Background: an optimization exercise with open tools, aiming at small area. Do not read the settings as production practice. RTL that was checked went through simulation tests only; none was proved equivalent to the original. The series may have gaps, and a smaller design here may also do less where the tests do not look. For run 9, only the layout was checked, not whether the RTL still works. In runs 4 to 8 the design's own scripts or RTL, not TritonCTS, make the clock network. No driver is modelled on the clock port, so clock power and skew are understated where the tree is cut down; a real chip needs a root buffer or a tree. Power figures rest on the tool's default switching activity, not on a simulated workload.

==> flow/design.v <==
package memory_sub_system_param;
    localparam byte WORD_SIZE           = 32;        
    localparam integer CACHE_SIZE       = 1024;      
    localparam byte CACHE_LINE_SIZE     = 16;        
    localparam integer NUM_CACHE_LINES  = CACHE_SIZE / CACHE_LINE_SIZE;
    localparam integer MEMORY_SIZE      = 64 * 1024;     
    localparam byte ADDR_LENGTH     = $clog2(MEMORY_SIZE);       
    localparam byte INDEX_LENGTH    = $clog2(NUM_CACHE_LINES);
    localparam byte TAG_LENGTH      = $clog2(MEMORY_SIZE / CACHE_SIZE);
    localparam byte OFFSET_LENGTH   = ADDR_LENGTH - INDEX_LENGTH - TAG_LENGTH;
endpackage
import memory_sub_system_param::*;
module tag_mem #(
    parameter byte TAG_LEN          = TAG_LENGTH,
    parameter integer NUM_CACHE_L   = NUM_CACHE_LINES
    )(
    input                       clk,
    input [NUM_CACHE_L-1:0]     we_line,     
    input [NUM_CACHE_L-1:0]     we_line_n,   
    input [TAG_LEN-1:0]         tag_in,
    output logic [NUM_CACHE_L-1:0][TAG_LEN-1:0] tag_memory
    );
    logic [NUM_CACHE_L-1:0][TAG_LEN-1:0] nxt;
    for (genvar i = 0; i < NUM_CACHE_L; i++) begin : g_line
        for (genvar b = 0; b < TAG_LEN; b++) begin : g_bit
            hold_cell hc (.we(we_line[i]), .we_n(we_line_n[i]), .d(tag_in[b]), .q(tag_memory[i][b]), .nxt(nxt[i][b]));
        end
    end
    always_ff @(posedge clk)
        tag_memory <= nxt;
endmodule
import memory_sub_system_param::*;
module valid_mem #(
    parameter integer NUM_CACHE_L   = NUM_CACHE_LINES
    )(
    input                       clk,
    input                       resetn,
    input [NUM_CACHE_L-1:0]     we_line,     
    output logic [NUM_CACHE_L-1:0] valid_memory
    );
    logic [NUM_CACHE_L-1:0] nxt;
    for (genvar i = 0; i < NUM_CACHE_L; i++) begin : g_line
        valid_cell vc (.resetn(resetn), .we(we_line[i]), .q(valid_memory[i]), .nxt(nxt[i]));
    end
    always_ff @(posedge clk)
        valid_memory <= nxt;
endmodule
module valid_cell (
    input  resetn,
    input  we,
    input  q,
    output nxt
    );
    assign nxt = resetn & (q | we);
endmodule
import memory_sub_system_param::*;
module cache #(
    parameter integer NUM_CACHE_L   = NUM_CACHE_LINES,
    parameter integer CACHE_L_SIZE  = CACHE_LINE_SIZE
    )(
    input                       clk,
    input [NUM_CACHE_L-1:0]     we_line,     
    input [NUM_CACHE_L-1:0]     we_line_n,   
    input [CACHE_L_SIZE-1:0]    din,
    output logic [NUM_CACHE_L-1:0][CACHE_L_SIZE-1:0] cache_memory
    );
    logic [NUM_CACHE_L-1:0][CACHE_L_SIZE-1:0] nxt;
    for (genvar i = 0; i < NUM_CACHE_L; i++) begin : g_line
        for (genvar b = 0; b < CACHE_L_SIZE; b++) begin : g_bit
            hold_cell hc (.we(we_line[i]), .we_n(we_line_n[i]), .d(din[b]), .q(cache_memory[i][b]), .nxt(nxt[i][b]));
        end
    end
    always_ff @(posedge clk)
        cache_memory <= nxt;
endmodule
module hold_cell (
    input  we,
    input  we_n,
    input  d,
    input  q,
    output nxt
    );
    assign nxt = (we & d) | (we_n & q);
endmodule
import memory_sub_system_param::*;
module dm_cache (
    input                       clk,
    input                       resetn,
    input                       write,
    input                       select,
    input  [INDEX_LENGTH-1:0]   index,
    input  [TAG_LENGTH-1:0]     tag_in,
    input  [CACHE_LINE_SIZE-1:0] mem_write,
    input  [CACHE_LINE_SIZE-1:0] mem_read,
    output logic [CACHE_LINE_SIZE-1:0] dout,
    output logic [TAG_LENGTH-1:0]     tag_out,
    output logic                      valid_out
    );
    localparam integer N = NUM_CACHE_LINES;
    localparam integer W = CACHE_LINE_SIZE + TAG_LENGTH + 1;    
    wire       wr = resetn & write;
    wire [3:0] pa = 4'b1 << index[1:0];
    wire [3:0] pb = 4'b1 << index[3:2];
    wire [3:0] pc = 4'b1 << index[5:4];
    wire [3:0] pcw = pc & {4{wr}};
    logic [N-1:0] line, we_line, we_line_n;
    for (genvar i = 0; i < N; i++) begin : g_dec
        assign line[i]    = pa[i%4] & pb[(i/4)%4] & pc[i/16];
        assign we_line[i] = pa[i%4] & pb[(i/4)%4] & pcw[i/16];
        assign we_line_n[i] = ~we_line[i];
    end
    logic [N-1:0][CACHE_LINE_SIZE-1:0] cache_memory;
    logic [N-1:0][TAG_LENGTH-1:0] tag_memory;
    logic [N-1:0]               valid_memory;
    cache c0 (
        .clk(clk),
        .we_line(we_line),
        .we_line_n(we_line_n),
        .din(select ? mem_read : mem_write),
        .cache_memory(cache_memory)
    );
    tag_mem tm0 (
        .clk(clk),
        .we_line(we_line),
        .we_line_n(we_line_n),
        .tag_in(tag_in),
        .tag_memory(tag_memory)
    );
    valid_mem vm0 (
        .clk(clk),
        .resetn(resetn),
        .we_line(we_line),
        .valid_memory(valid_memory)
    );
    logic [W-1:0] rd;
    for (genvar b = 0; b < W; b++) begin : g_col
        logic [N-1:0] col;
        for (genvar i = 0; i < N; i++) begin : g_row
            if (b < CACHE_LINE_SIZE)                 assign col[i] = cache_memory[i][b];
            else if (b < CACHE_LINE_SIZE+TAG_LENGTH) assign col[i] = tag_memory[i][b-CACHE_LINE_SIZE];
            else                                     assign col[i] = valid_memory[i];
        end
        logic [5:0] part;
        read_col rc (.sel(line), .col(col), .part(part));
        assign rd[b] = |part;
    end
    wire v = rd[W-1];
    always_ff @(posedge clk)
        if (resetn && !write) begin
            dout      <= rd[CACHE_LINE_SIZE-1:0] & {CACHE_LINE_SIZE{v}};
            tag_out   <= rd[W-2:CACHE_LINE_SIZE] & {TAG_LENGTH{v}};
            valid_out <= v;
        end
endmodule
module read_col (
    input  [63:0] sel,
    input  [63:0] col,
    output [5:0]  part
    );
    logic [21:0] n;      
    for (genvar k = 0; k < 21; k++) begin : g_aoi
        aoi222 a (.a0(sel[3*k]), .b0(col[3*k]), .a1(sel[3*k+1]), .b1(col[3*k+1]),
                  .a2(sel[3*k+2]), .b2(col[3*k+2]), .y(n[k]));
    end
    nand2 n63 (.a(sel[63]), .b(col[63]), .y(n[21]));
    for (genvar j = 0; j < 5; j++) begin : g_nand
        nand4 g (.a(n[4*j]), .b(n[4*j+1]), .c(n[4*j+2]), .d(n[4*j+3]), .y(part[j]));
    end
    nand2 n5 (.a(n[20]), .b(n[21]), .y(part[5]));
endmodule
module aoi222 (
    input  a0, b0, a1, b1, a2, b2,
    output y
    );
    assign y = ~((a0 & b0) | (a1 & b1) | (a2 & b2));
endmodule
module nand4 (
    input  a, b, c, d,
    output y
    );
    assign y = ~(a & b & c & d);
endmodule
module nand2 (
    input  a, b,
    output y
    );
    assign y = ~(a & b);
endmodule
==> flow/run.sh <==
#!/bin/bash
# synth_recipe.tcl (not shown) runs the flow's synth.tcl, then flattens the netlist and writes it again
# the make line also repeats each setting of config.mk as NAME=value (left out here)
make -C /OpenROAD-flow-scripts/flow DESIGN_CONFIG=/design/flow/config.mk WORK_HOME=/design/flow/orfs CLKGATE_MAP_FILE= SYNTH_SCRIPT=/design/flow/synth_recipe.tcl finish
==> flow/config.mk <==
export PLATFORM = sky130hd
export DESIGN_NAME = dm_cache
export DESIGN_NICKNAME = dm_cache
export VERILOG_FILES = /design/flow/design.v
export SDC_FILE = /design/flow/constraint.sdc
export NUM_CORES = 4
export LEC_CHECK = 0
export CAP_MARGIN = 20
export CORE_MARGIN = 2
export CORE_UTILIZATION = 60
export SLEW_MARGIN = 20
export SYNTH_HIERARCHICAL = 1
export SYNTH_MINIMUM_KEEP_SIZE = 0
==> flow/constraint.sdc <==
create_clock -name core_clock -period 6.0 [get_ports {clk}]
set_input_delay 1.2000 -clock core_clock [delete_from_list [all_inputs] [get_ports {clk}]]
set_output_delay 1.2000 -clock core_clock [all_outputs]
set_load 0.01 [all_outputs]
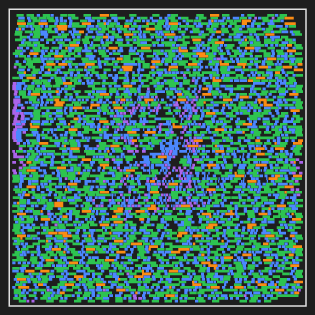
**Above:** run 1 (cells colored by class).
Scale: 1 px per micron.
[flip-flops] green | cells: 1495 | share of their area: 52%
[other buffers and delay cells] purple | cells: 231 | share of their area: 3.3%
[clock drivers and dummy loads] orange | cells: 266 | share of their area: 8.5%
[all other logic] blue | cells: 2438 | share of their area: 36%

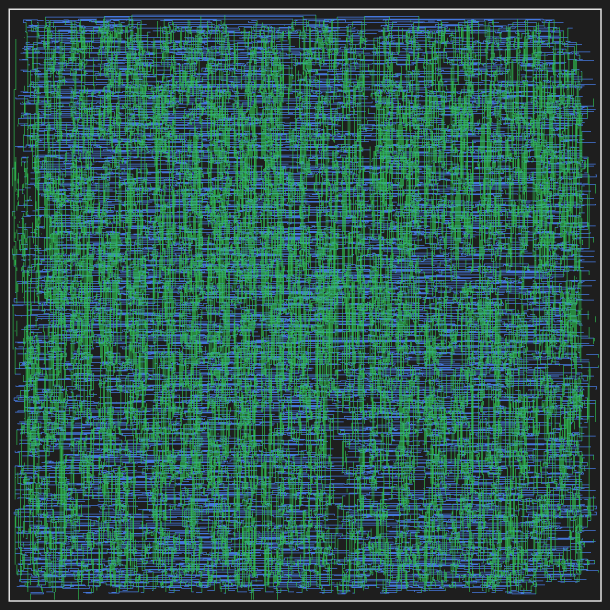
**Above:** run 1 (signal wires by layer).
Scale: 2 px per micron. Only two layers are drawn.
[met1] blue | wire length: 74.7 mm
[met2] green | wire length: 75.5 mm

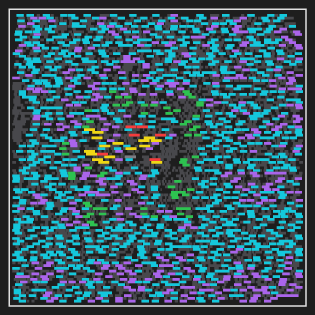
**Above:** run 1 (register map, names as in the netlist).
Scale: 1 px per micron.
[dout] yellow | flops: 16
[tag_out] red | flops: 6 | where: middle
[c0.cache_memory] cyan | flops: 1024 | where: widely spread
[tm0.tag_memory] purple | flops: 384 | where: widely spread
[vm0.valid_memory] green | flops: 64 | where: middle

==> run 1: state kept, by name, summed over array words and instances, names as in the netlist <==
register          cells
dout                 16
tm0.tag_memory      384
vm0.valid_memory     64
tag_out               6
c0.cache_memory    1024
valid_out             1
==> run 1: cell usage after synthesis <==
cell type	instances	area (sq um)
nor4bb_1	1	10.01
nor4_1	22	137.6
o21a_1	64	480.5
or2_2	1	6.260
nor4_2	2	25.02
nand4bb_1	7	78.83
mux2_2	16	180.2
buf_1	1	3.750
a22o_1	1408	12330
buf_2	27	135.1
and4_1	2	17.52
or4b_1	1	10.01
and4b_1	6	60.06
buf_6	6	67.56
buf_4	1	7.510
edfxtp_1	23	690.7
nand2b_1	2	12.51
and4bb_2	6	75.07
a22oi_1	22	165.2
nor4b_2	4	60.06
nand4_1	117	732.0
nand4b_1	6	52.55
nand2_1	112	420.4
dfxtp_1	1472	29470
nor2_1	112	420.4
a222oi_1	483	4835
nor2_2	39	244.0
or4b_4	3	41.29
or4_4	1	11.26
nor2b_1	1	6.260
clkbuf_1	18	67.56
==> run 1: worst max-delay path: cells and delay by family <==
| family | cells | cell delay [ns] |
|---|---|---|
| AO/OA/AOI/OAI | 2 | 0.71 |
| buffers and inverters | 2 | 1.44 |
| AND/OR/NAND/NOR | 4 | 2.10 |
==> run 1: per-module statistics from Yosys, one instance, submodules excluded, excerpt <==
| module | copies in the design | cells | flip-flops and latches | area [sq um] |
|---|---|---|---|---|
| tag_mem | 1 | 384 | 384 | 7687 |
| valid_cell | 64 | 1 | 0 | 7.507 |
| nand4 | 115 | 1 | 0 | 6.256 |
| valid_mem | 1 | 64 | 64 | 1281 |
| dm_cache | 1 | 398 | 23 | 2846 |
| nand2 | 46 | 1 | 0 | 3.754 |
| cache | 1 | 1024 | 1024 | 20500 |
| aoi222 | 483 | 1 | 0 | 10.01 |
| hold_cell | 1408 | 1 | 0 | 8.758 |
==> run 1: kinds of logic (layout without fill, tap and decap cells) <==
family,Yosys count,count (layout),synth area share
AOI/OAI and AO/OA,1977,1977,0.3503
other,0,7,0
and+or+nand+nor,445,445,0.04761
muxes,16,16,0.003543
buffers and inverters,53,497,0.005536
DFF,1495,1495,0.5931
==> run 1: metal layers <==
layer | vias up | wire, microns
met5 | - | 135
met4 | 14 | 9007
met3 | 454 | 26180
met2 | 3177 | 75450
met1 | 21281 | 74730
li1 | 18035 | -
==> results.toml, run 1 <==
[run_status]
outcome = "no timing/DRC/antenna violations"

[placed_design]
port_buffers = 70
gp_congestion = 0.9946
dp_hpwl_microns = 112500
dp_cells = 5296
pre_cts_ws_ns = 0.4740

[clocking]
h-tree-depth = 4
cts_buffers = 148
cts_setup_buffers = 0
cts.path.max_buffers = 3
clock_latency_ns = 0.77
cts_tree = "done"
cts.clk_slew.worst_paths_ns = 0.06
clockRootBuffer = "clkbuf_16"
postCtsResizedCells = 0

[routing]
ant_nets = 0
drt_pass1_iterations = 13
routed_via_density = 7.712
drc = 0
drt_iter0_markers = 7912
wl_per_cell_microns = 33.30

[layout]
clockNetworkAreaShare = 0.08287
seq_area_sq_um = 30160
post-route-util = 0.7037
seq_cells = 1495
final_common_cell = "dfxtp_1"
seq_share = 0.5113
n_antenna_cell = 7
nNonClkInverters = 0
multi_input_area_sq_um = 20600
clkbuf_count = 227
buffers = 231
design_area_sq_um = 58990
multi_input_area_share = 0.3493
final_cell_mix = "1472 x dfxtp_1, 1408 x a22o_1, 483 x a222oi_1"
area_growth_pct = 15.99
nonClkBufAreaFrac = 0.03220
fillCellCount = 6082
dominant_cells = "registers"

[worst_setup_path]
cp_slowest_stage_delay_ns = 1.13
critPathLaunch = "index[1]"
reg2reg_slack_ns = 3.31
cp_data_required_time_ns = 6.49
r2r_end = "dout[13]"
crit_chain = "clkdlybuf4s50_1 > nand4bb_1 > nor2_1 > buf_4 > a222oi_1 > nand4_1 > nor4_1 > a22oi_1"
reg2reg_from = "c0.cache_memory[733]"
cp.arrival_ns = 5.48
cp_max_fo = 32
crit_type = "input port to flip-flop"
end_kind = "flip-flop"
worstRegToRegCells = 4
crit_end = "dout[13]"
critPathLaunchType = "input port"

[sta]
period_needed_ns = 4.989
fin_tns_setup_ns = 0
slew_headroom = 0.1196
finalWorstSetupSlack_ns = 1.011
hold_violations = 0
fmax_mhz = 200.4
tightest_slew_ns = 1.317
rsz0062_at_grt = "no"
setup_violations = 0
drv_slew = 0
period_share = 0.8315
whs_ns = 0.4548

[power]
pg_seq_mw = 11.3
swShare = 0.2327
p_per_area_nw_per_um2 = 372.6
p_int_mw = 16.86
p_comb_frac = 0.061
p_total_mw = 21.98
p_leak_nw = 22.84
switchingPower_mw = 5.115
clock_power_mw = 9.35
comb-power_mw = 1.33
maxPowerGroup = "registers"
p_seq_frac = 0.514
ir_drop_v = 0.0003008

[die]
dieArea_sq_um = 87100
io_pins = 71
die_h_microns = 295.1
die_w_microns = 295.1
core_sq_um = 83820
num_rows = 106

[global_route]
grt.overflow.total = 0
grt_max_degree = 65
grt_pass1_vias = 38945
grt_first_pass_wirelength_microns = 269900
grt_usage = 0.4120
met3_usage = 0.1310
top_usage_layer = "met1"
antenna_found_initial = 15
use_met1 = 0.5969

[hold_path]
min_path_cells = 1
min_to = "vm0.valid_memory[4]"

[yosys]
syn_avg_cell_area_sq_um = 12.76
synth_area_sq_um = 50850
yosysWarnings = 10
synth.distinct_cells = 31
ys_seq_area_frac = 0.5931
netlist_instances = 3986
==> inputs of run 2 (changes only) <==
--- a/flow/config.mk
+++ b/flow/config.mk
@@ -7,7 +7,11 @@
 export LEC_CHECK = 0
 export CAP_MARGIN = 20
 export CORE_MARGIN = 2
-export CORE_UTILIZATION = 60
+export CORE_UTILIZATION = 70
+export CTS_BUF_LIST = sky130_fd_sc_hd__clkbuf_16
+export CTS_CLUSTER_DIAMETER = 60
+export CTS_CLUSTER_SIZE = 25
+export PLACE_DENSITY = 0.75
 export SLEW_MARGIN = 20
 export SYNTH_HIERARCHICAL = 1
 export SYNTH_MINIMUM_KEEP_SIZE = 0
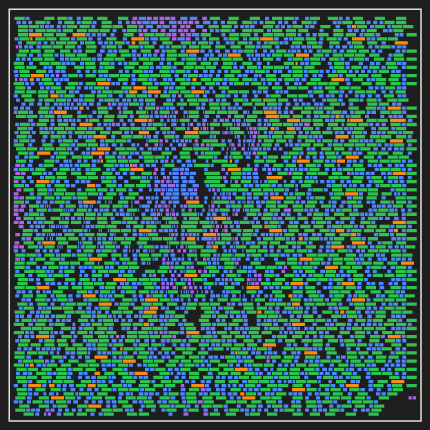
**Above:** run 2 (cells colored by class).
Scale: 1.5 px per micron.
[clock drivers and dummy loads] orange | cells: 128 | share of their area: 4.6%
[other buffers and delay cells] purple | cells: 208 | share of their area: 3.1%
[flip-flops] green | cells: 1495 | share of their area: 55%
[all other logic] blue | cells: 2438 | share of their area: 38%

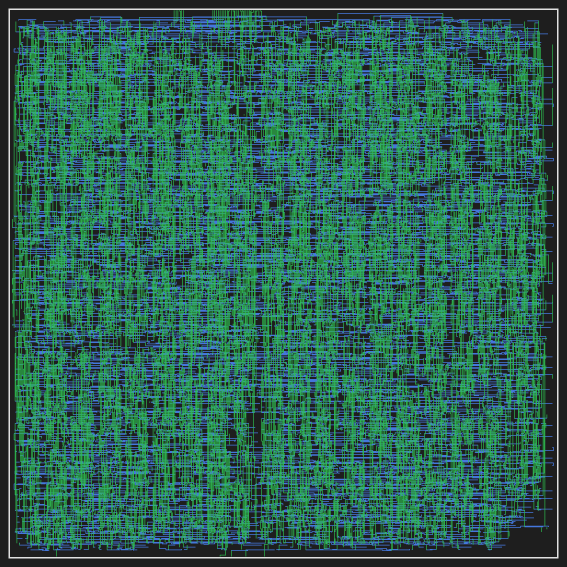
**Above:** run 2 (signal wires by layer).
Scale: 2 px per micron. Only two layers are drawn.
[met2] green | wire length: 75.6 mm
[met1] blue | wire length: 66.4 mm

==> results.toml, run 2 <==
[sta]
setup_violations = 0
rsz0062_at_grt = "no"
drv_slew = 0

[yosys]
synth_area_sq_um = 50850
yosysWarnings = 10
synth_edf_count = 23
syn_avg_cell_area_sq_um = 12.76
synth.distinct_cells = 31
netlist_top_cells_area = "dfxtp_1 58%, a22o_1 24%, a222oi_1 9.5%"
synthMostInstantiatedCell = "dfxtp_1"
ys_seq_area_frac = 0.5931

[hold_path]
min_path_cells = 1
min_to = "vm0.valid_memory[10]"

[routing]
drt_iter0_markers = 9344
ant_nets = 0

[worst_setup_path]
r2r_end = "tag_out[4]"
cp_top_family = "buffers and inverters"
crit_type = "input port to flip-flop"
cp.arrival_ns = 5.53
worstRegToRegCells = 5
critPathLaunchType = "input port"
cp_max_fo = 23
end_kind = "flip-flop"
path_depth = 10

[power]
ir_drop_v = 0.0003746
p_total_mw = 18.76
p_leak_nw = 21.56

[die]
die_w_microns = 273.5
core_sq_um = 71730

[global_route]
grt_max_degree = 74
grt_pass1_vias = 40051
grt_usage = 0.4693
antenna_found_initial = 17

[layout]
post-route-util = 0.7844
largest_reg_flops = 1024
final_common_cell = "dfxtp_1"
final_cell_mix = "1472 x dfxtp_1, 1408 x a22o_1, 483 x a222oi_1"

[clocking]
postCtsResizedCells = 0
cts.path.max_buffers = 3
clockRootBuffer = "clkbuf_16"

[run_status]
outcome = "no timing/DRC/antenna violations"
## run 2: cell counts after synthesis
Identical to the previous run, type by type.
## run 2: layout make-up
class                           instances  area [sq um]
Clock inverter                         47         493.0
Multi-Input combinational cell       2438         20660
Clock buffer                           81          2027
Tap cell                              950          1189
Sequential cell                      1495         30160
Fill cell                            4611         15470
Timing Repair Buffer                  208          1730
Antenna cell                            3         7.507
## run 2: per-layer routing
metal / part of all wire / track usage / vias to the layer above
met4: 0.057 / 0.2111 / 28
met3: 0.16 / 0.1707 / 715
met1: 0.36 / 0.6397 / 21200
met2: 0.41 / 0.6674 / 3840
met5: 0.00095 / 0 / -
li1: - / - / 17812
## run 2: cells by family (layout without fill, tap and decap cells)
logic type             count (synthesis)  after routing  synth area share
AOI/OAI and AO/OA                   1977           1977            0.3503
DFF                                 1495           1495            0.5931
and+or+nand+nor                      445            445           0.04761
buffers and inverters                 53            336          0.005536
muxes                                 16             16          0.003543
other                                  0              3                 0
## run 2: per-stage QoR
step                      std cells  setup slack [ns]  instance area, sq um  hold WS (ns)
final                          5222            0.8537                 56260        0.4630
after global routing           5219            0.9386                 56260        0.4760
after CTS                      5218             1.289                 56180        0.4611
after detailed placement       5090            0.6171                 53660        0.4400
after global placement         5088            0.5866                 53610        0.4341
after floorplan                3986             2.286                 50850        0.4266
## run 2: modules after synthesis, one instance, submodules excluded, excerpt
module	copies in the design	flops+latches	area, sq um	cells inside
cache	1	1024	20500	1024
tag_mem	1	384	7687	384
dm_cache	1	23	2846	398
valid_mem	1	64	1281	64
aoi222	483	0	10.01	1
hold_cell	1408	0	8.758	1
valid_cell	64	0	7.507	1
nand4	115	0	6.256	1
nand2	46	0	3.754	1
## run 2: worst max-delay path by stage
stage	to	slack (ns)
after floorplan	dout[10]	2.29
after global placement	tag_out[4]	0.59
after detailed placement	tag_out[4]	0.62
after CTS	tag_out[4]	1.29
after global routing	tag_out[4]	0.94
final	tag_out[4]	0.85
## run 2: power breakdown
part | leakage, nW | total, mW | internal [mW] | switching [mW]
combinational | 8.07 | 1.34 | 0.645 | 0.691
sequential | 12.2 | 11.3 | 10.8 | 0.509
clock | 1.25 | 6.13 | 2.67 | 3.46
==> inputs of run 3 (changes only) <==
==> flow/flow/run.sh (new file) <==
#!/bin/bash
# The standard layout (standard.sh: the standard flow's synthesis and ORFS flow), with two changes:
#  - port buffers use the smallest buffer cell instead of clkdlybuf4s50_1;
#  - the clock tree uses clkbuf_16 only, larger sink clusters and no dummy loads.
# make's full output goes to finish.log; each ORFS step keeps its own log under orfs/logs/.
set -euo pipefail
B=sky130_fd_sc_hd__clkbuf
bash standard.sh finish \
  "BUFFER_PORTS_ARGS=-buffer_cell sky130_fd_sc_hd__buf_1" \
  "CTS_ARGS=-sink_clustering_enable -repair_clock_nets -dont_use_dummy_load -sink_clustering_size 25 -sink_clustering_max_diameter 60 -buf_list ${B}_16" \
  > finish.log 2>&1
==> flow/standard.sh (new file) <==
#!/bin/bash
# synth_recipe.tcl (not shown) runs the flow's synth.tcl, then flattens the netlist and writes it again
# the make line also repeats each setting of config.mk as NAME=value (left out here)
make -C /OpenROAD-flow-scripts/flow DESIGN_CONFIG=/design/flow/config.mk WORK_HOME=/design/flow/orfs CLKGATE_MAP_FILE= SYNTH_SCRIPT=/design/flow/synth_recipe.tcl "${@:-finish}"
--- a/flow/config.mk
+++ b/flow/config.mk
@@ -8,9 +8,6 @@
 export CAP_MARGIN = 20
 export CORE_MARGIN = 2
 export CORE_UTILIZATION = 70
-export CTS_BUF_LIST = sky130_fd_sc_hd__clkbuf_16
-export CTS_CLUSTER_DIAMETER = 60
-export CTS_CLUSTER_SIZE = 25
 export PLACE_DENSITY = 0.75
 export SLEW_MARGIN = 20
 export SYNTH_HIERARCHICAL = 1
removed: flow/run.sh
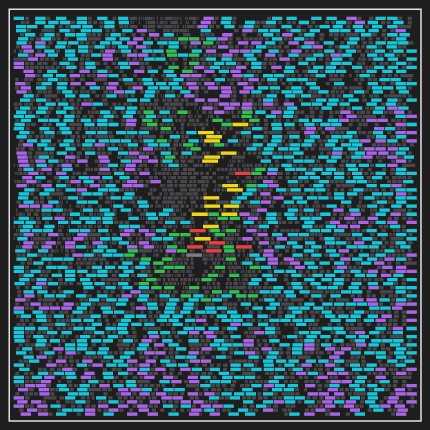
**Above:** run 3 (register map, names as in the netlist).
Scale: 1.5 px per micron.
[vm0.valid_memory] green | flops: 64
[tag_out] red | flops: 6 | where: middle
[dout] yellow | flops: 16 | where: middle
[tm0.tag_memory] purple | flops: 384 | where: widely spread
[c0.cache_memory] cyan | flops: 1024 | where: widely spread

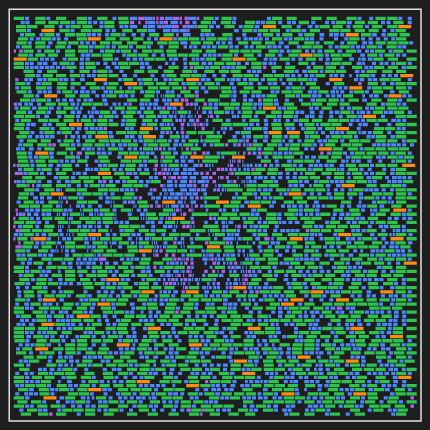
**Above:** run 3 (cells colored by class).
Scale: 1.5 px per micron.
[flip-flops] green | cells: 1495 | share of their area: 56%
[other buffers and delay cells] purple | cells: 203 | share of their area: 2.4%
[cells driving clock nets] orange | cells: 81 | share of their area: 3.7%
[all other logic] blue | cells: 2438 | share of their area: 38%

==> results.toml, run 3 <==
[yosys]
ys.flop_type = "dfxtp_1"
synthMostInstantiatedCell = "dfxtp_1"
syn_avg_cell_area_sq_um = 12.76
synth.distinct_cells = 31
ys_seq_area_frac = 0.5931
synth_area_sq_um = 50850
synth_top_area_share = 0.5795
synth_fp_nets = 4034
yosysTopAreaCell = "dfxtp_1"
ys_top_cells_by_count = "1472 x dfxtp_1, 1408 x a22o_1, 483 x a222oi_1"
synth-seq-cells = 1495
ys_async_sr_fraction = 0
netlist_top_cells_area = "dfxtp_1 58%, a22o_1 24%, a222oi_1 9.5%"
yosysWarnings = 10
synth_edf_count = 23
netlist_instances = 3986

[clocking]
clockRootBuffer = "clkbuf_16"
cts_tree = "done"
cts_setup_buffers = 0
cts_buffers = 81
clock_latency_ns = 0.68
cts.clk_slew.worst_paths_ns = 0.08
clock_sinks = 1495
postCtsResizedCells = 0
h-tree-depth = 3
cts.path.max_buffers = 3

[routing]
ant_nets = 0
routed_via_density = 8.392
vias = 43405
drc = 0
totalWireLength_microns = 180900
wl_per_cell_microns = 34.98
drt_iter0_markers = 9962

[worst_setup_path]
critPathLaunchType = "input port"
cp_data_required_time_ns = 6.33
crit_type = "input port to flip-flop"
cp_max_fo = 12
cp.arrival_ns = 4.73
end_kind = "flip-flop"

[global_route]
top_usage_layer = "met2"
grt_first_pass_wirelength_microns = 264700
grt_usage = 0.4650
antenna_found_initial = 15
grt_max_degree = 74
grt_pass1_vias = 39404
grt.overflow.total = 0
use_met1 = 0.6501
use_met2 = 0.6522
met3_usage = 0.1398

[run_status]
outcome = "no timing/DRC/antenna violations"

[layout]
fillCellCount = 4695
final_cell_mix = "1472 x dfxtp_1, 1408 x a22o_1, 483 x a222oi_1"
fin_nets = 4267
design_area_sq_um = 55330
drive_above_1_share = 0.07897
post-route-util = 0.7713
largest_reg_flops = 1024
final_common_cell = "dfxtp_1"

[run]
maxCapViolations = 0

[die]
num_rows = 98
die_w_microns = 273.5
initial_core_util = 0.7089
io_pins = 71
core_sq_um = 71730

[sta]
whs_ns = 0.4583
drv_slew = 0
fmax_mhz = 227.1
fin_tns_setup_ns = 0
finalWorstSetupSlack_ns = 1.597
slew_headroom = 0.1948
skew_ns = 0.06293
rsz0062_at_grt = "no"
hold_violations = 0
setup_violations = 0

[power]
p_per_area_nw_per_um2 = 328.5
p_leak_nw = 21.12
ir_drop_v = 0.0003443

[placed_design]
pre_cts_ws_ns = 1.270
port_buffers = 70
gp_congestion = 1.005
place_area_sq_um = 53210
dp_hpwl_microns = 107800

[hold_path]
hold_class = "flip-flop to flip-flop"
-- run 3: kinds of logic after synthesis --
kind of cell,after synthesis,share of synthesized area
AOI/OAI and AO/OA,1977,0.3503
DFF,1495,0.5931
and+or+nand+nor,445,0.04761
buffers and inverters,53,0.005536
muxes,16,0.003543
-- run 3: per-module statistics from Yosys, one instance, submodules excluded, excerpt --
module / copies in the design / flip-flops and latches
cache: 1 / 1024
dm_cache: 1 / 23
nand2: 46 / 0
nand4: 115 / 0
valid_cell: 64 / 0
valid_mem: 1 / 64
-- run 3: final timing paths --
| check | from | end | slack, ns | depth (start not counted) |
|---|---|---|---|---|
| setup reg to reg | tm0.tag_memory[271] | tag_out[1] | 3.27 | 5 |
| hold reg to reg | vm0.valid_memory[29] | vm0.valid_memory[29] | 0.46 | 1 |
| setup / recovery | index[4] | tag_out[1] | 1.60 | 9 |
| hold / removal | vm0.valid_memory[29] | vm0.valid_memory[29] | 0.46 | 1 |
-- run 3: metrics by stage --
step | total power [mW] | std cells
floorplan | 12.20 | 3986
global placement | 12.68 | 5081
detailed placement | 12.74 | 5083
CTS | 18.04 | 5164
global route | 18.58 | 5167
finish | 18.17 | 5172
-- run 3: final cells by class --
class	instances	area [sq um]	area share
Multi-Input combinational cell	2438	20630	0.3729
Antenna cell	5	12.51	0.0002261
Sequential cell	1495	30160	0.5451
Tap cell	950	1189	0.02148
Timing Repair Buffer	203	1309	0.02365
Clock buffer	81	2027	0.03663
-- run 3: power by group --
part / switching [mW] / total, mW / internal (mW)
clock network: 3.14 / 5.55 / 2.41
registers: 0.517 / 11.3 / 10.8
logic: 0.694 / 1.31 / 0.619
-- run 3: layer usage --
metal / routed length, microns / share of wire
met3: 28410 / 0.16
met1: 67070 / 0.37
met4: 10720 / 0.059
met2: 74490 / 0.41
met5: 202 / 0.0011
-- run 3: critical path, cell delays in order --
cell	delay (ns)
buf_1	0.41
nand2b_1	0.43
buf_4	0.29
nor2_1	0.23
a222oi_1	0.93
nand4_1	0.54
nor4_1	0.46
buf_4	0.18
a22oi_1	0.05
==> inputs of run 4 (changes only) <==
==> flow/flow/run.sh (replaced) <==
#!/bin/bash
# The standard layout (standard.sh: the standard flow's synthesis and ORFS flow), with two changes:
#  - port buffers use the smallest buffer cell instead of clkdlybuf4s50_1;
#  - the clock tree is built by flow/clock_tree.tcl (a balanced three-stage tree over a
#    recursive bisection of the registers' placement) in place of TritonCTS.
# make's full output goes to finish.log; each ORFS step keeps its own log under orfs/logs/.
set -euo pipefail
here=$(pwd)
bash standard.sh finish \
  "BUFFER_PORTS_ARGS=-buffer_cell sky130_fd_sc_hd__buf_1" \
  "PRE_CTS_TCL=$here/flow/clock_tree.tcl" \
  > finish.log 2>&1
==> flow/flow/clock_tree.tcl (new file) <==
# Builds the clock tree in place of TritonCTS (sourced as PRE_CTS_TCL by ORFS's cts.tcl).
# The clock sinks are split by recursive bisection of their placement. Each level of the
# tree is a bisection depth with one buffer (or inverter) per group at that depth, placed
# at the centre of the group's sinks; a group's buffer drives the buffers of its subgroups
# at the next level, and the last level drives the sinks. Every sink sits behind the same
# number of stages, with an even number of inverters. clock_tree_synthesis is then replaced
# by a no-op so the rest of cts.tcl (legalisation, timing repair) runs as usual.

# {bisection depth, cell} per level, root first
if { ![info exists ::clock_tree_levels] } {
  set ::clock_tree_levels {
    {0 sky130_fd_sc_hd__inv_16}
    {3 sky130_fd_sc_hd__clkbuf_16}
    {6 sky130_fd_sc_hd__inv_12}
  }
}

set block [ord::get_db_block]
set clk_port_net [[$block findBTerm clk] getNet]

set sinks {}
foreach it [$clk_port_net getITerms] {
  set bb [[$it getInst] getBBox]
  lappend sinks [list [expr {([$bb xMin] + [$bb xMax]) / 2}] [expr {([$bb yMin] + [$bb yMax]) / 2}] $it]
}
puts "clock_tree: [llength $sinks] sinks"

proc ct_bisect { items depth } {
  if { $depth == 0 || [llength $items] < 2 } { return [list $items] }
  set xs [lmap s $items { lindex $s 0 }]
  set ys [lmap s $items { lindex $s 1 }]
  set dx [expr {[tcl::mathfunc::max {*}$xs] - [tcl::mathfunc::min {*}$xs]}]
  set dy [expr {[tcl::mathfunc::max {*}$ys] - [tcl::mathfunc::min {*}$ys]}]
  set sorted [lsort -integer -index [expr {$dx >= $dy ? 0 : 1}] $items]
  set h [expr {[llength $sorted] / 2}]
  return [concat [ct_bisect [lrange $sorted 0 [expr {$h - 1}]] [expr {$depth - 1}]] \
                 [ct_bisect [lrange $sorted $h end] [expr {$depth - 1}]]]
}

proc ct_centre { items } {
  set sx 0; set sy 0
  foreach s $items { set sx [expr {$sx + [lindex $s 0]}]; set sy [expr {$sy + [lindex $s 1]}] }
  return [list [expr {$sx / [llength $items]}] [expr {$sy / [llength $items]}]]
}

# a new cell with its centre at (x, y), input on in_net, output on a new clock net
proc ct_add { name master_name x y in_net } {
  set block [ord::get_db_block]
  set master [[ord::get_db] findMaster $master_name]
  set inst [odb::dbInst_create $block $master $name]
  $inst setLocation [expr {$x - [$master getWidth] / 2}] [expr {$y - [$master getHeight] / 2}]
  $inst setPlacementStatus PLACED
  set out_net [odb::dbNet_create $block "${name}_net"]
  $out_net setSigType CLOCK
  foreach it [$inst getITerms] {
    set mt [$it getMTerm]
    if { [$mt getSigType] ne "SIGNAL" } { continue }
    if { [$mt getIoType] eq "INPUT" } { $it connect $in_net } else { $it connect $out_net }
  }
  return $out_net
}

# build the subtree for group items at level lv, fed by net in_net
proc ct_build { items lv in_net name } {
  lassign [lindex $::clock_tree_levels $lv] depth master
  set out [ct_add $name $master {*}[ct_centre $items] $in_net]
  if { $lv == [llength $::clock_tree_levels] - 1 } {
    foreach s $items { [lindex $s 2] connect $out }
    return 1
  }
  set next_depth [lindex [lindex $::clock_tree_levels [expr {$lv + 1}]] 0]
  set n 1
  set k 0
  foreach g [ct_bisect $items [expr {$next_depth - $depth}]] {
    incr n [ct_build $g [expr {$lv + 1}] $out "${name}_$k"]
    incr k
  }
  return $n
}

foreach s $sinks { [lindex $s 2] disconnect }
set n [ct_build $sinks 0 $clk_port_net clkt]
$clk_port_net setSigType CLOCK
puts "clock_tree: $n cells"

set_propagated_clock [all_clocks]

# the tree is built: skip TritonCTS, and keep repair_clock_inverters from cloning the
# tree's inverters at every register
rename clock_tree_synthesis __unused_clock_tree_synthesis
proc clock_tree_synthesis { args } { puts "clock_tree: TritonCTS skipped" }
rename repair_clock_inverters __unused_repair_clock_inverters
proc repair_clock_inverters { args } { puts "clock_tree: repair_clock_inverters skipped" }
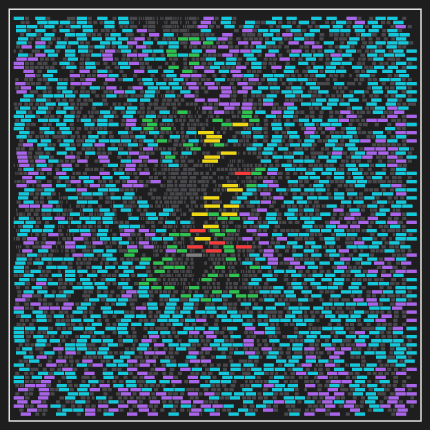
**Above:** run 4 (register map, names as in the netlist).
Scale: 1.5 px per micron.
[dout] yellow | flops: 16 | where: middle
[vm0.valid_memory] green | flops: 64
[tm0.tag_memory] purple | flops: 384 | where: widely spread
[c0.cache_memory] cyan | flops: 1024 | where: widely spread
[tag_out] red | flops: 6 | where: middle
not colored: 1

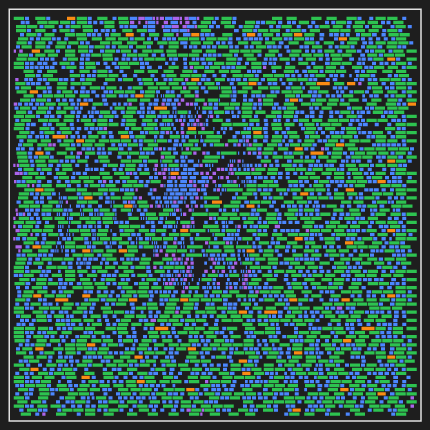
**Above:** run 4 (cells colored by class).
Scale: 1.5 px per micron.
[other buffers and delay cells] purple | cells: 203 | share of their area: 2.4%
[all other logic] blue | cells: 2438 | share of their area: 39%
[cells driving clock nets] orange | cells: 73 | share of their area: 2.4%
[flip-flops] green | cells: 1495 | share of their area: 57%

==> results.toml, run 4 <==
[global_route]
grt.overflow.total = 0
grt_first_pass_wirelength_microns = 260600
antenna_found_initial = 20
grt_pass1_vias = 38698
grt_usage = 0.4533
grt_max_degree = 74

[power]
ir_drop_v = 0.0003275
p_seq_frac = 0.662
p_per_area_nw_per_um2 = 312.9
p_leak_nw = 20.69
swShare = 0.2854
p_clk_frac = 0.262
p_comb_frac = 0.076
switchingPower_mw = 4.872
p_int_mw = 12.20

[worst_setup_path]
cp_data_required_time_ns = 6.19
cp.arrival_ns = 4.78
cp_max_fo = 23
r2r_end = "tag_out[4]"
critPathLaunchType = "input port"
worstRegToRegCells = 4
cp_top_family = "simple AND/OR/NAND/NOR gates"
critPathLaunch = "index[5]"
cpMostUsedCell = "buf_4"
reg2reg_slack_ns = 3.30
path_depth = 10
cp_slowest_stage_delay_ns = 0.78
end_kind = "flip-flop"
reg2reg_from = "tm0.tag_memory[166]"
cp_slowest_cell = "nor4_1"
crit_type = "input port to flip-flop"

[die]
initial_core_util = 0.7089
num_rows = 98
die_w_microns = 273.5
io_pins = 71
core_sq_um = 71730

[placed_design]
port_buffers = 70
place_area_sq_um = 53210
dp_hpwl_microns = 107800
pre_cts_ws_ns = 1.270
gp_congestion = 1.005

[layout]
seq_area_sq_um = 30160
final_common_cell = "dfxtp_1"
multi_input_area_sq_um = 20640
final_cell_mix = "1472 x dfxtp_1, 1408 x a22o_1, 483 x a222oi_1"
fillCellCount = 4786
largest_reg_flops = 1024
design_area_sq_um = 54560

[clocking]
cts.clk_slew.worst_paths_ns = 0.10
clock_latency_ns = 0.50
postCtsResizedCells = 0
cts_setup_buffers = 0

[yosys]
synthMostInstantiatedCell = "dfxtp_1"
ys_top_cells_by_count = "1472 x dfxtp_1, 1408 x a22o_1, 483 x a222oi_1"
netlist_top_cells_area = "dfxtp_1 58%, a22o_1 24%, a222oi_1 9.5%"
yosys.area_share.simple = 0.04761
ys.flop_type = "dfxtp_1"
synth_fp_nets = 4034
synth.distinct_cells = 31
syn_avg_cell_area_sq_um = 12.76
yosysWarnings = 10
synthAdderAreaFrac = 0
ys_async_sr_fraction = 0
synth_top_family_by_area = "compound AO/OA/AOI/OAI gates"
yosysTopAreaCell = "dfxtp_1"
synth_xor_area_frac = 0
synth-seq-cells = 1495
netlist_instances = 3986
synth_area_sq_um = 50850
synth_top_area_share = 0.5795
synth_compound_area_frac = 0.3503
synth_mux_area_frac = 0.003543

[hold_path]
hp-start = "vm0.valid_memory[42]"
hold_class = "flip-flop to flip-flop"
min_to = "vm0.valid_memory[42]"
min_path_cells = 1

[sta]
drv_slew = 0
fmax_mhz = 217.7
period_needed_ns = 4.594
setup_violations = 0
slew_headroom = 0.1920
rsz0062_at_grt = "no"
finalWorstSetupSlack_ns = 1.406
skew_ns = 0.02955
fin_tns_setup_ns = 0

[routing]
drc = 0
totalWireLength_microns = 177700
drt_pass1_iterations = 12
ant_nets = 0
wl_per_cell_microns = 34.40
routed_via_density = 8.360
vias = 43171

[run]
maxCapViolations = 0

[run_status]
outcome = "no timing/DRC/antenna violations"
## run 4: area by class of cell
class	count	area share
multi-input combinational	2438	0.3782
sequential	1495	0.5527
inverter	65	0.01945
timing repair buffer	203	0.02392
antenna	5	0.0002293
buffer	8	0.003669
tap	950	0.02179
## run 4: cells by family after synthesis
logic type | Yosys count
AO/OA/AOI/OAI | 1977
AND/OR/NAND/NOR | 445
multiplexers | 16
buffers and inverters | 53
flip-flops | 1495
## run 4: layer usage
layer  GRT usage  routed length, microns
met1      0.6480                   66360
met2      0.6380                   72960
met3      0.1268                   28040
met4      0.2051                   10150
met5           0                     140
## run 4: through the flow
step / utilization / std cells / hold slack (ns) / total power [mW]
after CTS: 0.7594 / 5156 / 0.4627 / 16.97
after global placement: 0.7413 / 5081 / 0.4337 / 12.68
final: 0.7606 / 5164 / 0.4634 / 17.07
after global routing: 0.7605 / 5159 / 0.4752 / 17.52
after detailed placement: 0.7418 / 5083 / 0.4402 / 12.74
after floorplan: - / 3986 / 0.4266 / 12.20
## run 4: how the worst max path moves through the flow
stage,endpoint
2_1_floorplan,dout[10]
3_5_place_dp,tag_out[1]
5_1_grt,tag_out[1]
6_report,tag_out[4]
3_3_place_gp,tag_out[1]
4_1_cts,tag_out[1]
## run 4: power by group through the flow
stage | Clock [mW] | Combinational [mW] | Sequential (mW)
floorplan | 0 | 0.870 | 11.3
global placement | 0 | 1.20 | 11.5
detailed placement | 0 | 1.26 | 11.5
CTS | 4.44 | 1.26 | 11.3
global route | 4.77 | 1.37 | 11.4
finish | 4.46 | 1.30 | 11.3
## run 4: worst reg2reg max path: cells and delay by family (launching register included)
kind	cells	cell delay (ns)
compound gates	2	0.74
flops	1	0.33
simple gates	2	1.33
## run 4: Yosys stat by module, one instance, submodules excluded, excerpt
module | cells | flops+latches | area (sq um) | times used
aoi222 | 1 | 0 | 10.01 | 483
cache | 1024 | 1024 | 20500 | 1
nand2 | 1 | 0 | 3.754 | 46
nand4 | 1 | 0 | 6.256 | 115
tag_mem | 384 | 384 | 7687 | 1
valid_cell | 1 | 0 | 7.507 | 64
valid_mem | 64 | 64 | 1281 | 1
==> inputs of run 5 (changes only) <==
--- a/flow/design.v
+++ b/flow/design.v
@@ -98,16 +98,32 @@
     );
     localparam integer N = NUM_CACHE_LINES;
     localparam integer W = CACHE_LINE_SIZE + TAG_LENGTH + 1;    
-    wire       wr = resetn & write;
-    wire [3:0] pa = 4'b1 << index[1:0];
-    wire [3:0] pb = 4'b1 << index[3:2];
-    wire [3:0] pc = 4'b1 << index[5:4];
-    wire [3:0] pcw = pc & {4{wr}};
+    wire [5:0] ix_n;
+    for (genvar k = 0; k < 6; k++) begin : g_inv
+        inv1 u (.a(index[k]), .y(ix_n[k]));
+    end
+    wire wr_n, wr;
+    nand2 u_wrn (.a(resetn), .b(write), .y(wr_n));
+    inv1  u_wr  (.a(wr_n), .y(wr));
+    wire [3:0] pa, pb, pc, pc_n, pcw, pcw_n;
+    for (genvar k = 0; k < 4; k++) begin : g_pre
+        nor2  ua (.a(k[0] ? ix_n[0] : index[0]), .b(k[1] ? ix_n[1] : index[1]), .y(pa[k]));
+        nor2  ub (.a(k[0] ? ix_n[2] : index[2]), .b(k[1] ? ix_n[3] : index[3]), .y(pb[k]));
+        nor2  uc (.a(k[0] ? ix_n[4] : index[4]), .b(k[1] ? ix_n[5] : index[5]), .y(pc[k]));
+        nand2 ucn (.a(k[0] ? index[4] : ix_n[4]), .b(k[1] ? index[5] : ix_n[5]), .y(pc_n[k]));
+        nand2 uwn (.a(pc[k]), .b(wr), .y(pcw_n[k]));
+        nor2  uw  (.a(pc_n[k]), .b(wr_n), .y(pcw[k]));
+    end
+    wire [15:0] ab, ab_n;
+    for (genvar j = 0; j < 16; j++) begin : g_ab
+        nand2 un (.a(pa[j%4]), .b(pb[j/4]), .y(ab_n[j]));
+        inv1  ui (.a(ab_n[j]), .y(ab[j]));
+    end
     logic [N-1:0] line, we_line, we_line_n;
     for (genvar i = 0; i < N; i++) begin : g_dec
-        assign line[i]    = pa[i%4] & pb[(i/4)%4] & pc[i/16];
-        assign we_line[i] = pa[i%4] & pb[(i/4)%4] & pcw[i/16];
-        assign we_line_n[i] = ~we_line[i];
+        nor2  ul (.a(ab_n[i%16]), .b(pc_n[i/16]),  .y(line[i]));
+        nor2  uw (.a(ab_n[i%16]), .b(pcw_n[i/16]), .y(we_line[i]));
+        nand2 un (.a(ab[i%16]),   .b(pcw[i/16]),   .y(we_line_n[i]));
     end
     logic [N-1:0][CACHE_LINE_SIZE-1:0] cache_memory;
     logic [N-1:0][TAG_LENGTH-1:0] tag_memory;
@@ -132,7 +148,7 @@
         .we_line(we_line),
         .valid_memory(valid_memory)
     );
-    logic [W-1:0] rd;
+    logic [W-1:0] q0, q1;        
     for (genvar b = 0; b < W; b++) begin : g_col
         logic [N-1:0] col;
         for (genvar i = 0; i < N; i++) begin : g_row
@@ -142,13 +158,20 @@
         end
         logic [5:0] part;
         read_col rc (.sel(line), .col(col), .part(part));
-        assign rd[b] = |part;
-    end
-    wire v = rd[W-1];
+        nor3 u0 (.a(part[0]), .b(part[1]), .c(part[2]), .y(q0[b]));
+        nor3 u1 (.a(part[3]), .b(part[4]), .c(part[5]), .y(q1[b]));
+    end
+    wire v, v_n;                 
+    nand2 u_v  (.a(q0[W-1]), .b(q1[W-1]), .y(v));
+    and2  u_vn (.a(q0[W-1]), .b(q1[W-1]), .y(v_n));
+    logic [W-2:0] rd;            
+    for (genvar b = 0; b < W-1; b++) begin : g_mask
+        aoi21 u (.a1(q0[b]), .a2(q1[b]), .b1(v_n), .y(rd[b]));
+    end
     always_ff @(posedge clk)
         if (resetn && !write) begin
-            dout      <= rd[CACHE_LINE_SIZE-1:0] & {CACHE_LINE_SIZE{v}};
-            tag_out   <= rd[W-2:CACHE_LINE_SIZE] & {TAG_LENGTH{v}};
+            dout      <= rd[CACHE_LINE_SIZE-1:0];
+            tag_out   <= rd[W-2:CACHE_LINE_SIZE];
             valid_out <= v;
         end
 endmodule
@@ -186,3 +209,33 @@
     );
     assign y = ~(a & b);
 endmodule
+module nor2 (
+    input  a, b,
+    output y
+    );
+    assign y = ~(a | b);
+endmodule
+module nor3 (
+    input  a, b, c,
+    output y
+    );
+    assign y = ~(a | b | c);
+endmodule
+module and2 (
+    input  a, b,
+    output y
+    );
+    assign y = a & b;
+endmodule
+module inv1 (
+    input  a,
+    output y
+    );
+    assign y = ~a;
+endmodule
+module aoi21 (
+    input  a1, a2, b1,
+    output y
+    );
+    assign y = ~((a1 & a2) | b1);
+endmodule
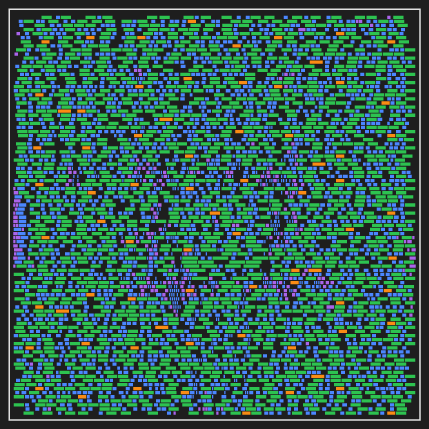
**Above:** run 5 (cells colored by class).
Scale: 1.5 px per micron.
[cells driving clock nets] orange | cells: 73 | share of their area: 2.4%
[all other logic] blue | cells: 2459 | share of their area: 38%
[other buffers and delay cells] purple | cells: 220 | share of their area: 2.7%
[flip-flops] green | cells: 1495 | share of their area: 57%

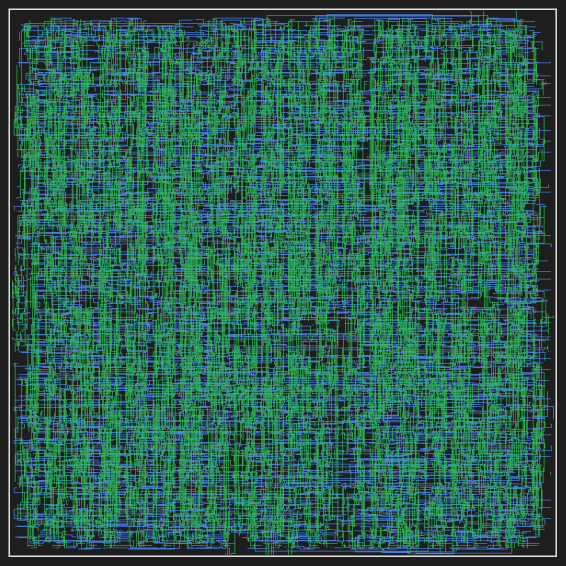
**Above:** run 5 (signal wires by layer).
Scale: 2 px per micron. Only two layers are drawn.
[met2] green | wire length: 72.4 mm
[met1] blue | wire length: 65.1 mm

==> results.toml, run 5 <==
[run_status]
outcome = "no timing/DRC/antenna violations"

[layout]
design_area_sq_um = 54550
drive_above_1_share = 0.08029
fillCellCount = 4864
post-route-util = 0.7630
final_cell_mix = "1472 x dfxtp_1, 1408 x a22o_1, 483 x a222oi_1"
fin_cells = 5200
final_common_cell = "dfxtp_1"
largest_reg_flops = 1024

[yosys]
ys.flop_type = "dfxtp_1"
syn_avg_cell_area_sq_um = 12.78
synth_area_sq_um = 50580
synth_top_area_share = 0.5826
yosysWarnings = 10
ys_top_cells_by_count = "1472 x dfxtp_1, 1408 x a22o_1, 483 x a222oi_1"
synth.distinct_cells = 17
yosysTopAreaCell = "dfxtp_1"
synthMostInstantiatedCell = "dfxtp_1"
ys_async_sr_fraction = 0
netlist_instances = 3956
synth-seq-cells = 1495
synth_fp_nets = 4004
netlist_top_cells_area = "dfxtp_1 58%, a22o_1 24%, a222oi_1 9.6%"

[global_route]
grt_pass1_vias = 38170
grt.overflow.total = 0
grt_first_pass_wirelength_microns = 253400
grt_max_degree = 65
grt_usage = 0.4431

[worst_setup_path]
cp_data_required_time_ns = 6.23
cp_slowest_cell = "nor3_2"
crit_type = "input port to flip-flop"
cpMostUsedCell = "buf_4"
cp_max_fo = 23
cp.arrival_ns = 4.42
end_kind = "flip-flop"
cp_slowest_stage_delay_ns = 0.73
cp_top_family = "simple AND/OR/NAND/NOR gates"
critPathLaunchType = "input port"

[placed_design]
port_buffers = 70
dp_hpwl_microns = 100900
pre_cts_ws_ns = 1.483
dp_cells = 5123
place_area_sq_um = 53230
gp_congestion = 0.9900

[sta]
rsz0062_at_grt = "no"
whs_ns = 0.4632
fin_tns_setup_ns = 0
finalWorstSetupSlack_ns = 1.812
fmax_mhz = 238.8
period_needed_ns = 4.188
slew_headroom = 0.2283
tightest_slew_ns = 1.158
skew_ns = 0.01738
setup_violations = 0
drv_slew = 0

[run]
maxCapViolations = 0

[die]
initial_core_util = 0.7075
core_sq_um = 71490
num_rows = 98
die_w_microns = 272.8

[routing]
drt_pass1_iterations = 12
routed_via_density = 8.163
vias = 42445
drc = 0
totalWireLength_microns = 172900
ant_nets = 0
wl_per_cell_microns = 33.25

[power]
p_seq_frac = 0.661
swShare = 0.2853
switchingPower_mw = 4.868
p_per_area_nw_per_um2 = 312.8
p_total_mw = 17.06
p_clk_frac = 0.262
ir_drop_v = 0.0003310
p_leak_nw = 20.95
p_int_mw = 12.20
p_comb_frac = 0.077

[clocking]
clock_latency_ns = 0.48
cts_setup_buffers = 0
postCtsResizedCells = 0
cts.clk_slew.worst_paths_ns = 0.10

[hold_path]
hold_class = "flip-flop to flip-flop"
run 5: cell type report:
| cell class | instances | area (sq um) | share of cell area |
|---|---|---|---|
| diodes | 3 | 7.507 | 0.0001376 |
| plain buffers | 8 | 200.2 | 0.003670 |
| well taps | 950 | 1189 | 0.02179 |
| repair buffers | 220 | 1426 | 0.02615 |
| multi-input cells | 2436 | 20420 | 0.3743 |
| flip-flops and latches | 1495 | 30160 | 0.5529 |
| inverters | 88 | 1147 | 0.02103 |
run 5: power groups by stage:
stage	clock [mW]	combinational (mW)	sequential (mW)
final	4.48	1.32	11.3
after global placement	0	1.21	11.4
after floorplan	0	0.865	11.3
after CTS	4.47	1.27	11.2
after global routing	4.80	1.38	11.4
after detailed placement	0	1.27	11.5
run 5: logic make-up after synthesis:
family / count (synthesis) / share of synthesized area
AOI/OAI and AO/OA: 1977 / 0.3527
buffers and inverters: 25 / 0.002325
DFF: 1495 / 0.5963
muxes: 16 / 0.004304
and+or+nand+nor: 443 / 0.04436
run 5: path summary, 6_finish.rpt:
path / startpoint / to / slack (ns) / cells past startpoint
worst max-delay path: index[5] / dout[6] / 1.81 / 10
worst min-delay path: vm0.valid_memory[58] / vm0.valid_memory[58] / 0.46 / 1
worst max register to register: vm0.valid_memory[57] / tag_out[3] / 3.54 / 6
worst min register to register: vm0.valid_memory[58] / vm0.valid_memory[58] / 0.46 / 1
run 5: modules after synthesis, one instance, submodules excluded, a selection:
module / flip-flops and latches / area, sq um / copies in the design / cells
tag_mem: 384 / 7687 / 1 / 384
cache: 1024 / 20500 / 1 / 1024
aoi21: 0 / 8.758 / 22 / 1
nor2: 0 / 3.754 / 144 / 1
dm_cache: 23 / 945.9 / 1 / 42
and2: 0 / 6.256 / 1 / 1
valid_mem: 64 / 1281 / 1 / 64
nand4: 0 / 6.256 / 115 / 1
nand2: 0 / 3.754 / 136 / 1
valid_cell: 0 / 7.507 / 64 / 1
run 5: metal layers:
layer,global-route usage,share of wire,up-vias
met5,0,0.00011,-
met1,0.6330,0.38,20724
li1,-,-,17714
met4,0.2112,0.062,4
met2,0.6312,0.42,3494
met3,0.1086,0.14,509
run 5: worst reg2reg max path: cells and delay by family, from the launching register on:
kind	cells	cell delay [ns]
compound gates	2	0.82
buf+inv	1	0.33
flops	1	0.33
simple gates	3	0.73
==> inputs of run 6 (changes only) <==
--- a/flow/design.v
+++ b/flow/design.v
@@ -56,10 +56,12 @@
 import memory_sub_system_param::*;
 module cache #(
     parameter integer NUM_CACHE_L   = NUM_CACHE_LINES,
-    parameter integer CACHE_L_SIZE  = CACHE_LINE_SIZE
+    parameter integer CACHE_L_SIZE  = CACHE_LINE_SIZE,
+    parameter integer HALF          = 11
     )(
     input                       clk,
-    input [NUM_CACHE_L-1:0]     we_line,     
+    input [NUM_CACHE_L-1:0]     we_lo,       
+    input [NUM_CACHE_L-1:0]     we_hi,       
     input [NUM_CACHE_L-1:0]     we_line_n,   
     input [CACHE_L_SIZE-1:0]    din,
     output logic [NUM_CACHE_L-1:0][CACHE_L_SIZE-1:0] cache_memory
@@ -67,7 +69,8 @@
     logic [NUM_CACHE_L-1:0][CACHE_L_SIZE-1:0] nxt;
     for (genvar i = 0; i < NUM_CACHE_L; i++) begin : g_line
         for (genvar b = 0; b < CACHE_L_SIZE; b++) begin : g_bit
-            hold_cell hc (.we(we_line[i]), .we_n(we_line_n[i]), .d(din[b]), .q(cache_memory[i][b]), .nxt(nxt[i][b]));
+            wire we = (b < HALF) ? we_lo[i] : we_hi[i];
+            hold_cell hc (.we(we), .we_n(we_line_n[i]), .d(din[b]), .q(cache_memory[i][b]), .nxt(nxt[i][b]));
         end
     end
     always_ff @(posedge clk)
@@ -119,25 +122,29 @@
         nand2 un (.a(pa[j%4]), .b(pb[j/4]), .y(ab_n[j]));
         inv1  ui (.a(ab_n[j]), .y(ab[j]));
     end
-    logic [N-1:0] line, we_line, we_line_n;
+    localparam integer HALF = 11;    
+    logic [N-1:0] line_lo, line_hi, we_lo, we_hi, we_line_n;
     for (genvar i = 0; i < N; i++) begin : g_dec
-        nor2  ul (.a(ab_n[i%16]), .b(pc_n[i/16]),  .y(line[i]));
-        nor2  uw (.a(ab_n[i%16]), .b(pcw_n[i/16]), .y(we_line[i]));
-        nand2 un (.a(ab[i%16]),   .b(pcw[i/16]),   .y(we_line_n[i]));
+        nor2  ul0 (.a(ab_n[i%16]), .b(pc_n[i/16]),  .y(line_lo[i]));
+        nor2  ul1 (.a(ab_n[i%16]), .b(pc_n[i/16]),  .y(line_hi[i]));
+        nor2  uw0 (.a(ab_n[i%16]), .b(pcw_n[i/16]), .y(we_lo[i]));
+        nor2  uw1 (.a(ab_n[i%16]), .b(pcw_n[i/16]), .y(we_hi[i]));
+        nand2 un  (.a(ab[i%16]),   .b(pcw[i/16]),   .y(we_line_n[i]));
     end
     logic [N-1:0][CACHE_LINE_SIZE-1:0] cache_memory;
     logic [N-1:0][TAG_LENGTH-1:0] tag_memory;
     logic [N-1:0]               valid_memory;
     cache c0 (
         .clk(clk),
-        .we_line(we_line),
+        .we_lo(we_lo),
+        .we_hi(we_hi),
         .we_line_n(we_line_n),
         .din(select ? mem_read : mem_write),
         .cache_memory(cache_memory)
     );
     tag_mem tm0 (
         .clk(clk),
-        .we_line(we_line),
+        .we_line(we_hi),
         .we_line_n(we_line_n),
         .tag_in(tag_in),
         .tag_memory(tag_memory)
@@ -145,7 +152,7 @@
     valid_mem vm0 (
         .clk(clk),
         .resetn(resetn),
-        .we_line(we_line),
+        .we_line(we_hi),
         .valid_memory(valid_memory)
     );
     logic [W-1:0] q0, q1;        
@@ -157,7 +164,8 @@
             else                                     assign col[i] = valid_memory[i];
         end
         logic [5:0] part;
-        read_col rc (.sel(line), .col(col), .part(part));
+        wire [N-1:0] sel = (b < HALF) ? line_lo : line_hi;
+        read_col rc (.sel(sel), .col(col), .part(part));
         nor3 u0 (.a(part[0]), .b(part[1]), .c(part[2]), .y(q0[b]));
         nor3 u1 (.a(part[3]), .b(part[4]), .c(part[5]), .y(q1[b]));
     end
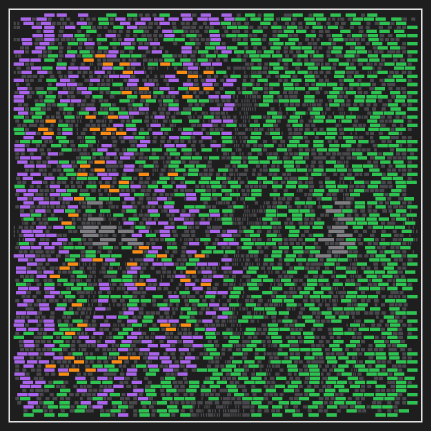
**Above:** run 6 (hierarchy map of the flops).
Scale: 1.5 px per micron.
[tm0] purple | flops: 384
[vm0] orange | flops: 64
[c0] green | flops: 1024 | where: widely spread
not colored: 23

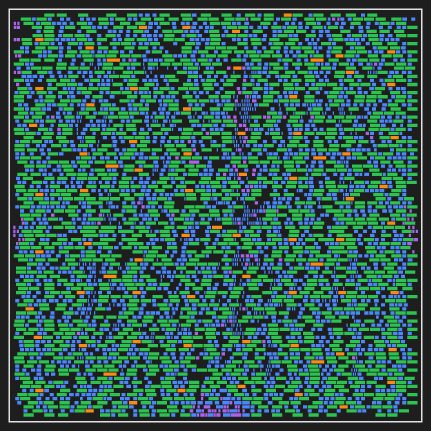
**Above:** run 6 (cells colored by class).
Scale: 1.5 px per micron.
[all other logic] blue | cells: 2587 | share of their area: 39%
[cells driving clock nets] orange | cells: 73 | share of their area: 2.4%
[other buffers and delay cells] purple | cells: 144 | share of their area: 1.6%
[flip-flops] green | cells: 1495 | share of their area: 57%

==> results.toml, run 6 <==
[clocking]
cts_setup_buffers = 0
cts.clk_slew.worst_paths_ns = 0.10
postCtsResizedCells = 0

[routing]
wl_met2_microns = 69550
wl_met1_microns = 66600
totalWireLength_microns = 169100
drc = 0
wl_met3_microns = 24160
vias = 42647

[yosys]
ys.flop_type = "dfxtp_1"
netlist_instances = 4084
synthMostInstantiatedCell = "dfxtp_1"
synth-seq-cells = 1495
synth_top_area_share = 0.5772
synth_area_sq_um = 51060
yosysWarnings = 10
ys_top_cells_by_count = "1472 x dfxtp_1, 1408 x a22o_1, 483 x a222oi_1"
synth_fp_nets = 4132
syn_avg_cell_area_sq_um = 12.50

[global_route]
use_met2 = 0.6040
use_met1 = 0.6366
grt_usage = 0.4292
met3_usage = 0.09537
grt_pass1_vias = 38320
top_usage_layer = "met1"

[worst_setup_path]
cp_data_required_time_ns = 6.22
critPathLaunch = "index[4]"
reg2reg_slack_ns = 3.69
r2r_end = "dout[6]"

[layout]
drive_above_1_share = 0.05559
largest_reg_flops = 1024
design_area_sq_um = 54340

[run_status]
outcome = "no timing/DRC/antenna violations"

[sta]
finalWorstSetupSlack_ns = 1.552
whs_ns = 0.4633
tightest_slew_ns = 1.187
period_needed_ns = 4.448
drv_slew = 0
slew_headroom = 0.2069
rsz0062_at_grt = "no"

[hold_path]
hold_class = "flip-flop to flip-flop"

[placed_design]
gp_congestion = 0.9607
place_area_sq_um = 53070
pre_cts_ws_ns = 1.288

[power]
switchingPower_mw = 4.859
pg_seq_mw = 11.3
p_seq_frac = 0.661
p_per_area_nw_per_um2 = 313.9
swShare = 0.2848
p_clk_frac = 0.262
p_leak_nw = 20.60

[die]
num_rows = 99
die_w_microns = 274.1
-- run 6: cell types whose count changed in the layout (fill, tap and decap cells not counted), sizes merged --
cell / before / now
nor2: 144 / 272
buf: 214 / 144
clkbuf: 14 / 8
diode: 3 / 4
-- run 6: kinds of logic (layout without fill, tap and decap cells) --
family,after synthesis,count (layout),synth area share
other,0,4,0
AND/OR/NAND/NOR,571,571,0.05335
AO/OA/AOI/OAI,1977,1977,0.3494
multiplexers,16,16,0.004264
flip-flops,1495,1495,0.5907
buffers and inverters,25,240,0.002303
-- run 6: worst min path at each step --
stage / from / endpoint / slack [ns] / cells past startpoint
2_1_floorplan: vm0.valid_memory[0] / vm0.valid_memory[0] / 0.43 / 1
3_3_place_gp: vm0.valid_memory[60] / vm0.valid_memory[60] / 0.43 / 1
3_5_place_dp: vm0.valid_memory[26] / vm0.valid_memory[26] / 0.44 / 1
4_1_cts: vm0.valid_memory[29] / vm0.valid_memory[29] / 0.46 / 1
5_1_grt: vm0.valid_memory[23] / vm0.valid_memory[23] / 0.48 / 1
6_report: vm0.valid_memory[23] / vm0.valid_memory[23] / 0.46 / 1
-- run 6: area by class of cell --
cell class                      instances  area [sq um]
Antenna cell                            4         10.01
Sequential cell                      1495         30160
Fill cell                            5017         18240
Inverter                               88          1147
Multi-Input combinational cell       2564         20790
Buffer                                  8         200.2
Tap cell                              959          1200
Timing Repair Buffer                  144         839.6
-- run 6: critical path, cell delays in order --
cell	delay (ns)
buf_1	0.20
inv_1	0.12
nand2_1	0.88
nor2_1	0.45
a222oi_1	0.55
nand4_1	0.28
nor3_2	0.33
and2_1	0.19
buf_4	0.38
a21oi_2	0.06
-- run 6: modules after synthesis (local to each module, per instance), excerpt --
module,flip-flops and latches,cells inside,cell area (sq um),copies in the design
valid_mem,64,64,1281,1
tag_mem,384,384,7687,1
nand2,0,1,3.754,136
cache,1024,1024,20500,1
nor3,0,1,10.01,46
valid_cell,0,1,7.507,64
nor2,0,1,3.754,272
dm_cache,23,42,945.9,1
hold_cell,0,1,8.758,1408
nand4,0,1,6.256,115
inv1,0,1,3.754,23
aoi21,0,1,8.758,22
and2,0,1,6.256,1
aoi222,0,1,10.01,483
-- run 6: stage by stage --
step / total power, mW / instances
after floorplan: 12.20 / 4084
after global placement: 12.66 / 5185
after detailed placement: 12.73 / 5185
after CTS: 16.98 / 5258
after global routing: 17.53 / 5258
final: 17.06 / 5262
==> inputs of run 7 (changes only) <==
--- a/flow/design.v
+++ b/flow/design.v
@@ -155,7 +155,7 @@
         .we_line(we_hi),
         .valid_memory(valid_memory)
     );
-    logic [W-1:0] q0, q1;        
+    logic [W-1:0] orn;           
     for (genvar b = 0; b < W; b++) begin : g_col
         logic [N-1:0] col;
         for (genvar i = 0; i < N; i++) begin : g_row
@@ -164,17 +164,20 @@
             else                                     assign col[i] = valid_memory[i];
         end
         logic [5:0] part;
+        logic [2:0] m;
         wire [N-1:0] sel = (b < HALF) ? line_lo : line_hi;
         read_col rc (.sel(sel), .col(col), .part(part));
-        nor3 u0 (.a(part[0]), .b(part[1]), .c(part[2]), .y(q0[b]));
-        nor3 u1 (.a(part[3]), .b(part[4]), .c(part[5]), .y(q1[b]));
+        for (genvar k = 0; k < 3; k++) begin : g_m
+            nor2 u (.a(part[2*k]), .b(part[2*k+1]), .y(m[k]));
+        end
+        and3 u_orn (.a(m[0]), .b(m[1]), .c(m[2]), .y(orn[b]));
     end
     wire v, v_n;                 
-    nand2 u_v  (.a(q0[W-1]), .b(q1[W-1]), .y(v));
-    and2  u_vn (.a(q0[W-1]), .b(q1[W-1]), .y(v_n));
+    assign v_n = orn[W-1];
+    inv1 u_v (.a(v_n), .y(v));
     logic [W-2:0] rd;            
     for (genvar b = 0; b < W-1; b++) begin : g_mask
-        aoi21 u (.a1(q0[b]), .a2(q1[b]), .b1(v_n), .y(rd[b]));
+        nor2 u (.a(orn[b]), .b(v_n), .y(rd[b]));
     end
     always_ff @(posedge clk)
         if (resetn && !write) begin
@@ -223,17 +226,11 @@
     );
     assign y = ~(a | b);
 endmodule
-module nor3 (
+module and3 (
     input  a, b, c,
     output y
     );
-    assign y = ~(a | b | c);
-endmodule
-module and2 (
-    input  a, b,
-    output y
-    );
-    assign y = a & b;
+    assign y = a & b & c;
 endmodule
 module inv1 (
     input  a,
@@ -241,9 +238,3 @@
     );
     assign y = ~a;
 endmodule
-module aoi21 (
-    input  a1, a2, b1,
-    output y
-    );
-    assign y = ~((a1 & a2) | b1);
-endmodule
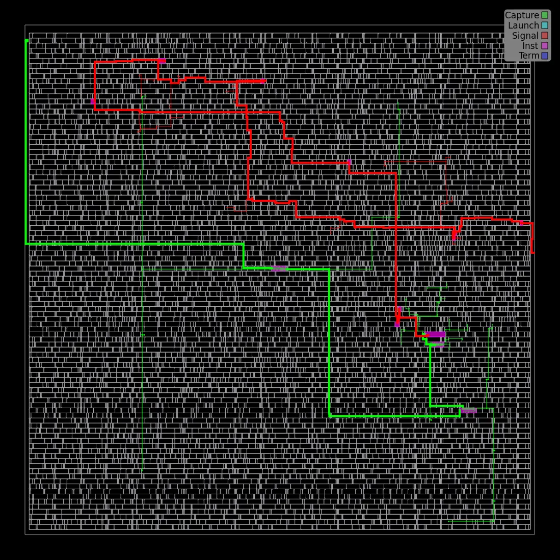
**Above:** run 7 (path with the least slack).
fin crit period: 4.654 ns
Final Util: 0.7549
final worst slack: 1.346 ns

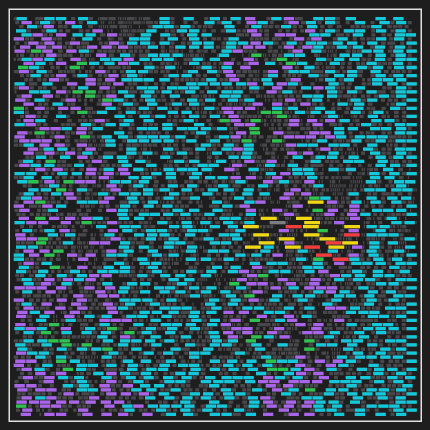
**Above:** run 7 (register map, names as in the netlist).
Scale: 1.5 px per micron.
[vm0.valid_memory] green | flops: 64 | where: widely spread
[tag_out] red | flops: 6 | where: right middle
[c0.cache_memory] cyan | flops: 1024 | where: widely spread
[tm0.tag_memory] purple | flops: 384 | where: widely spread
[dout] yellow | flops: 16 | where: right middle
not colored: 1

==> results.toml, run 7 <==
[die]
core_sq_um = 71730
initial_core_util = 0.7094
num_rows = 98
io_pins = 71
die_w_microns = 273.6

[yosys]
synth_fp_nets = 4177
ys.flop_type = "dfxtp_1"
synth_area_sq_um = 50880
netlist_instances = 4129
synthMostInstantiatedCell = "dfxtp_1"
yosysWarnings = 10
syn_avg_cell_area_sq_um = 12.32
synth-seq-cells = 1495
ys_top_cells_by_count = "1472 x dfxtp_1, 1408 x a22o_1, 483 x a222oi_1"
synth_top_area_share = 0.5791

[sta]
slew_headroom = 0.2108
tightest_slew_ns = 1.180
setup_violations = 0
whs_ns = 0.4656
drv_slew = 0
rsz0062_at_grt = "no"

[routing]
vias = 43423
routed_via_density = 8.198
ant_nets = 0
totalWireLength_microns = 174500
drc = 0
drt_iter0_markers = 9208

[clocking]
cts.clk_slew.worst_paths_ns = 0.10
clock_latency_ns = 0.49
postCtsResizedCells = 0
cts_setup_buffers = 0

[layout]
drive_above_1_share = 0.03959
final_common_cell = "dfxtp_1"
design_area_sq_um = 54150
fin_cells = 5297
largest_reg_flops = 1024
fin_nets = 4394
seq_area_sq_um = 30160
fillCellCount = 4908
multi_input_area_sq_um = 20620
final_cell_mix = "1472 x dfxtp_1, 1408 x a22o_1, 483 x a222oi_1"

[global_route]
use_met1 = 0.6430
met3_usage = 0.09333
antenna_found_initial = 6
grt_usage = 0.4432
grt_pass1_vias = 38970
top_usage_layer = "met1"
use_met2 = 0.6323

[power]
p_leak_nw = 20.60
p_seq_frac = 0.660
ir_drop_v = 0.0003052
switchingPower_mw = 4.936
p_clk_frac = 0.261
p_total_mw = 17.14
p_per_area_nw_per_um2 = 316.5
swShare = 0.2880

[worst_setup_path]
cpMostUsedCell = "nor2_1"
cp_slowest_stage_delay_ns = 0.81
cp_data_required_time_ns = 6.22
critPathBufInv = 2
cp_slowest_cell = "nand2_1"
path_depth = 9
critPathLaunch = "index[4]"
crit_chain = "buf_1 > inv_1 > nand2_1 > nor2_1 > a222oi_1 > nand4_1 > nor2_1 > and3_1 > nor2_1"
cp_top_family = "simple AND/OR/NAND/NOR gates"
critPathLaunchType = "input port"
r2r_end = "tag_out[0]"
reg2reg_slack_ns = 3.48

[run_status]
outcome = "no timing/DRC/antenna violations"

[placed_design]
place_area_sq_um = 52870
dp_cells = 5220
gp_congestion = 1.034
pre_cts_ws_ns = 1.166

[hold_path]
hold_class = "flip-flop to flip-flop"
[run 7: cell types whose count changed after synthesis, sizes merged]
| cell | before | now |
|---|---|---|
| a21oi | 22 | 0 |
| and2 | 1 | 0 |
| and3 | 0 | 23 |
| inv | 23 | 24 |
| nand2 | 136 | 135 |
| nor2 | 272 | 363 |
| nor3 | 46 | 0 |
[run 7: cell families after synthesis]
kind of cell           count (synthesis)  synth area share
AND/OR/NAND/NOR                      637           0.05383
flip-flops                          1495            0.5927
buffers and inverters                 26          0.002385
multiplexers                          16          0.004278
AO/OA/AOI/OAI                       1955            0.3468
[run 7: metal layers]
metal,share of wire,up-vias
met5,0.000074,-
met4,0.059,2
met3,0.15,593
met2,0.41,3780
met1,0.38,20966
li1,-,18082
[run 7: area by class of cell]
class,count,share of cell area
Inverter,89,0.02126
Buffer,8,0.003697
Antenna cell,3,0.0001386
Sequential cell,1495,0.5569
Timing Repair Buffer,144,0.01527
Multi-Input combinational cell,2608,0.3807
Tap cell,950,0.02195
[run 7: how the worst min path moves through the flow]
stage | depth (start not counted) | endpoint | from
after floorplan | 1 | vm0.valid_memory[0] | vm0.valid_memory[0]
after global placement | 1 | vm0.valid_memory[0] | vm0.valid_memory[0]
after detailed placement | 1 | vm0.valid_memory[54] | vm0.valid_memory[54]
after CTS | 1 | vm0.valid_memory[54] | vm0.valid_memory[54]
after global routing | 1 | vm0.valid_memory[34] | vm0.valid_memory[34]
final | 1 | vm0.valid_memory[25] | vm0.valid_memory[25]
[run 7: Yosys stat by module (local to each module, per instance), a selection]
module      flops+latches  copies in the design  area, sq um
inv1                    0                    24        3.754
aoi222                  0                   483        10.01
cache                1024                     1        20500
tag_mem               384                     1         7687
hold_cell               0                  1408        8.758
valid_cell              0                    64        7.507
nand2                   0                   135        3.754
[run 7: power by group through the flow]
stage	clock, mW	combinational (mW)	sequential [mW]
2_1_floorplan	0	0.873	11.3
3_3_place_gp	0	1.25	11.5
3_5_place_dp	0	1.30	11.5
4_1_cts	4.44	1.30	11.3
5_1_grt	4.79	1.41	11.4
6_report	4.48	1.35	11.3
[run 7: worst reg2reg max path, cell delays in order, from the launching register on]
cell,delay [ns]
dfxtp_1,0.33
a222oi_1,0.50
nand4_1,0.27
nor2_1,0.54
and3_1,0.25
buf_4,0.26
nor2_1,0.12
==> inputs of run 8 (changes only) <==
--- a/flow/config.mk
+++ b/flow/config.mk
@@ -7,8 +7,8 @@
 export LEC_CHECK = 0
 export CAP_MARGIN = 20
 export CORE_MARGIN = 2
-export CORE_UTILIZATION = 70
-export PLACE_DENSITY = 0.75
+export CORE_UTILIZATION = 78
+export PLACE_DENSITY = 0.82
 export SLEW_MARGIN = 20
 export SYNTH_HIERARCHICAL = 1
 export SYNTH_MINIMUM_KEEP_SIZE = 0
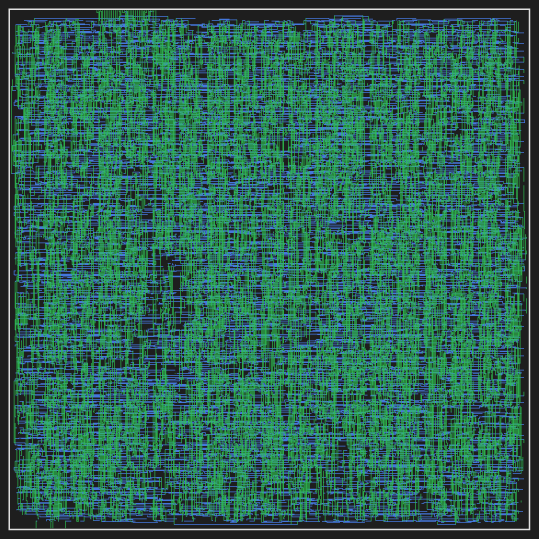
**Above:** run 8 (signal wires by layer).
Scale: 2 px per micron. Only two layers are drawn.
[met1] blue | wire length: 62.1 mm
[met2] green | wire length: 70.6 mm

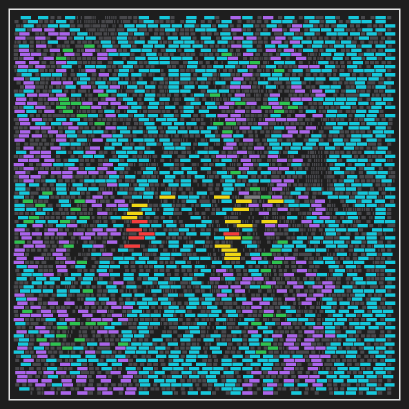
**Above:** run 8 (register map, names as in the netlist).
Scale: 1.5 px per micron.
[dout] yellow | flops: 16 | where: middle
[c0.cache_memory] cyan | flops: 1024 | where: widely spread
[tm0.tag_memory] purple | flops: 384 | where: widely spread
[vm0.valid_memory] green | flops: 64
[tag_out] red | flops: 6
not colored: 1

==> results.toml, run 8 <==
[die]
core_sq_um = 64460
num_rows = 93
io_pins = 71
initial_core_util = 0.7893
die_w_microns = 259.4

[routing]
wl_per_cell_microns = 34.03
drc = 0
drt_iter0_markers = 10609
totalWireLength_microns = 176300
vias = 44509
ant_nets = 0

[power]
swShare = 0.2885
p_total_mw = 17.15
p_seq_frac = 0.660
p_per_area_nw_per_um2 = 318.2
p_clk_frac = 0.261
switchingPower_mw = 4.946
ir_drop_v = 0.0002984
p_leak_nw = 20.51

[clocking]
clock_latency_ns = 0.49
cts_setup_buffers = 0
postCtsResizedCells = 0

[yosys]
yosysWarnings = 10
synth_fp_nets = 4177
ys.flop_type = "dfxtp_1"
ys_top_cells_by_count = "1472 x dfxtp_1, 1408 x a22o_1, 483 x a222oi_1"
netlist_instances = 4129

[placed_design]
pre_cts_ws_ns = 1.196
place_area_sq_um = 52590

[worst_setup_path]
cp_data_required_time_ns = 6.24
cpMostUsedCell = "nor2_1"
critPathLaunchType = "input port"
cp_slowest_stage_delay_ns = 0.62
cp_slowest_cell = "nand2_1"
crit_chain = "buf_1 > inv_1 > nand2_1 > buf_4 > nor2_1 > a222oi_1 > nand4_1 > nor2_1 > and3_1 > buf_4 > nor2_1"

[layout]
fillCellCount = 3663
design_area_sq_um = 53890
drive_above_1_share = 0.03562
fin_nets = 4373
final_cell_mix = "1472 x dfxtp_1, 1408 x a22o_1, 483 x a222oi_1"
final_common_cell = "dfxtp_1"
largest_reg_flops = 1024

[sta]
setup_violations = 0
period_needed_ns = 4.489
drv_slew = 0
finalWorstSetupSlack_ns = 1.511
tightest_slew_ns = 1.204

[run_status]
outcome = "no timing/DRC/antenna violations"

[hold_path]
hold_class = "flip-flop to flip-flop"
run 8: changes by cell type in the layout (fill, tap and decap cells not counted), sizes merged:
cell / previous run / this run
clkbuf: 8 / 9
buf: 144 / 122
run 8: final cells by class:
class	instances	area (sq um)	share of cell area
inverters	89	1151	0.02136
diodes	3	7.507	0.0001393
well taps	855	1070	0.01985
multi-input cells	2608	20620	0.3826
flip-flops and latches	1495	30160	0.5596
repair buffers	123	683.2	0.01268
plain buffers	8	200.2	0.003715
run 8: layer usage:
layer,track usage,share of wire,vias up
met2,0.6879,0.40,4421
met1,0.6845,0.35,21164
met5,0,0.00017,-
met3,0.1610,0.17,892
li1,-,-,18026
met4,0.2728,0.075,6
run 8: final timing paths:
check,startpoint,to,slack (ns),depth (start not counted)
setup / recovery,index[5],tag_out[5],1.51,11
hold reg to reg,vm0.valid_memory[46],vm0.valid_memory[46],0.46,1
hold / removal,vm0.valid_memory[46],vm0.valid_memory[46],0.46,1
setup reg to reg,vm0.valid_memory[6],tag_out[5],3.51,6
run 8: Yosys stat by module, one instance, submodules excluded, a selection:
module      copies in the design  flip-flops and latches
valid_mem                      1                      64
aoi222                       483                       0
hold_cell                   1408                       0
valid_cell                    64                       0
nand4                        115                       0
and3                          23                       0
inv1                          24                       0
nor2                         363                       0
run 8: critical path, delay by kind of cell:
family | cells | cell delay [ns]
AOI/OAI and AO/OA | 1 | 0.51
buffers and inverters | 4 | 1.12
and+or+nand+nor | 6 | 1.87
run 8: power by group through the flow:
stage	Combinational [mW]	Clock, mW	Sequential (mW)
2_1_floorplan	0.873	0	11.3
3_3_place_gp	1.22	0	11.5
3_5_place_dp	1.29	0	11.5
4_1_cts	1.30	4.41	11.3
5_1_grt	1.41	4.74	11.4
6_report	1.37	4.47	11.3
run 8: stage by stage:
stage,hold slack (ns),cells,util
after floorplan,0.4266,4129,-
after global placement,0.4342,5103,0.8156
after detailed placement,0.4417,5103,0.8158
after CTS,0.4633,5176,0.8354
after global routing,0.4740,5179,0.8359
final,0.4640,5181,0.8360
run 8: logic make-up (layout without fill, tap and decap cells):
kind of cell / Yosys count / in the layout / share of synthesized area
mux: 16 / 16 / 0.004278
buf+inv: 26 / 220 / 0.002385
other cells: 0 / 3 / 0
simple gates: 637 / 637 / 0.05383
compound gates: 1955 / 1955 / 0.3468
flops: 1495 / 1495 / 0.5927
==> inputs of run 9 (changes only) <==
==> flow/design.v (replaced) <==
package memory_sub_system_param;
    localparam byte WORD_SIZE           = 32;        
    localparam integer CACHE_SIZE       = 1024;      
    localparam byte CACHE_LINE_SIZE     = 16;        
    localparam integer NUM_CACHE_LINES  = CACHE_SIZE / CACHE_LINE_SIZE;
    localparam integer MEMORY_SIZE      = 64 * 1024;     
    localparam byte ADDR_LENGTH     = $clog2(MEMORY_SIZE);       
    localparam byte INDEX_LENGTH    = $clog2(NUM_CACHE_LINES);
    localparam byte TAG_LENGTH      = $clog2(MEMORY_SIZE / CACHE_SIZE);
    localparam byte OFFSET_LENGTH   = ADDR_LENGTH - INDEX_LENGTH - TAG_LENGTH;
endpackage
import memory_sub_system_param::*;
module tag_mem #(
    parameter byte INDEX_LEN        = INDEX_LENGTH,
    parameter byte TAG_LEN          = TAG_LENGTH,
    parameter integer NUM_CACHE_L   = NUM_CACHE_LINES
    )(
    input                       clk,   
    input                       resetn,  
    input                       write,
    input [INDEX_LEN-1:0]       index,
    input [TAG_LEN-1:0]         tag_in,
    output logic [TAG_LEN-1:0]  tag_out
    );
    logic [NUM_CACHE_L-1:0][TAG_LEN-1:0] tag_memory;
    always_ff @(posedge clk)
    begin
        if (!resetn) begin       
            tag_memory = 0;
        end
        else begin
            if (write) begin
                tag_memory[index] = tag_in;
            end
            else begin
                tag_out = tag_memory[index];
            end
        end
    end
endmodule
import memory_sub_system_param::*;
module valid_mem #(
    parameter byte INDEX_LEN        = INDEX_LENGTH,
    parameter byte TAG_LEN          = TAG_LENGTH,
    parameter integer NUM_CACHE_L   = NUM_CACHE_LINES
    )(
    input                       clk,   
    input                       resetn,  
    input                       write,
    input [INDEX_LEN-1:0]    index,
    output logic                valid_out
    );
    logic [NUM_CACHE_L-1:0]     valid_memory;
    always_ff @(posedge clk)
    begin
        if (!resetn) begin       
            valid_memory = 0;
        end
        else begin
            if (write) begin
                valid_memory[index] = 1'b1;
            end
            else begin
                valid_out = valid_memory[index];
            end
        end
    end
endmodule
import memory_sub_system_param::*;
module cache #(
    parameter byte INDEX_LEN        = INDEX_LENGTH,
    parameter byte OFFSET_LEN       = OFFSET_LENGTH,
    parameter byte WORD_S           = WORD_SIZE,
    parameter integer NUM_CACHE_L   = NUM_CACHE_LINES,
    parameter integer CACHE_L_SIZE  = CACHE_LINE_SIZE
    )(
    input                       clk,   
    input                       resetn,  
    input                       select,
    input                       write,
    input [INDEX_LEN-1:0]       index,
    input [OFFSET_LEN-1:0]      offset,
    input [WORD_S-1:0]          mem_write,
    input [CACHE_L_SIZE-1:0]    mem_read,
    output logic [CACHE_L_SIZE-1:0] dout
    );
    logic [NUM_CACHE_L-1:0][CACHE_L_SIZE-1:0] cache_memory;
    always_ff @(posedge clk)
    begin
        if (!resetn) begin       
            cache_memory = 0;
        end
        else begin
            if (write) begin
                if (select) begin
                    cache_memory[index] = mem_read;      
                end
                else begin
                    cache_memory[index] = mem_write[CACHE_L_SIZE-1:0];     
                end
            end
            else begin
                dout = cache_memory[index];
            end
        end
    end
endmodule
import memory_sub_system_param::*;
module dm_cache (
    input                       clk,
    input                       resetn,
    input                       write,
    input                       select,
    input  [INDEX_LENGTH-1:0]   index,
    input  [TAG_LENGTH-1:0]     tag_in,
    input  [CACHE_LINE_SIZE-1:0] mem_write,
    input  [CACHE_LINE_SIZE-1:0] mem_read,
    output [CACHE_LINE_SIZE-1:0] dout,
    output [TAG_LENGTH-1:0]     tag_out,
    output                      valid_out
    );
    cache c0 (
        .clk(clk),
        .resetn(resetn),
        .select(select),
        .write(write),
        .index(index),
        .offset('0),
        .mem_write({{(WORD_SIZE-CACHE_LINE_SIZE){1'b0}}, mem_write}),
        .mem_read(mem_read),
        .dout(dout)
    );
    tag_mem tm0 (
        .clk(clk),
        .resetn(resetn),
        .write(write),
        .index(index),
        .tag_in(tag_in),
        .tag_out(tag_out)
    );
    valid_mem vm0 (
        .clk(clk),
        .resetn(resetn),
        .write(write),
        .index(index),
        .valid_out(valid_out)
    );
endmodule
==> flow/run.sh (new file) <==
#!/bin/bash
# synth_recipe.tcl (not shown) runs the flow's synth.tcl, then flattens the netlist and writes it again
# the make line also repeats each setting of config.mk as NAME=value (left out here)
make -C /OpenROAD-flow-scripts/flow DESIGN_CONFIG=/design/flow/config.mk WORK_HOME=/design/flow/orfs CLKGATE_MAP_FILE= SYNTH_SCRIPT=/design/flow/synth_recipe.tcl finish
--- a/flow/config.mk
+++ b/flow/config.mk
@@ -7,8 +7,5 @@
 export LEC_CHECK = 0
 export CAP_MARGIN = 20
 export CORE_MARGIN = 2
-export CORE_UTILIZATION = 78
-export PLACE_DENSITY = 0.82
+export CORE_UTILIZATION = 35
 export SLEW_MARGIN = 20
-export SYNTH_HIERARCHICAL = 1
-export SYNTH_MINIMUM_KEEP_SIZE = 0
removed: flow/flow/run.sh
removed: flow/flow/clock_tree.tcl
removed: flow/standard.sh
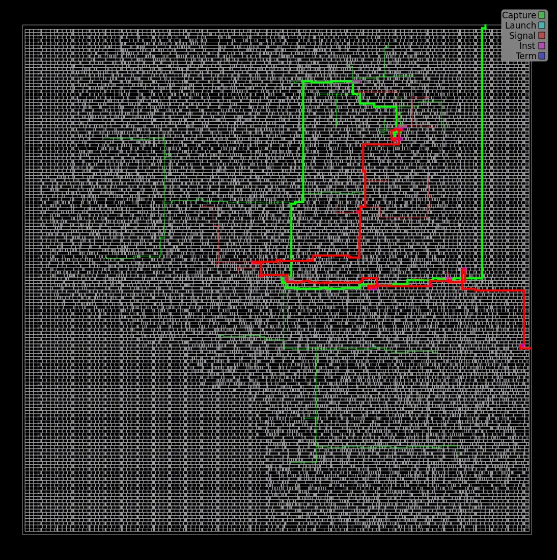
**Above:** run 9 (path with the least slack).
fin crit period: 5.139 ns
Final Util: 0.4027
final worst slack: 0.8609 ns
Non-Filler Instances: 9293
setup TNS: 0 ns

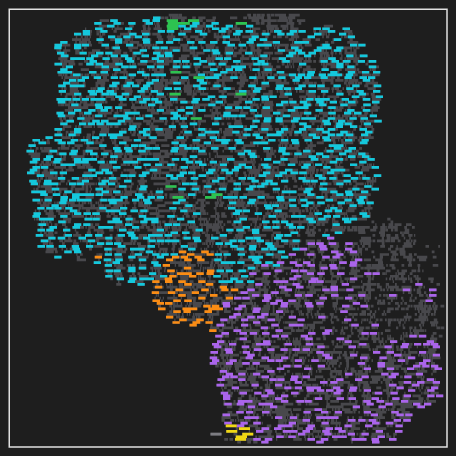
**Above:** run 9 (register map, names as in the netlist).
Scale: 1 px per micron.
[vm0.valid_memory] orange | flops: 64
[c0.dout] green | flops: 16 | where: top middle
[tm0.tag_memory] purple | flops: 384
[c0.cache_memory] cyan | flops: 1024
[tm0.tag_out] yellow | flops: 6 | where: bottom middle
not colored: 1

==> results.toml, run 9 <==
[layout]
seq_area_sq_um = 30160
fillCellCount = 17879
multi_input_area_sq_um = 33000
fin_nets = 6747
largest_reg_flops = 1024
final_common_cell = "nor2_1"
final_cell_mix = "1671 x nor2_1, 1472 x dfxtp_1, 964 x a22oi_1"

[routing]
vias = 58570
drt_iter0_markers = 9211
wl_per_cell_microns = 29.25
totalWireLength_microns = 271800
drc = 0

[sta]
drv_slew = 0
tightest_slew_ns = 1.251
setup_violations = 0
whs_ns = 0.4508

[worst_setup_path]
reg2reg_from = "tm0.tag_memory[173]"
critPathBufInv = 3
cp_slowest_cell = "nor2_1"
crit_chain = "clkdlybuf4s50_1 > inv_6 > ha_1 > nand3b_1 > inv_1 > ha_1 > o21bai_1 > nand2b_1 > nor2_1 > nand2_1 > a22oi_1 > nor2_1"
cp_top_family = "simple AND/OR/NAND/NOR gates"
critPathLaunchType = "input port"
r2r_end = "tm0.tag_out[5]"
reg2reg_slack_ns = 3.56

[yosys]
synth_xor_area_frac = 0.002698
netlist_instances = 6787
synth_fp_nets = 6854
synth_top_family_by_area = "compound AO/OA/AOI/OAI gates"
synthAdderAreaFrac = 0.003750
synth_mux_area_frac = 0.1694
ys_top_cells_by_count = "1681 x nor2_1, 1472 x dfxtp_1, 964 x a22oi_1"

[power]
p_seq_frac = 0.443
ir_drop_v = 0.0003140
p_per_area_nw_per_um2 = 304.0
p_clk_frac = 0.446

[clocking]
postCtsResizedCells = 0
cts_setup_buffers = 0
clock_latency_ns = 0.85

[die]
io_pins = 71
initial_core_util = 0.3523
core_sq_um = 185600
die_w_microns = 436.3

[placed_design]
pre_cts_ws_ns = 0.2809

[hold_path]
hold_class = "flip-flop to flip-flop"

[run_status]
outcome = "no timing/DRC/antenna violations"
==> run 9: cell types whose count changed after synthesis, sizes merged, moves of 104 or more <==
cell / delta
a22o: -1408
a21oi: +277
a22oi: +964
clkbuf: +534
nand2: +319
nor2: +1322
nand3: +142
nand4: -104
a222oi: -483
o21ai: +199
mux4: +483
==> run 9: final cells by class <==
cell class | count | share of cell area
timing repair buffer | 353 | 0.04086
sequential | 1495 | 0.4034
inverter | 16 | 0.0009708
tap | 2480 | 0.04151
clock buffer | 243 | 0.06415
clock inverter | 42 | 0.007247
multi-input combinational | 4652 | 0.4414
antenna | 12 | 0.0004017
==> run 9: worst min-delay path by stage <==
stage                   startpoint                   to  slack (ns)  cells after the start
5_1_grt        tm0.tag_memory[191]  tm0.tag_memory[191]        0.48                      2
2_1_floorplan  tm0.tag_memory[215]  tm0.tag_memory[215]        0.43                      2
3_5_place_dp   tm0.tag_memory[215]  tm0.tag_memory[215]        0.44                      2
3_3_place_gp    c0.cache_memory[4]   c0.cache_memory[4]        0.44                      2
6_report       tm0.tag_memory[215]  tm0.tag_memory[215]        0.45                      2
4_1_cts        tm0.tag_memory[215]  tm0.tag_memory[215]        0.45                      2
==> run 9: routing by layer <==
layer | vias to the layer above | part of all wire | track usage | wire (microns)
met3 | 750 | 0.14 | 0.09269 | 37260
met5 | - | 0.00042 | 0 | 115
met2 | 3955 | 0.42 | 0.3967 | 113900
met4 | 18 | 0.053 | 0.1308 | 14500
li1 | 24632 | - | - | -
met1 | 29215 | 0.39 | 0.3715 | 106100
==> run 9: stage by stage <==
step / std cells / instance area, sq um
after floorplan: 6787 / 65400
after global placement: 8995 / 69360
after detailed placement: 8995 / 69370
after CTS: 9280 / 74700
after global routing: 9282 / 74730
final: 9293 / 74750
==> run 9: power groups by stage <==
| stage | Combinational (mW) | Sequential [mW] | Clock (mW) |
|---|---|---|---|
| after floorplan | 1.28 | 10.3 | 0 |
| after global placement | 2.41 | 10.3 | 0 |
| after detailed placement | 2.40 | 10.3 | 0 |
| after CTS | 2.41 | 10.1 | 10.2 |
| after global routing | 2.55 | 10.1 | 10.6 |
| final | 2.52 | 10.1 | 10.1 |

==> notes/layouts.md <==
Pictures saved along the way, in no particular order.

Cells colored by class.
(a)
Scale: 1.5 px per micron.
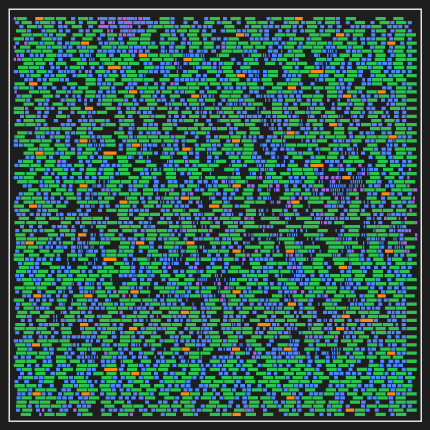
(b)
Scale: 1 px per micron.
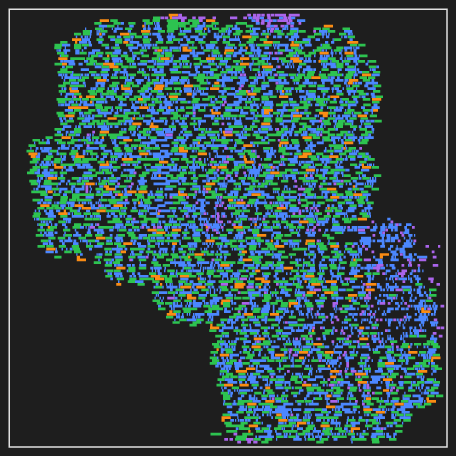
(c)
Scale: 1.5 px per micron.
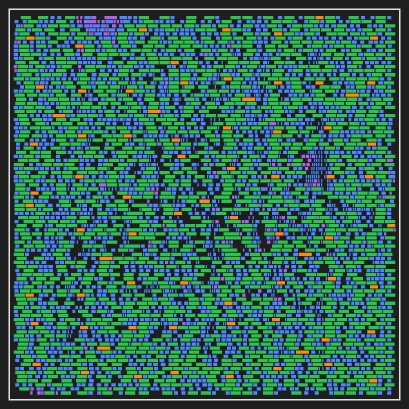
- (a) = run 7
- (c) = run 8
- (b) = run 9

what the ideal ports hide:
The results above use ideal ports. As a check the final layouts listed here were re-extracted and re-timed, cells and wires unchanged.
Step 1 assumes that a clkbuf_16 drives the clock port and a buf_2 every other input.
Step 2, shift: input delay + t, output delay - t, t = (earliest + latest rising clock arrival at the registers) / 2. This alone moves slack from input paths to output paths.
Three values: no drivers, after step 1, after step 2; two values: the first two.
run | t, ns | slack for setup (ns) | hold WS [ns] | worst register clock-pin slew, ns | worst slew at a driven data input, ns
run 1 | 0.831 | 1.011 / 0.924 / 0.093 | 0.455 / 0.455 / 0.455 | 0.06 / 0.06 | 0.17
run 2 | 0.748 | 0.854 / 0.905 / 0.156 | 0.463 / 0.463 / 0.463 | 0.10 / 0.10 | 0.11
run 3 | 0.718 | 1.597 / 1.558 / 0.841 | 0.458 / 0.458 / 0.458 | 0.10 / 0.10 | 0.13
run 4 | 0.586 | 1.406 / 1.451 / 0.865 | 0.463 / 0.463 / 0.463 | 0.11 / 0.11 | 0.13
run 5 | 0.575 | 1.812 / 1.784 / 1.208 | 0.463 / 0.463 / 0.463 | 0.10 / 0.10 | 0.13
run 6 | 0.583 | 1.552 / 1.518 / 0.936 | 0.463 / 0.463 / 0.463 | 0.10 / 0.10 | 0.14
run 7 | 0.579 | 1.346 / 1.412 / 0.833 | 0.466 / 0.466 / 0.466 | 0.11 / 0.11 | 0.05
run 8 | 0.585 | 1.511 / 1.574 / 0.989 | 0.464 / 0.464 / 0.464 | 0.10 / 0.10 | 0.04
run 9 | 0.895 | 0.861 / 0.912 / 0.018 | 0.451 / 0.451 / 0.451 | 0.06 / 0.06 | 0.06
After both steps setup and hold are still met in every run listed. The setup slack of run 1, which loses most, moves by -0.087 ns with the drivers and by -0.918 ns with both steps.
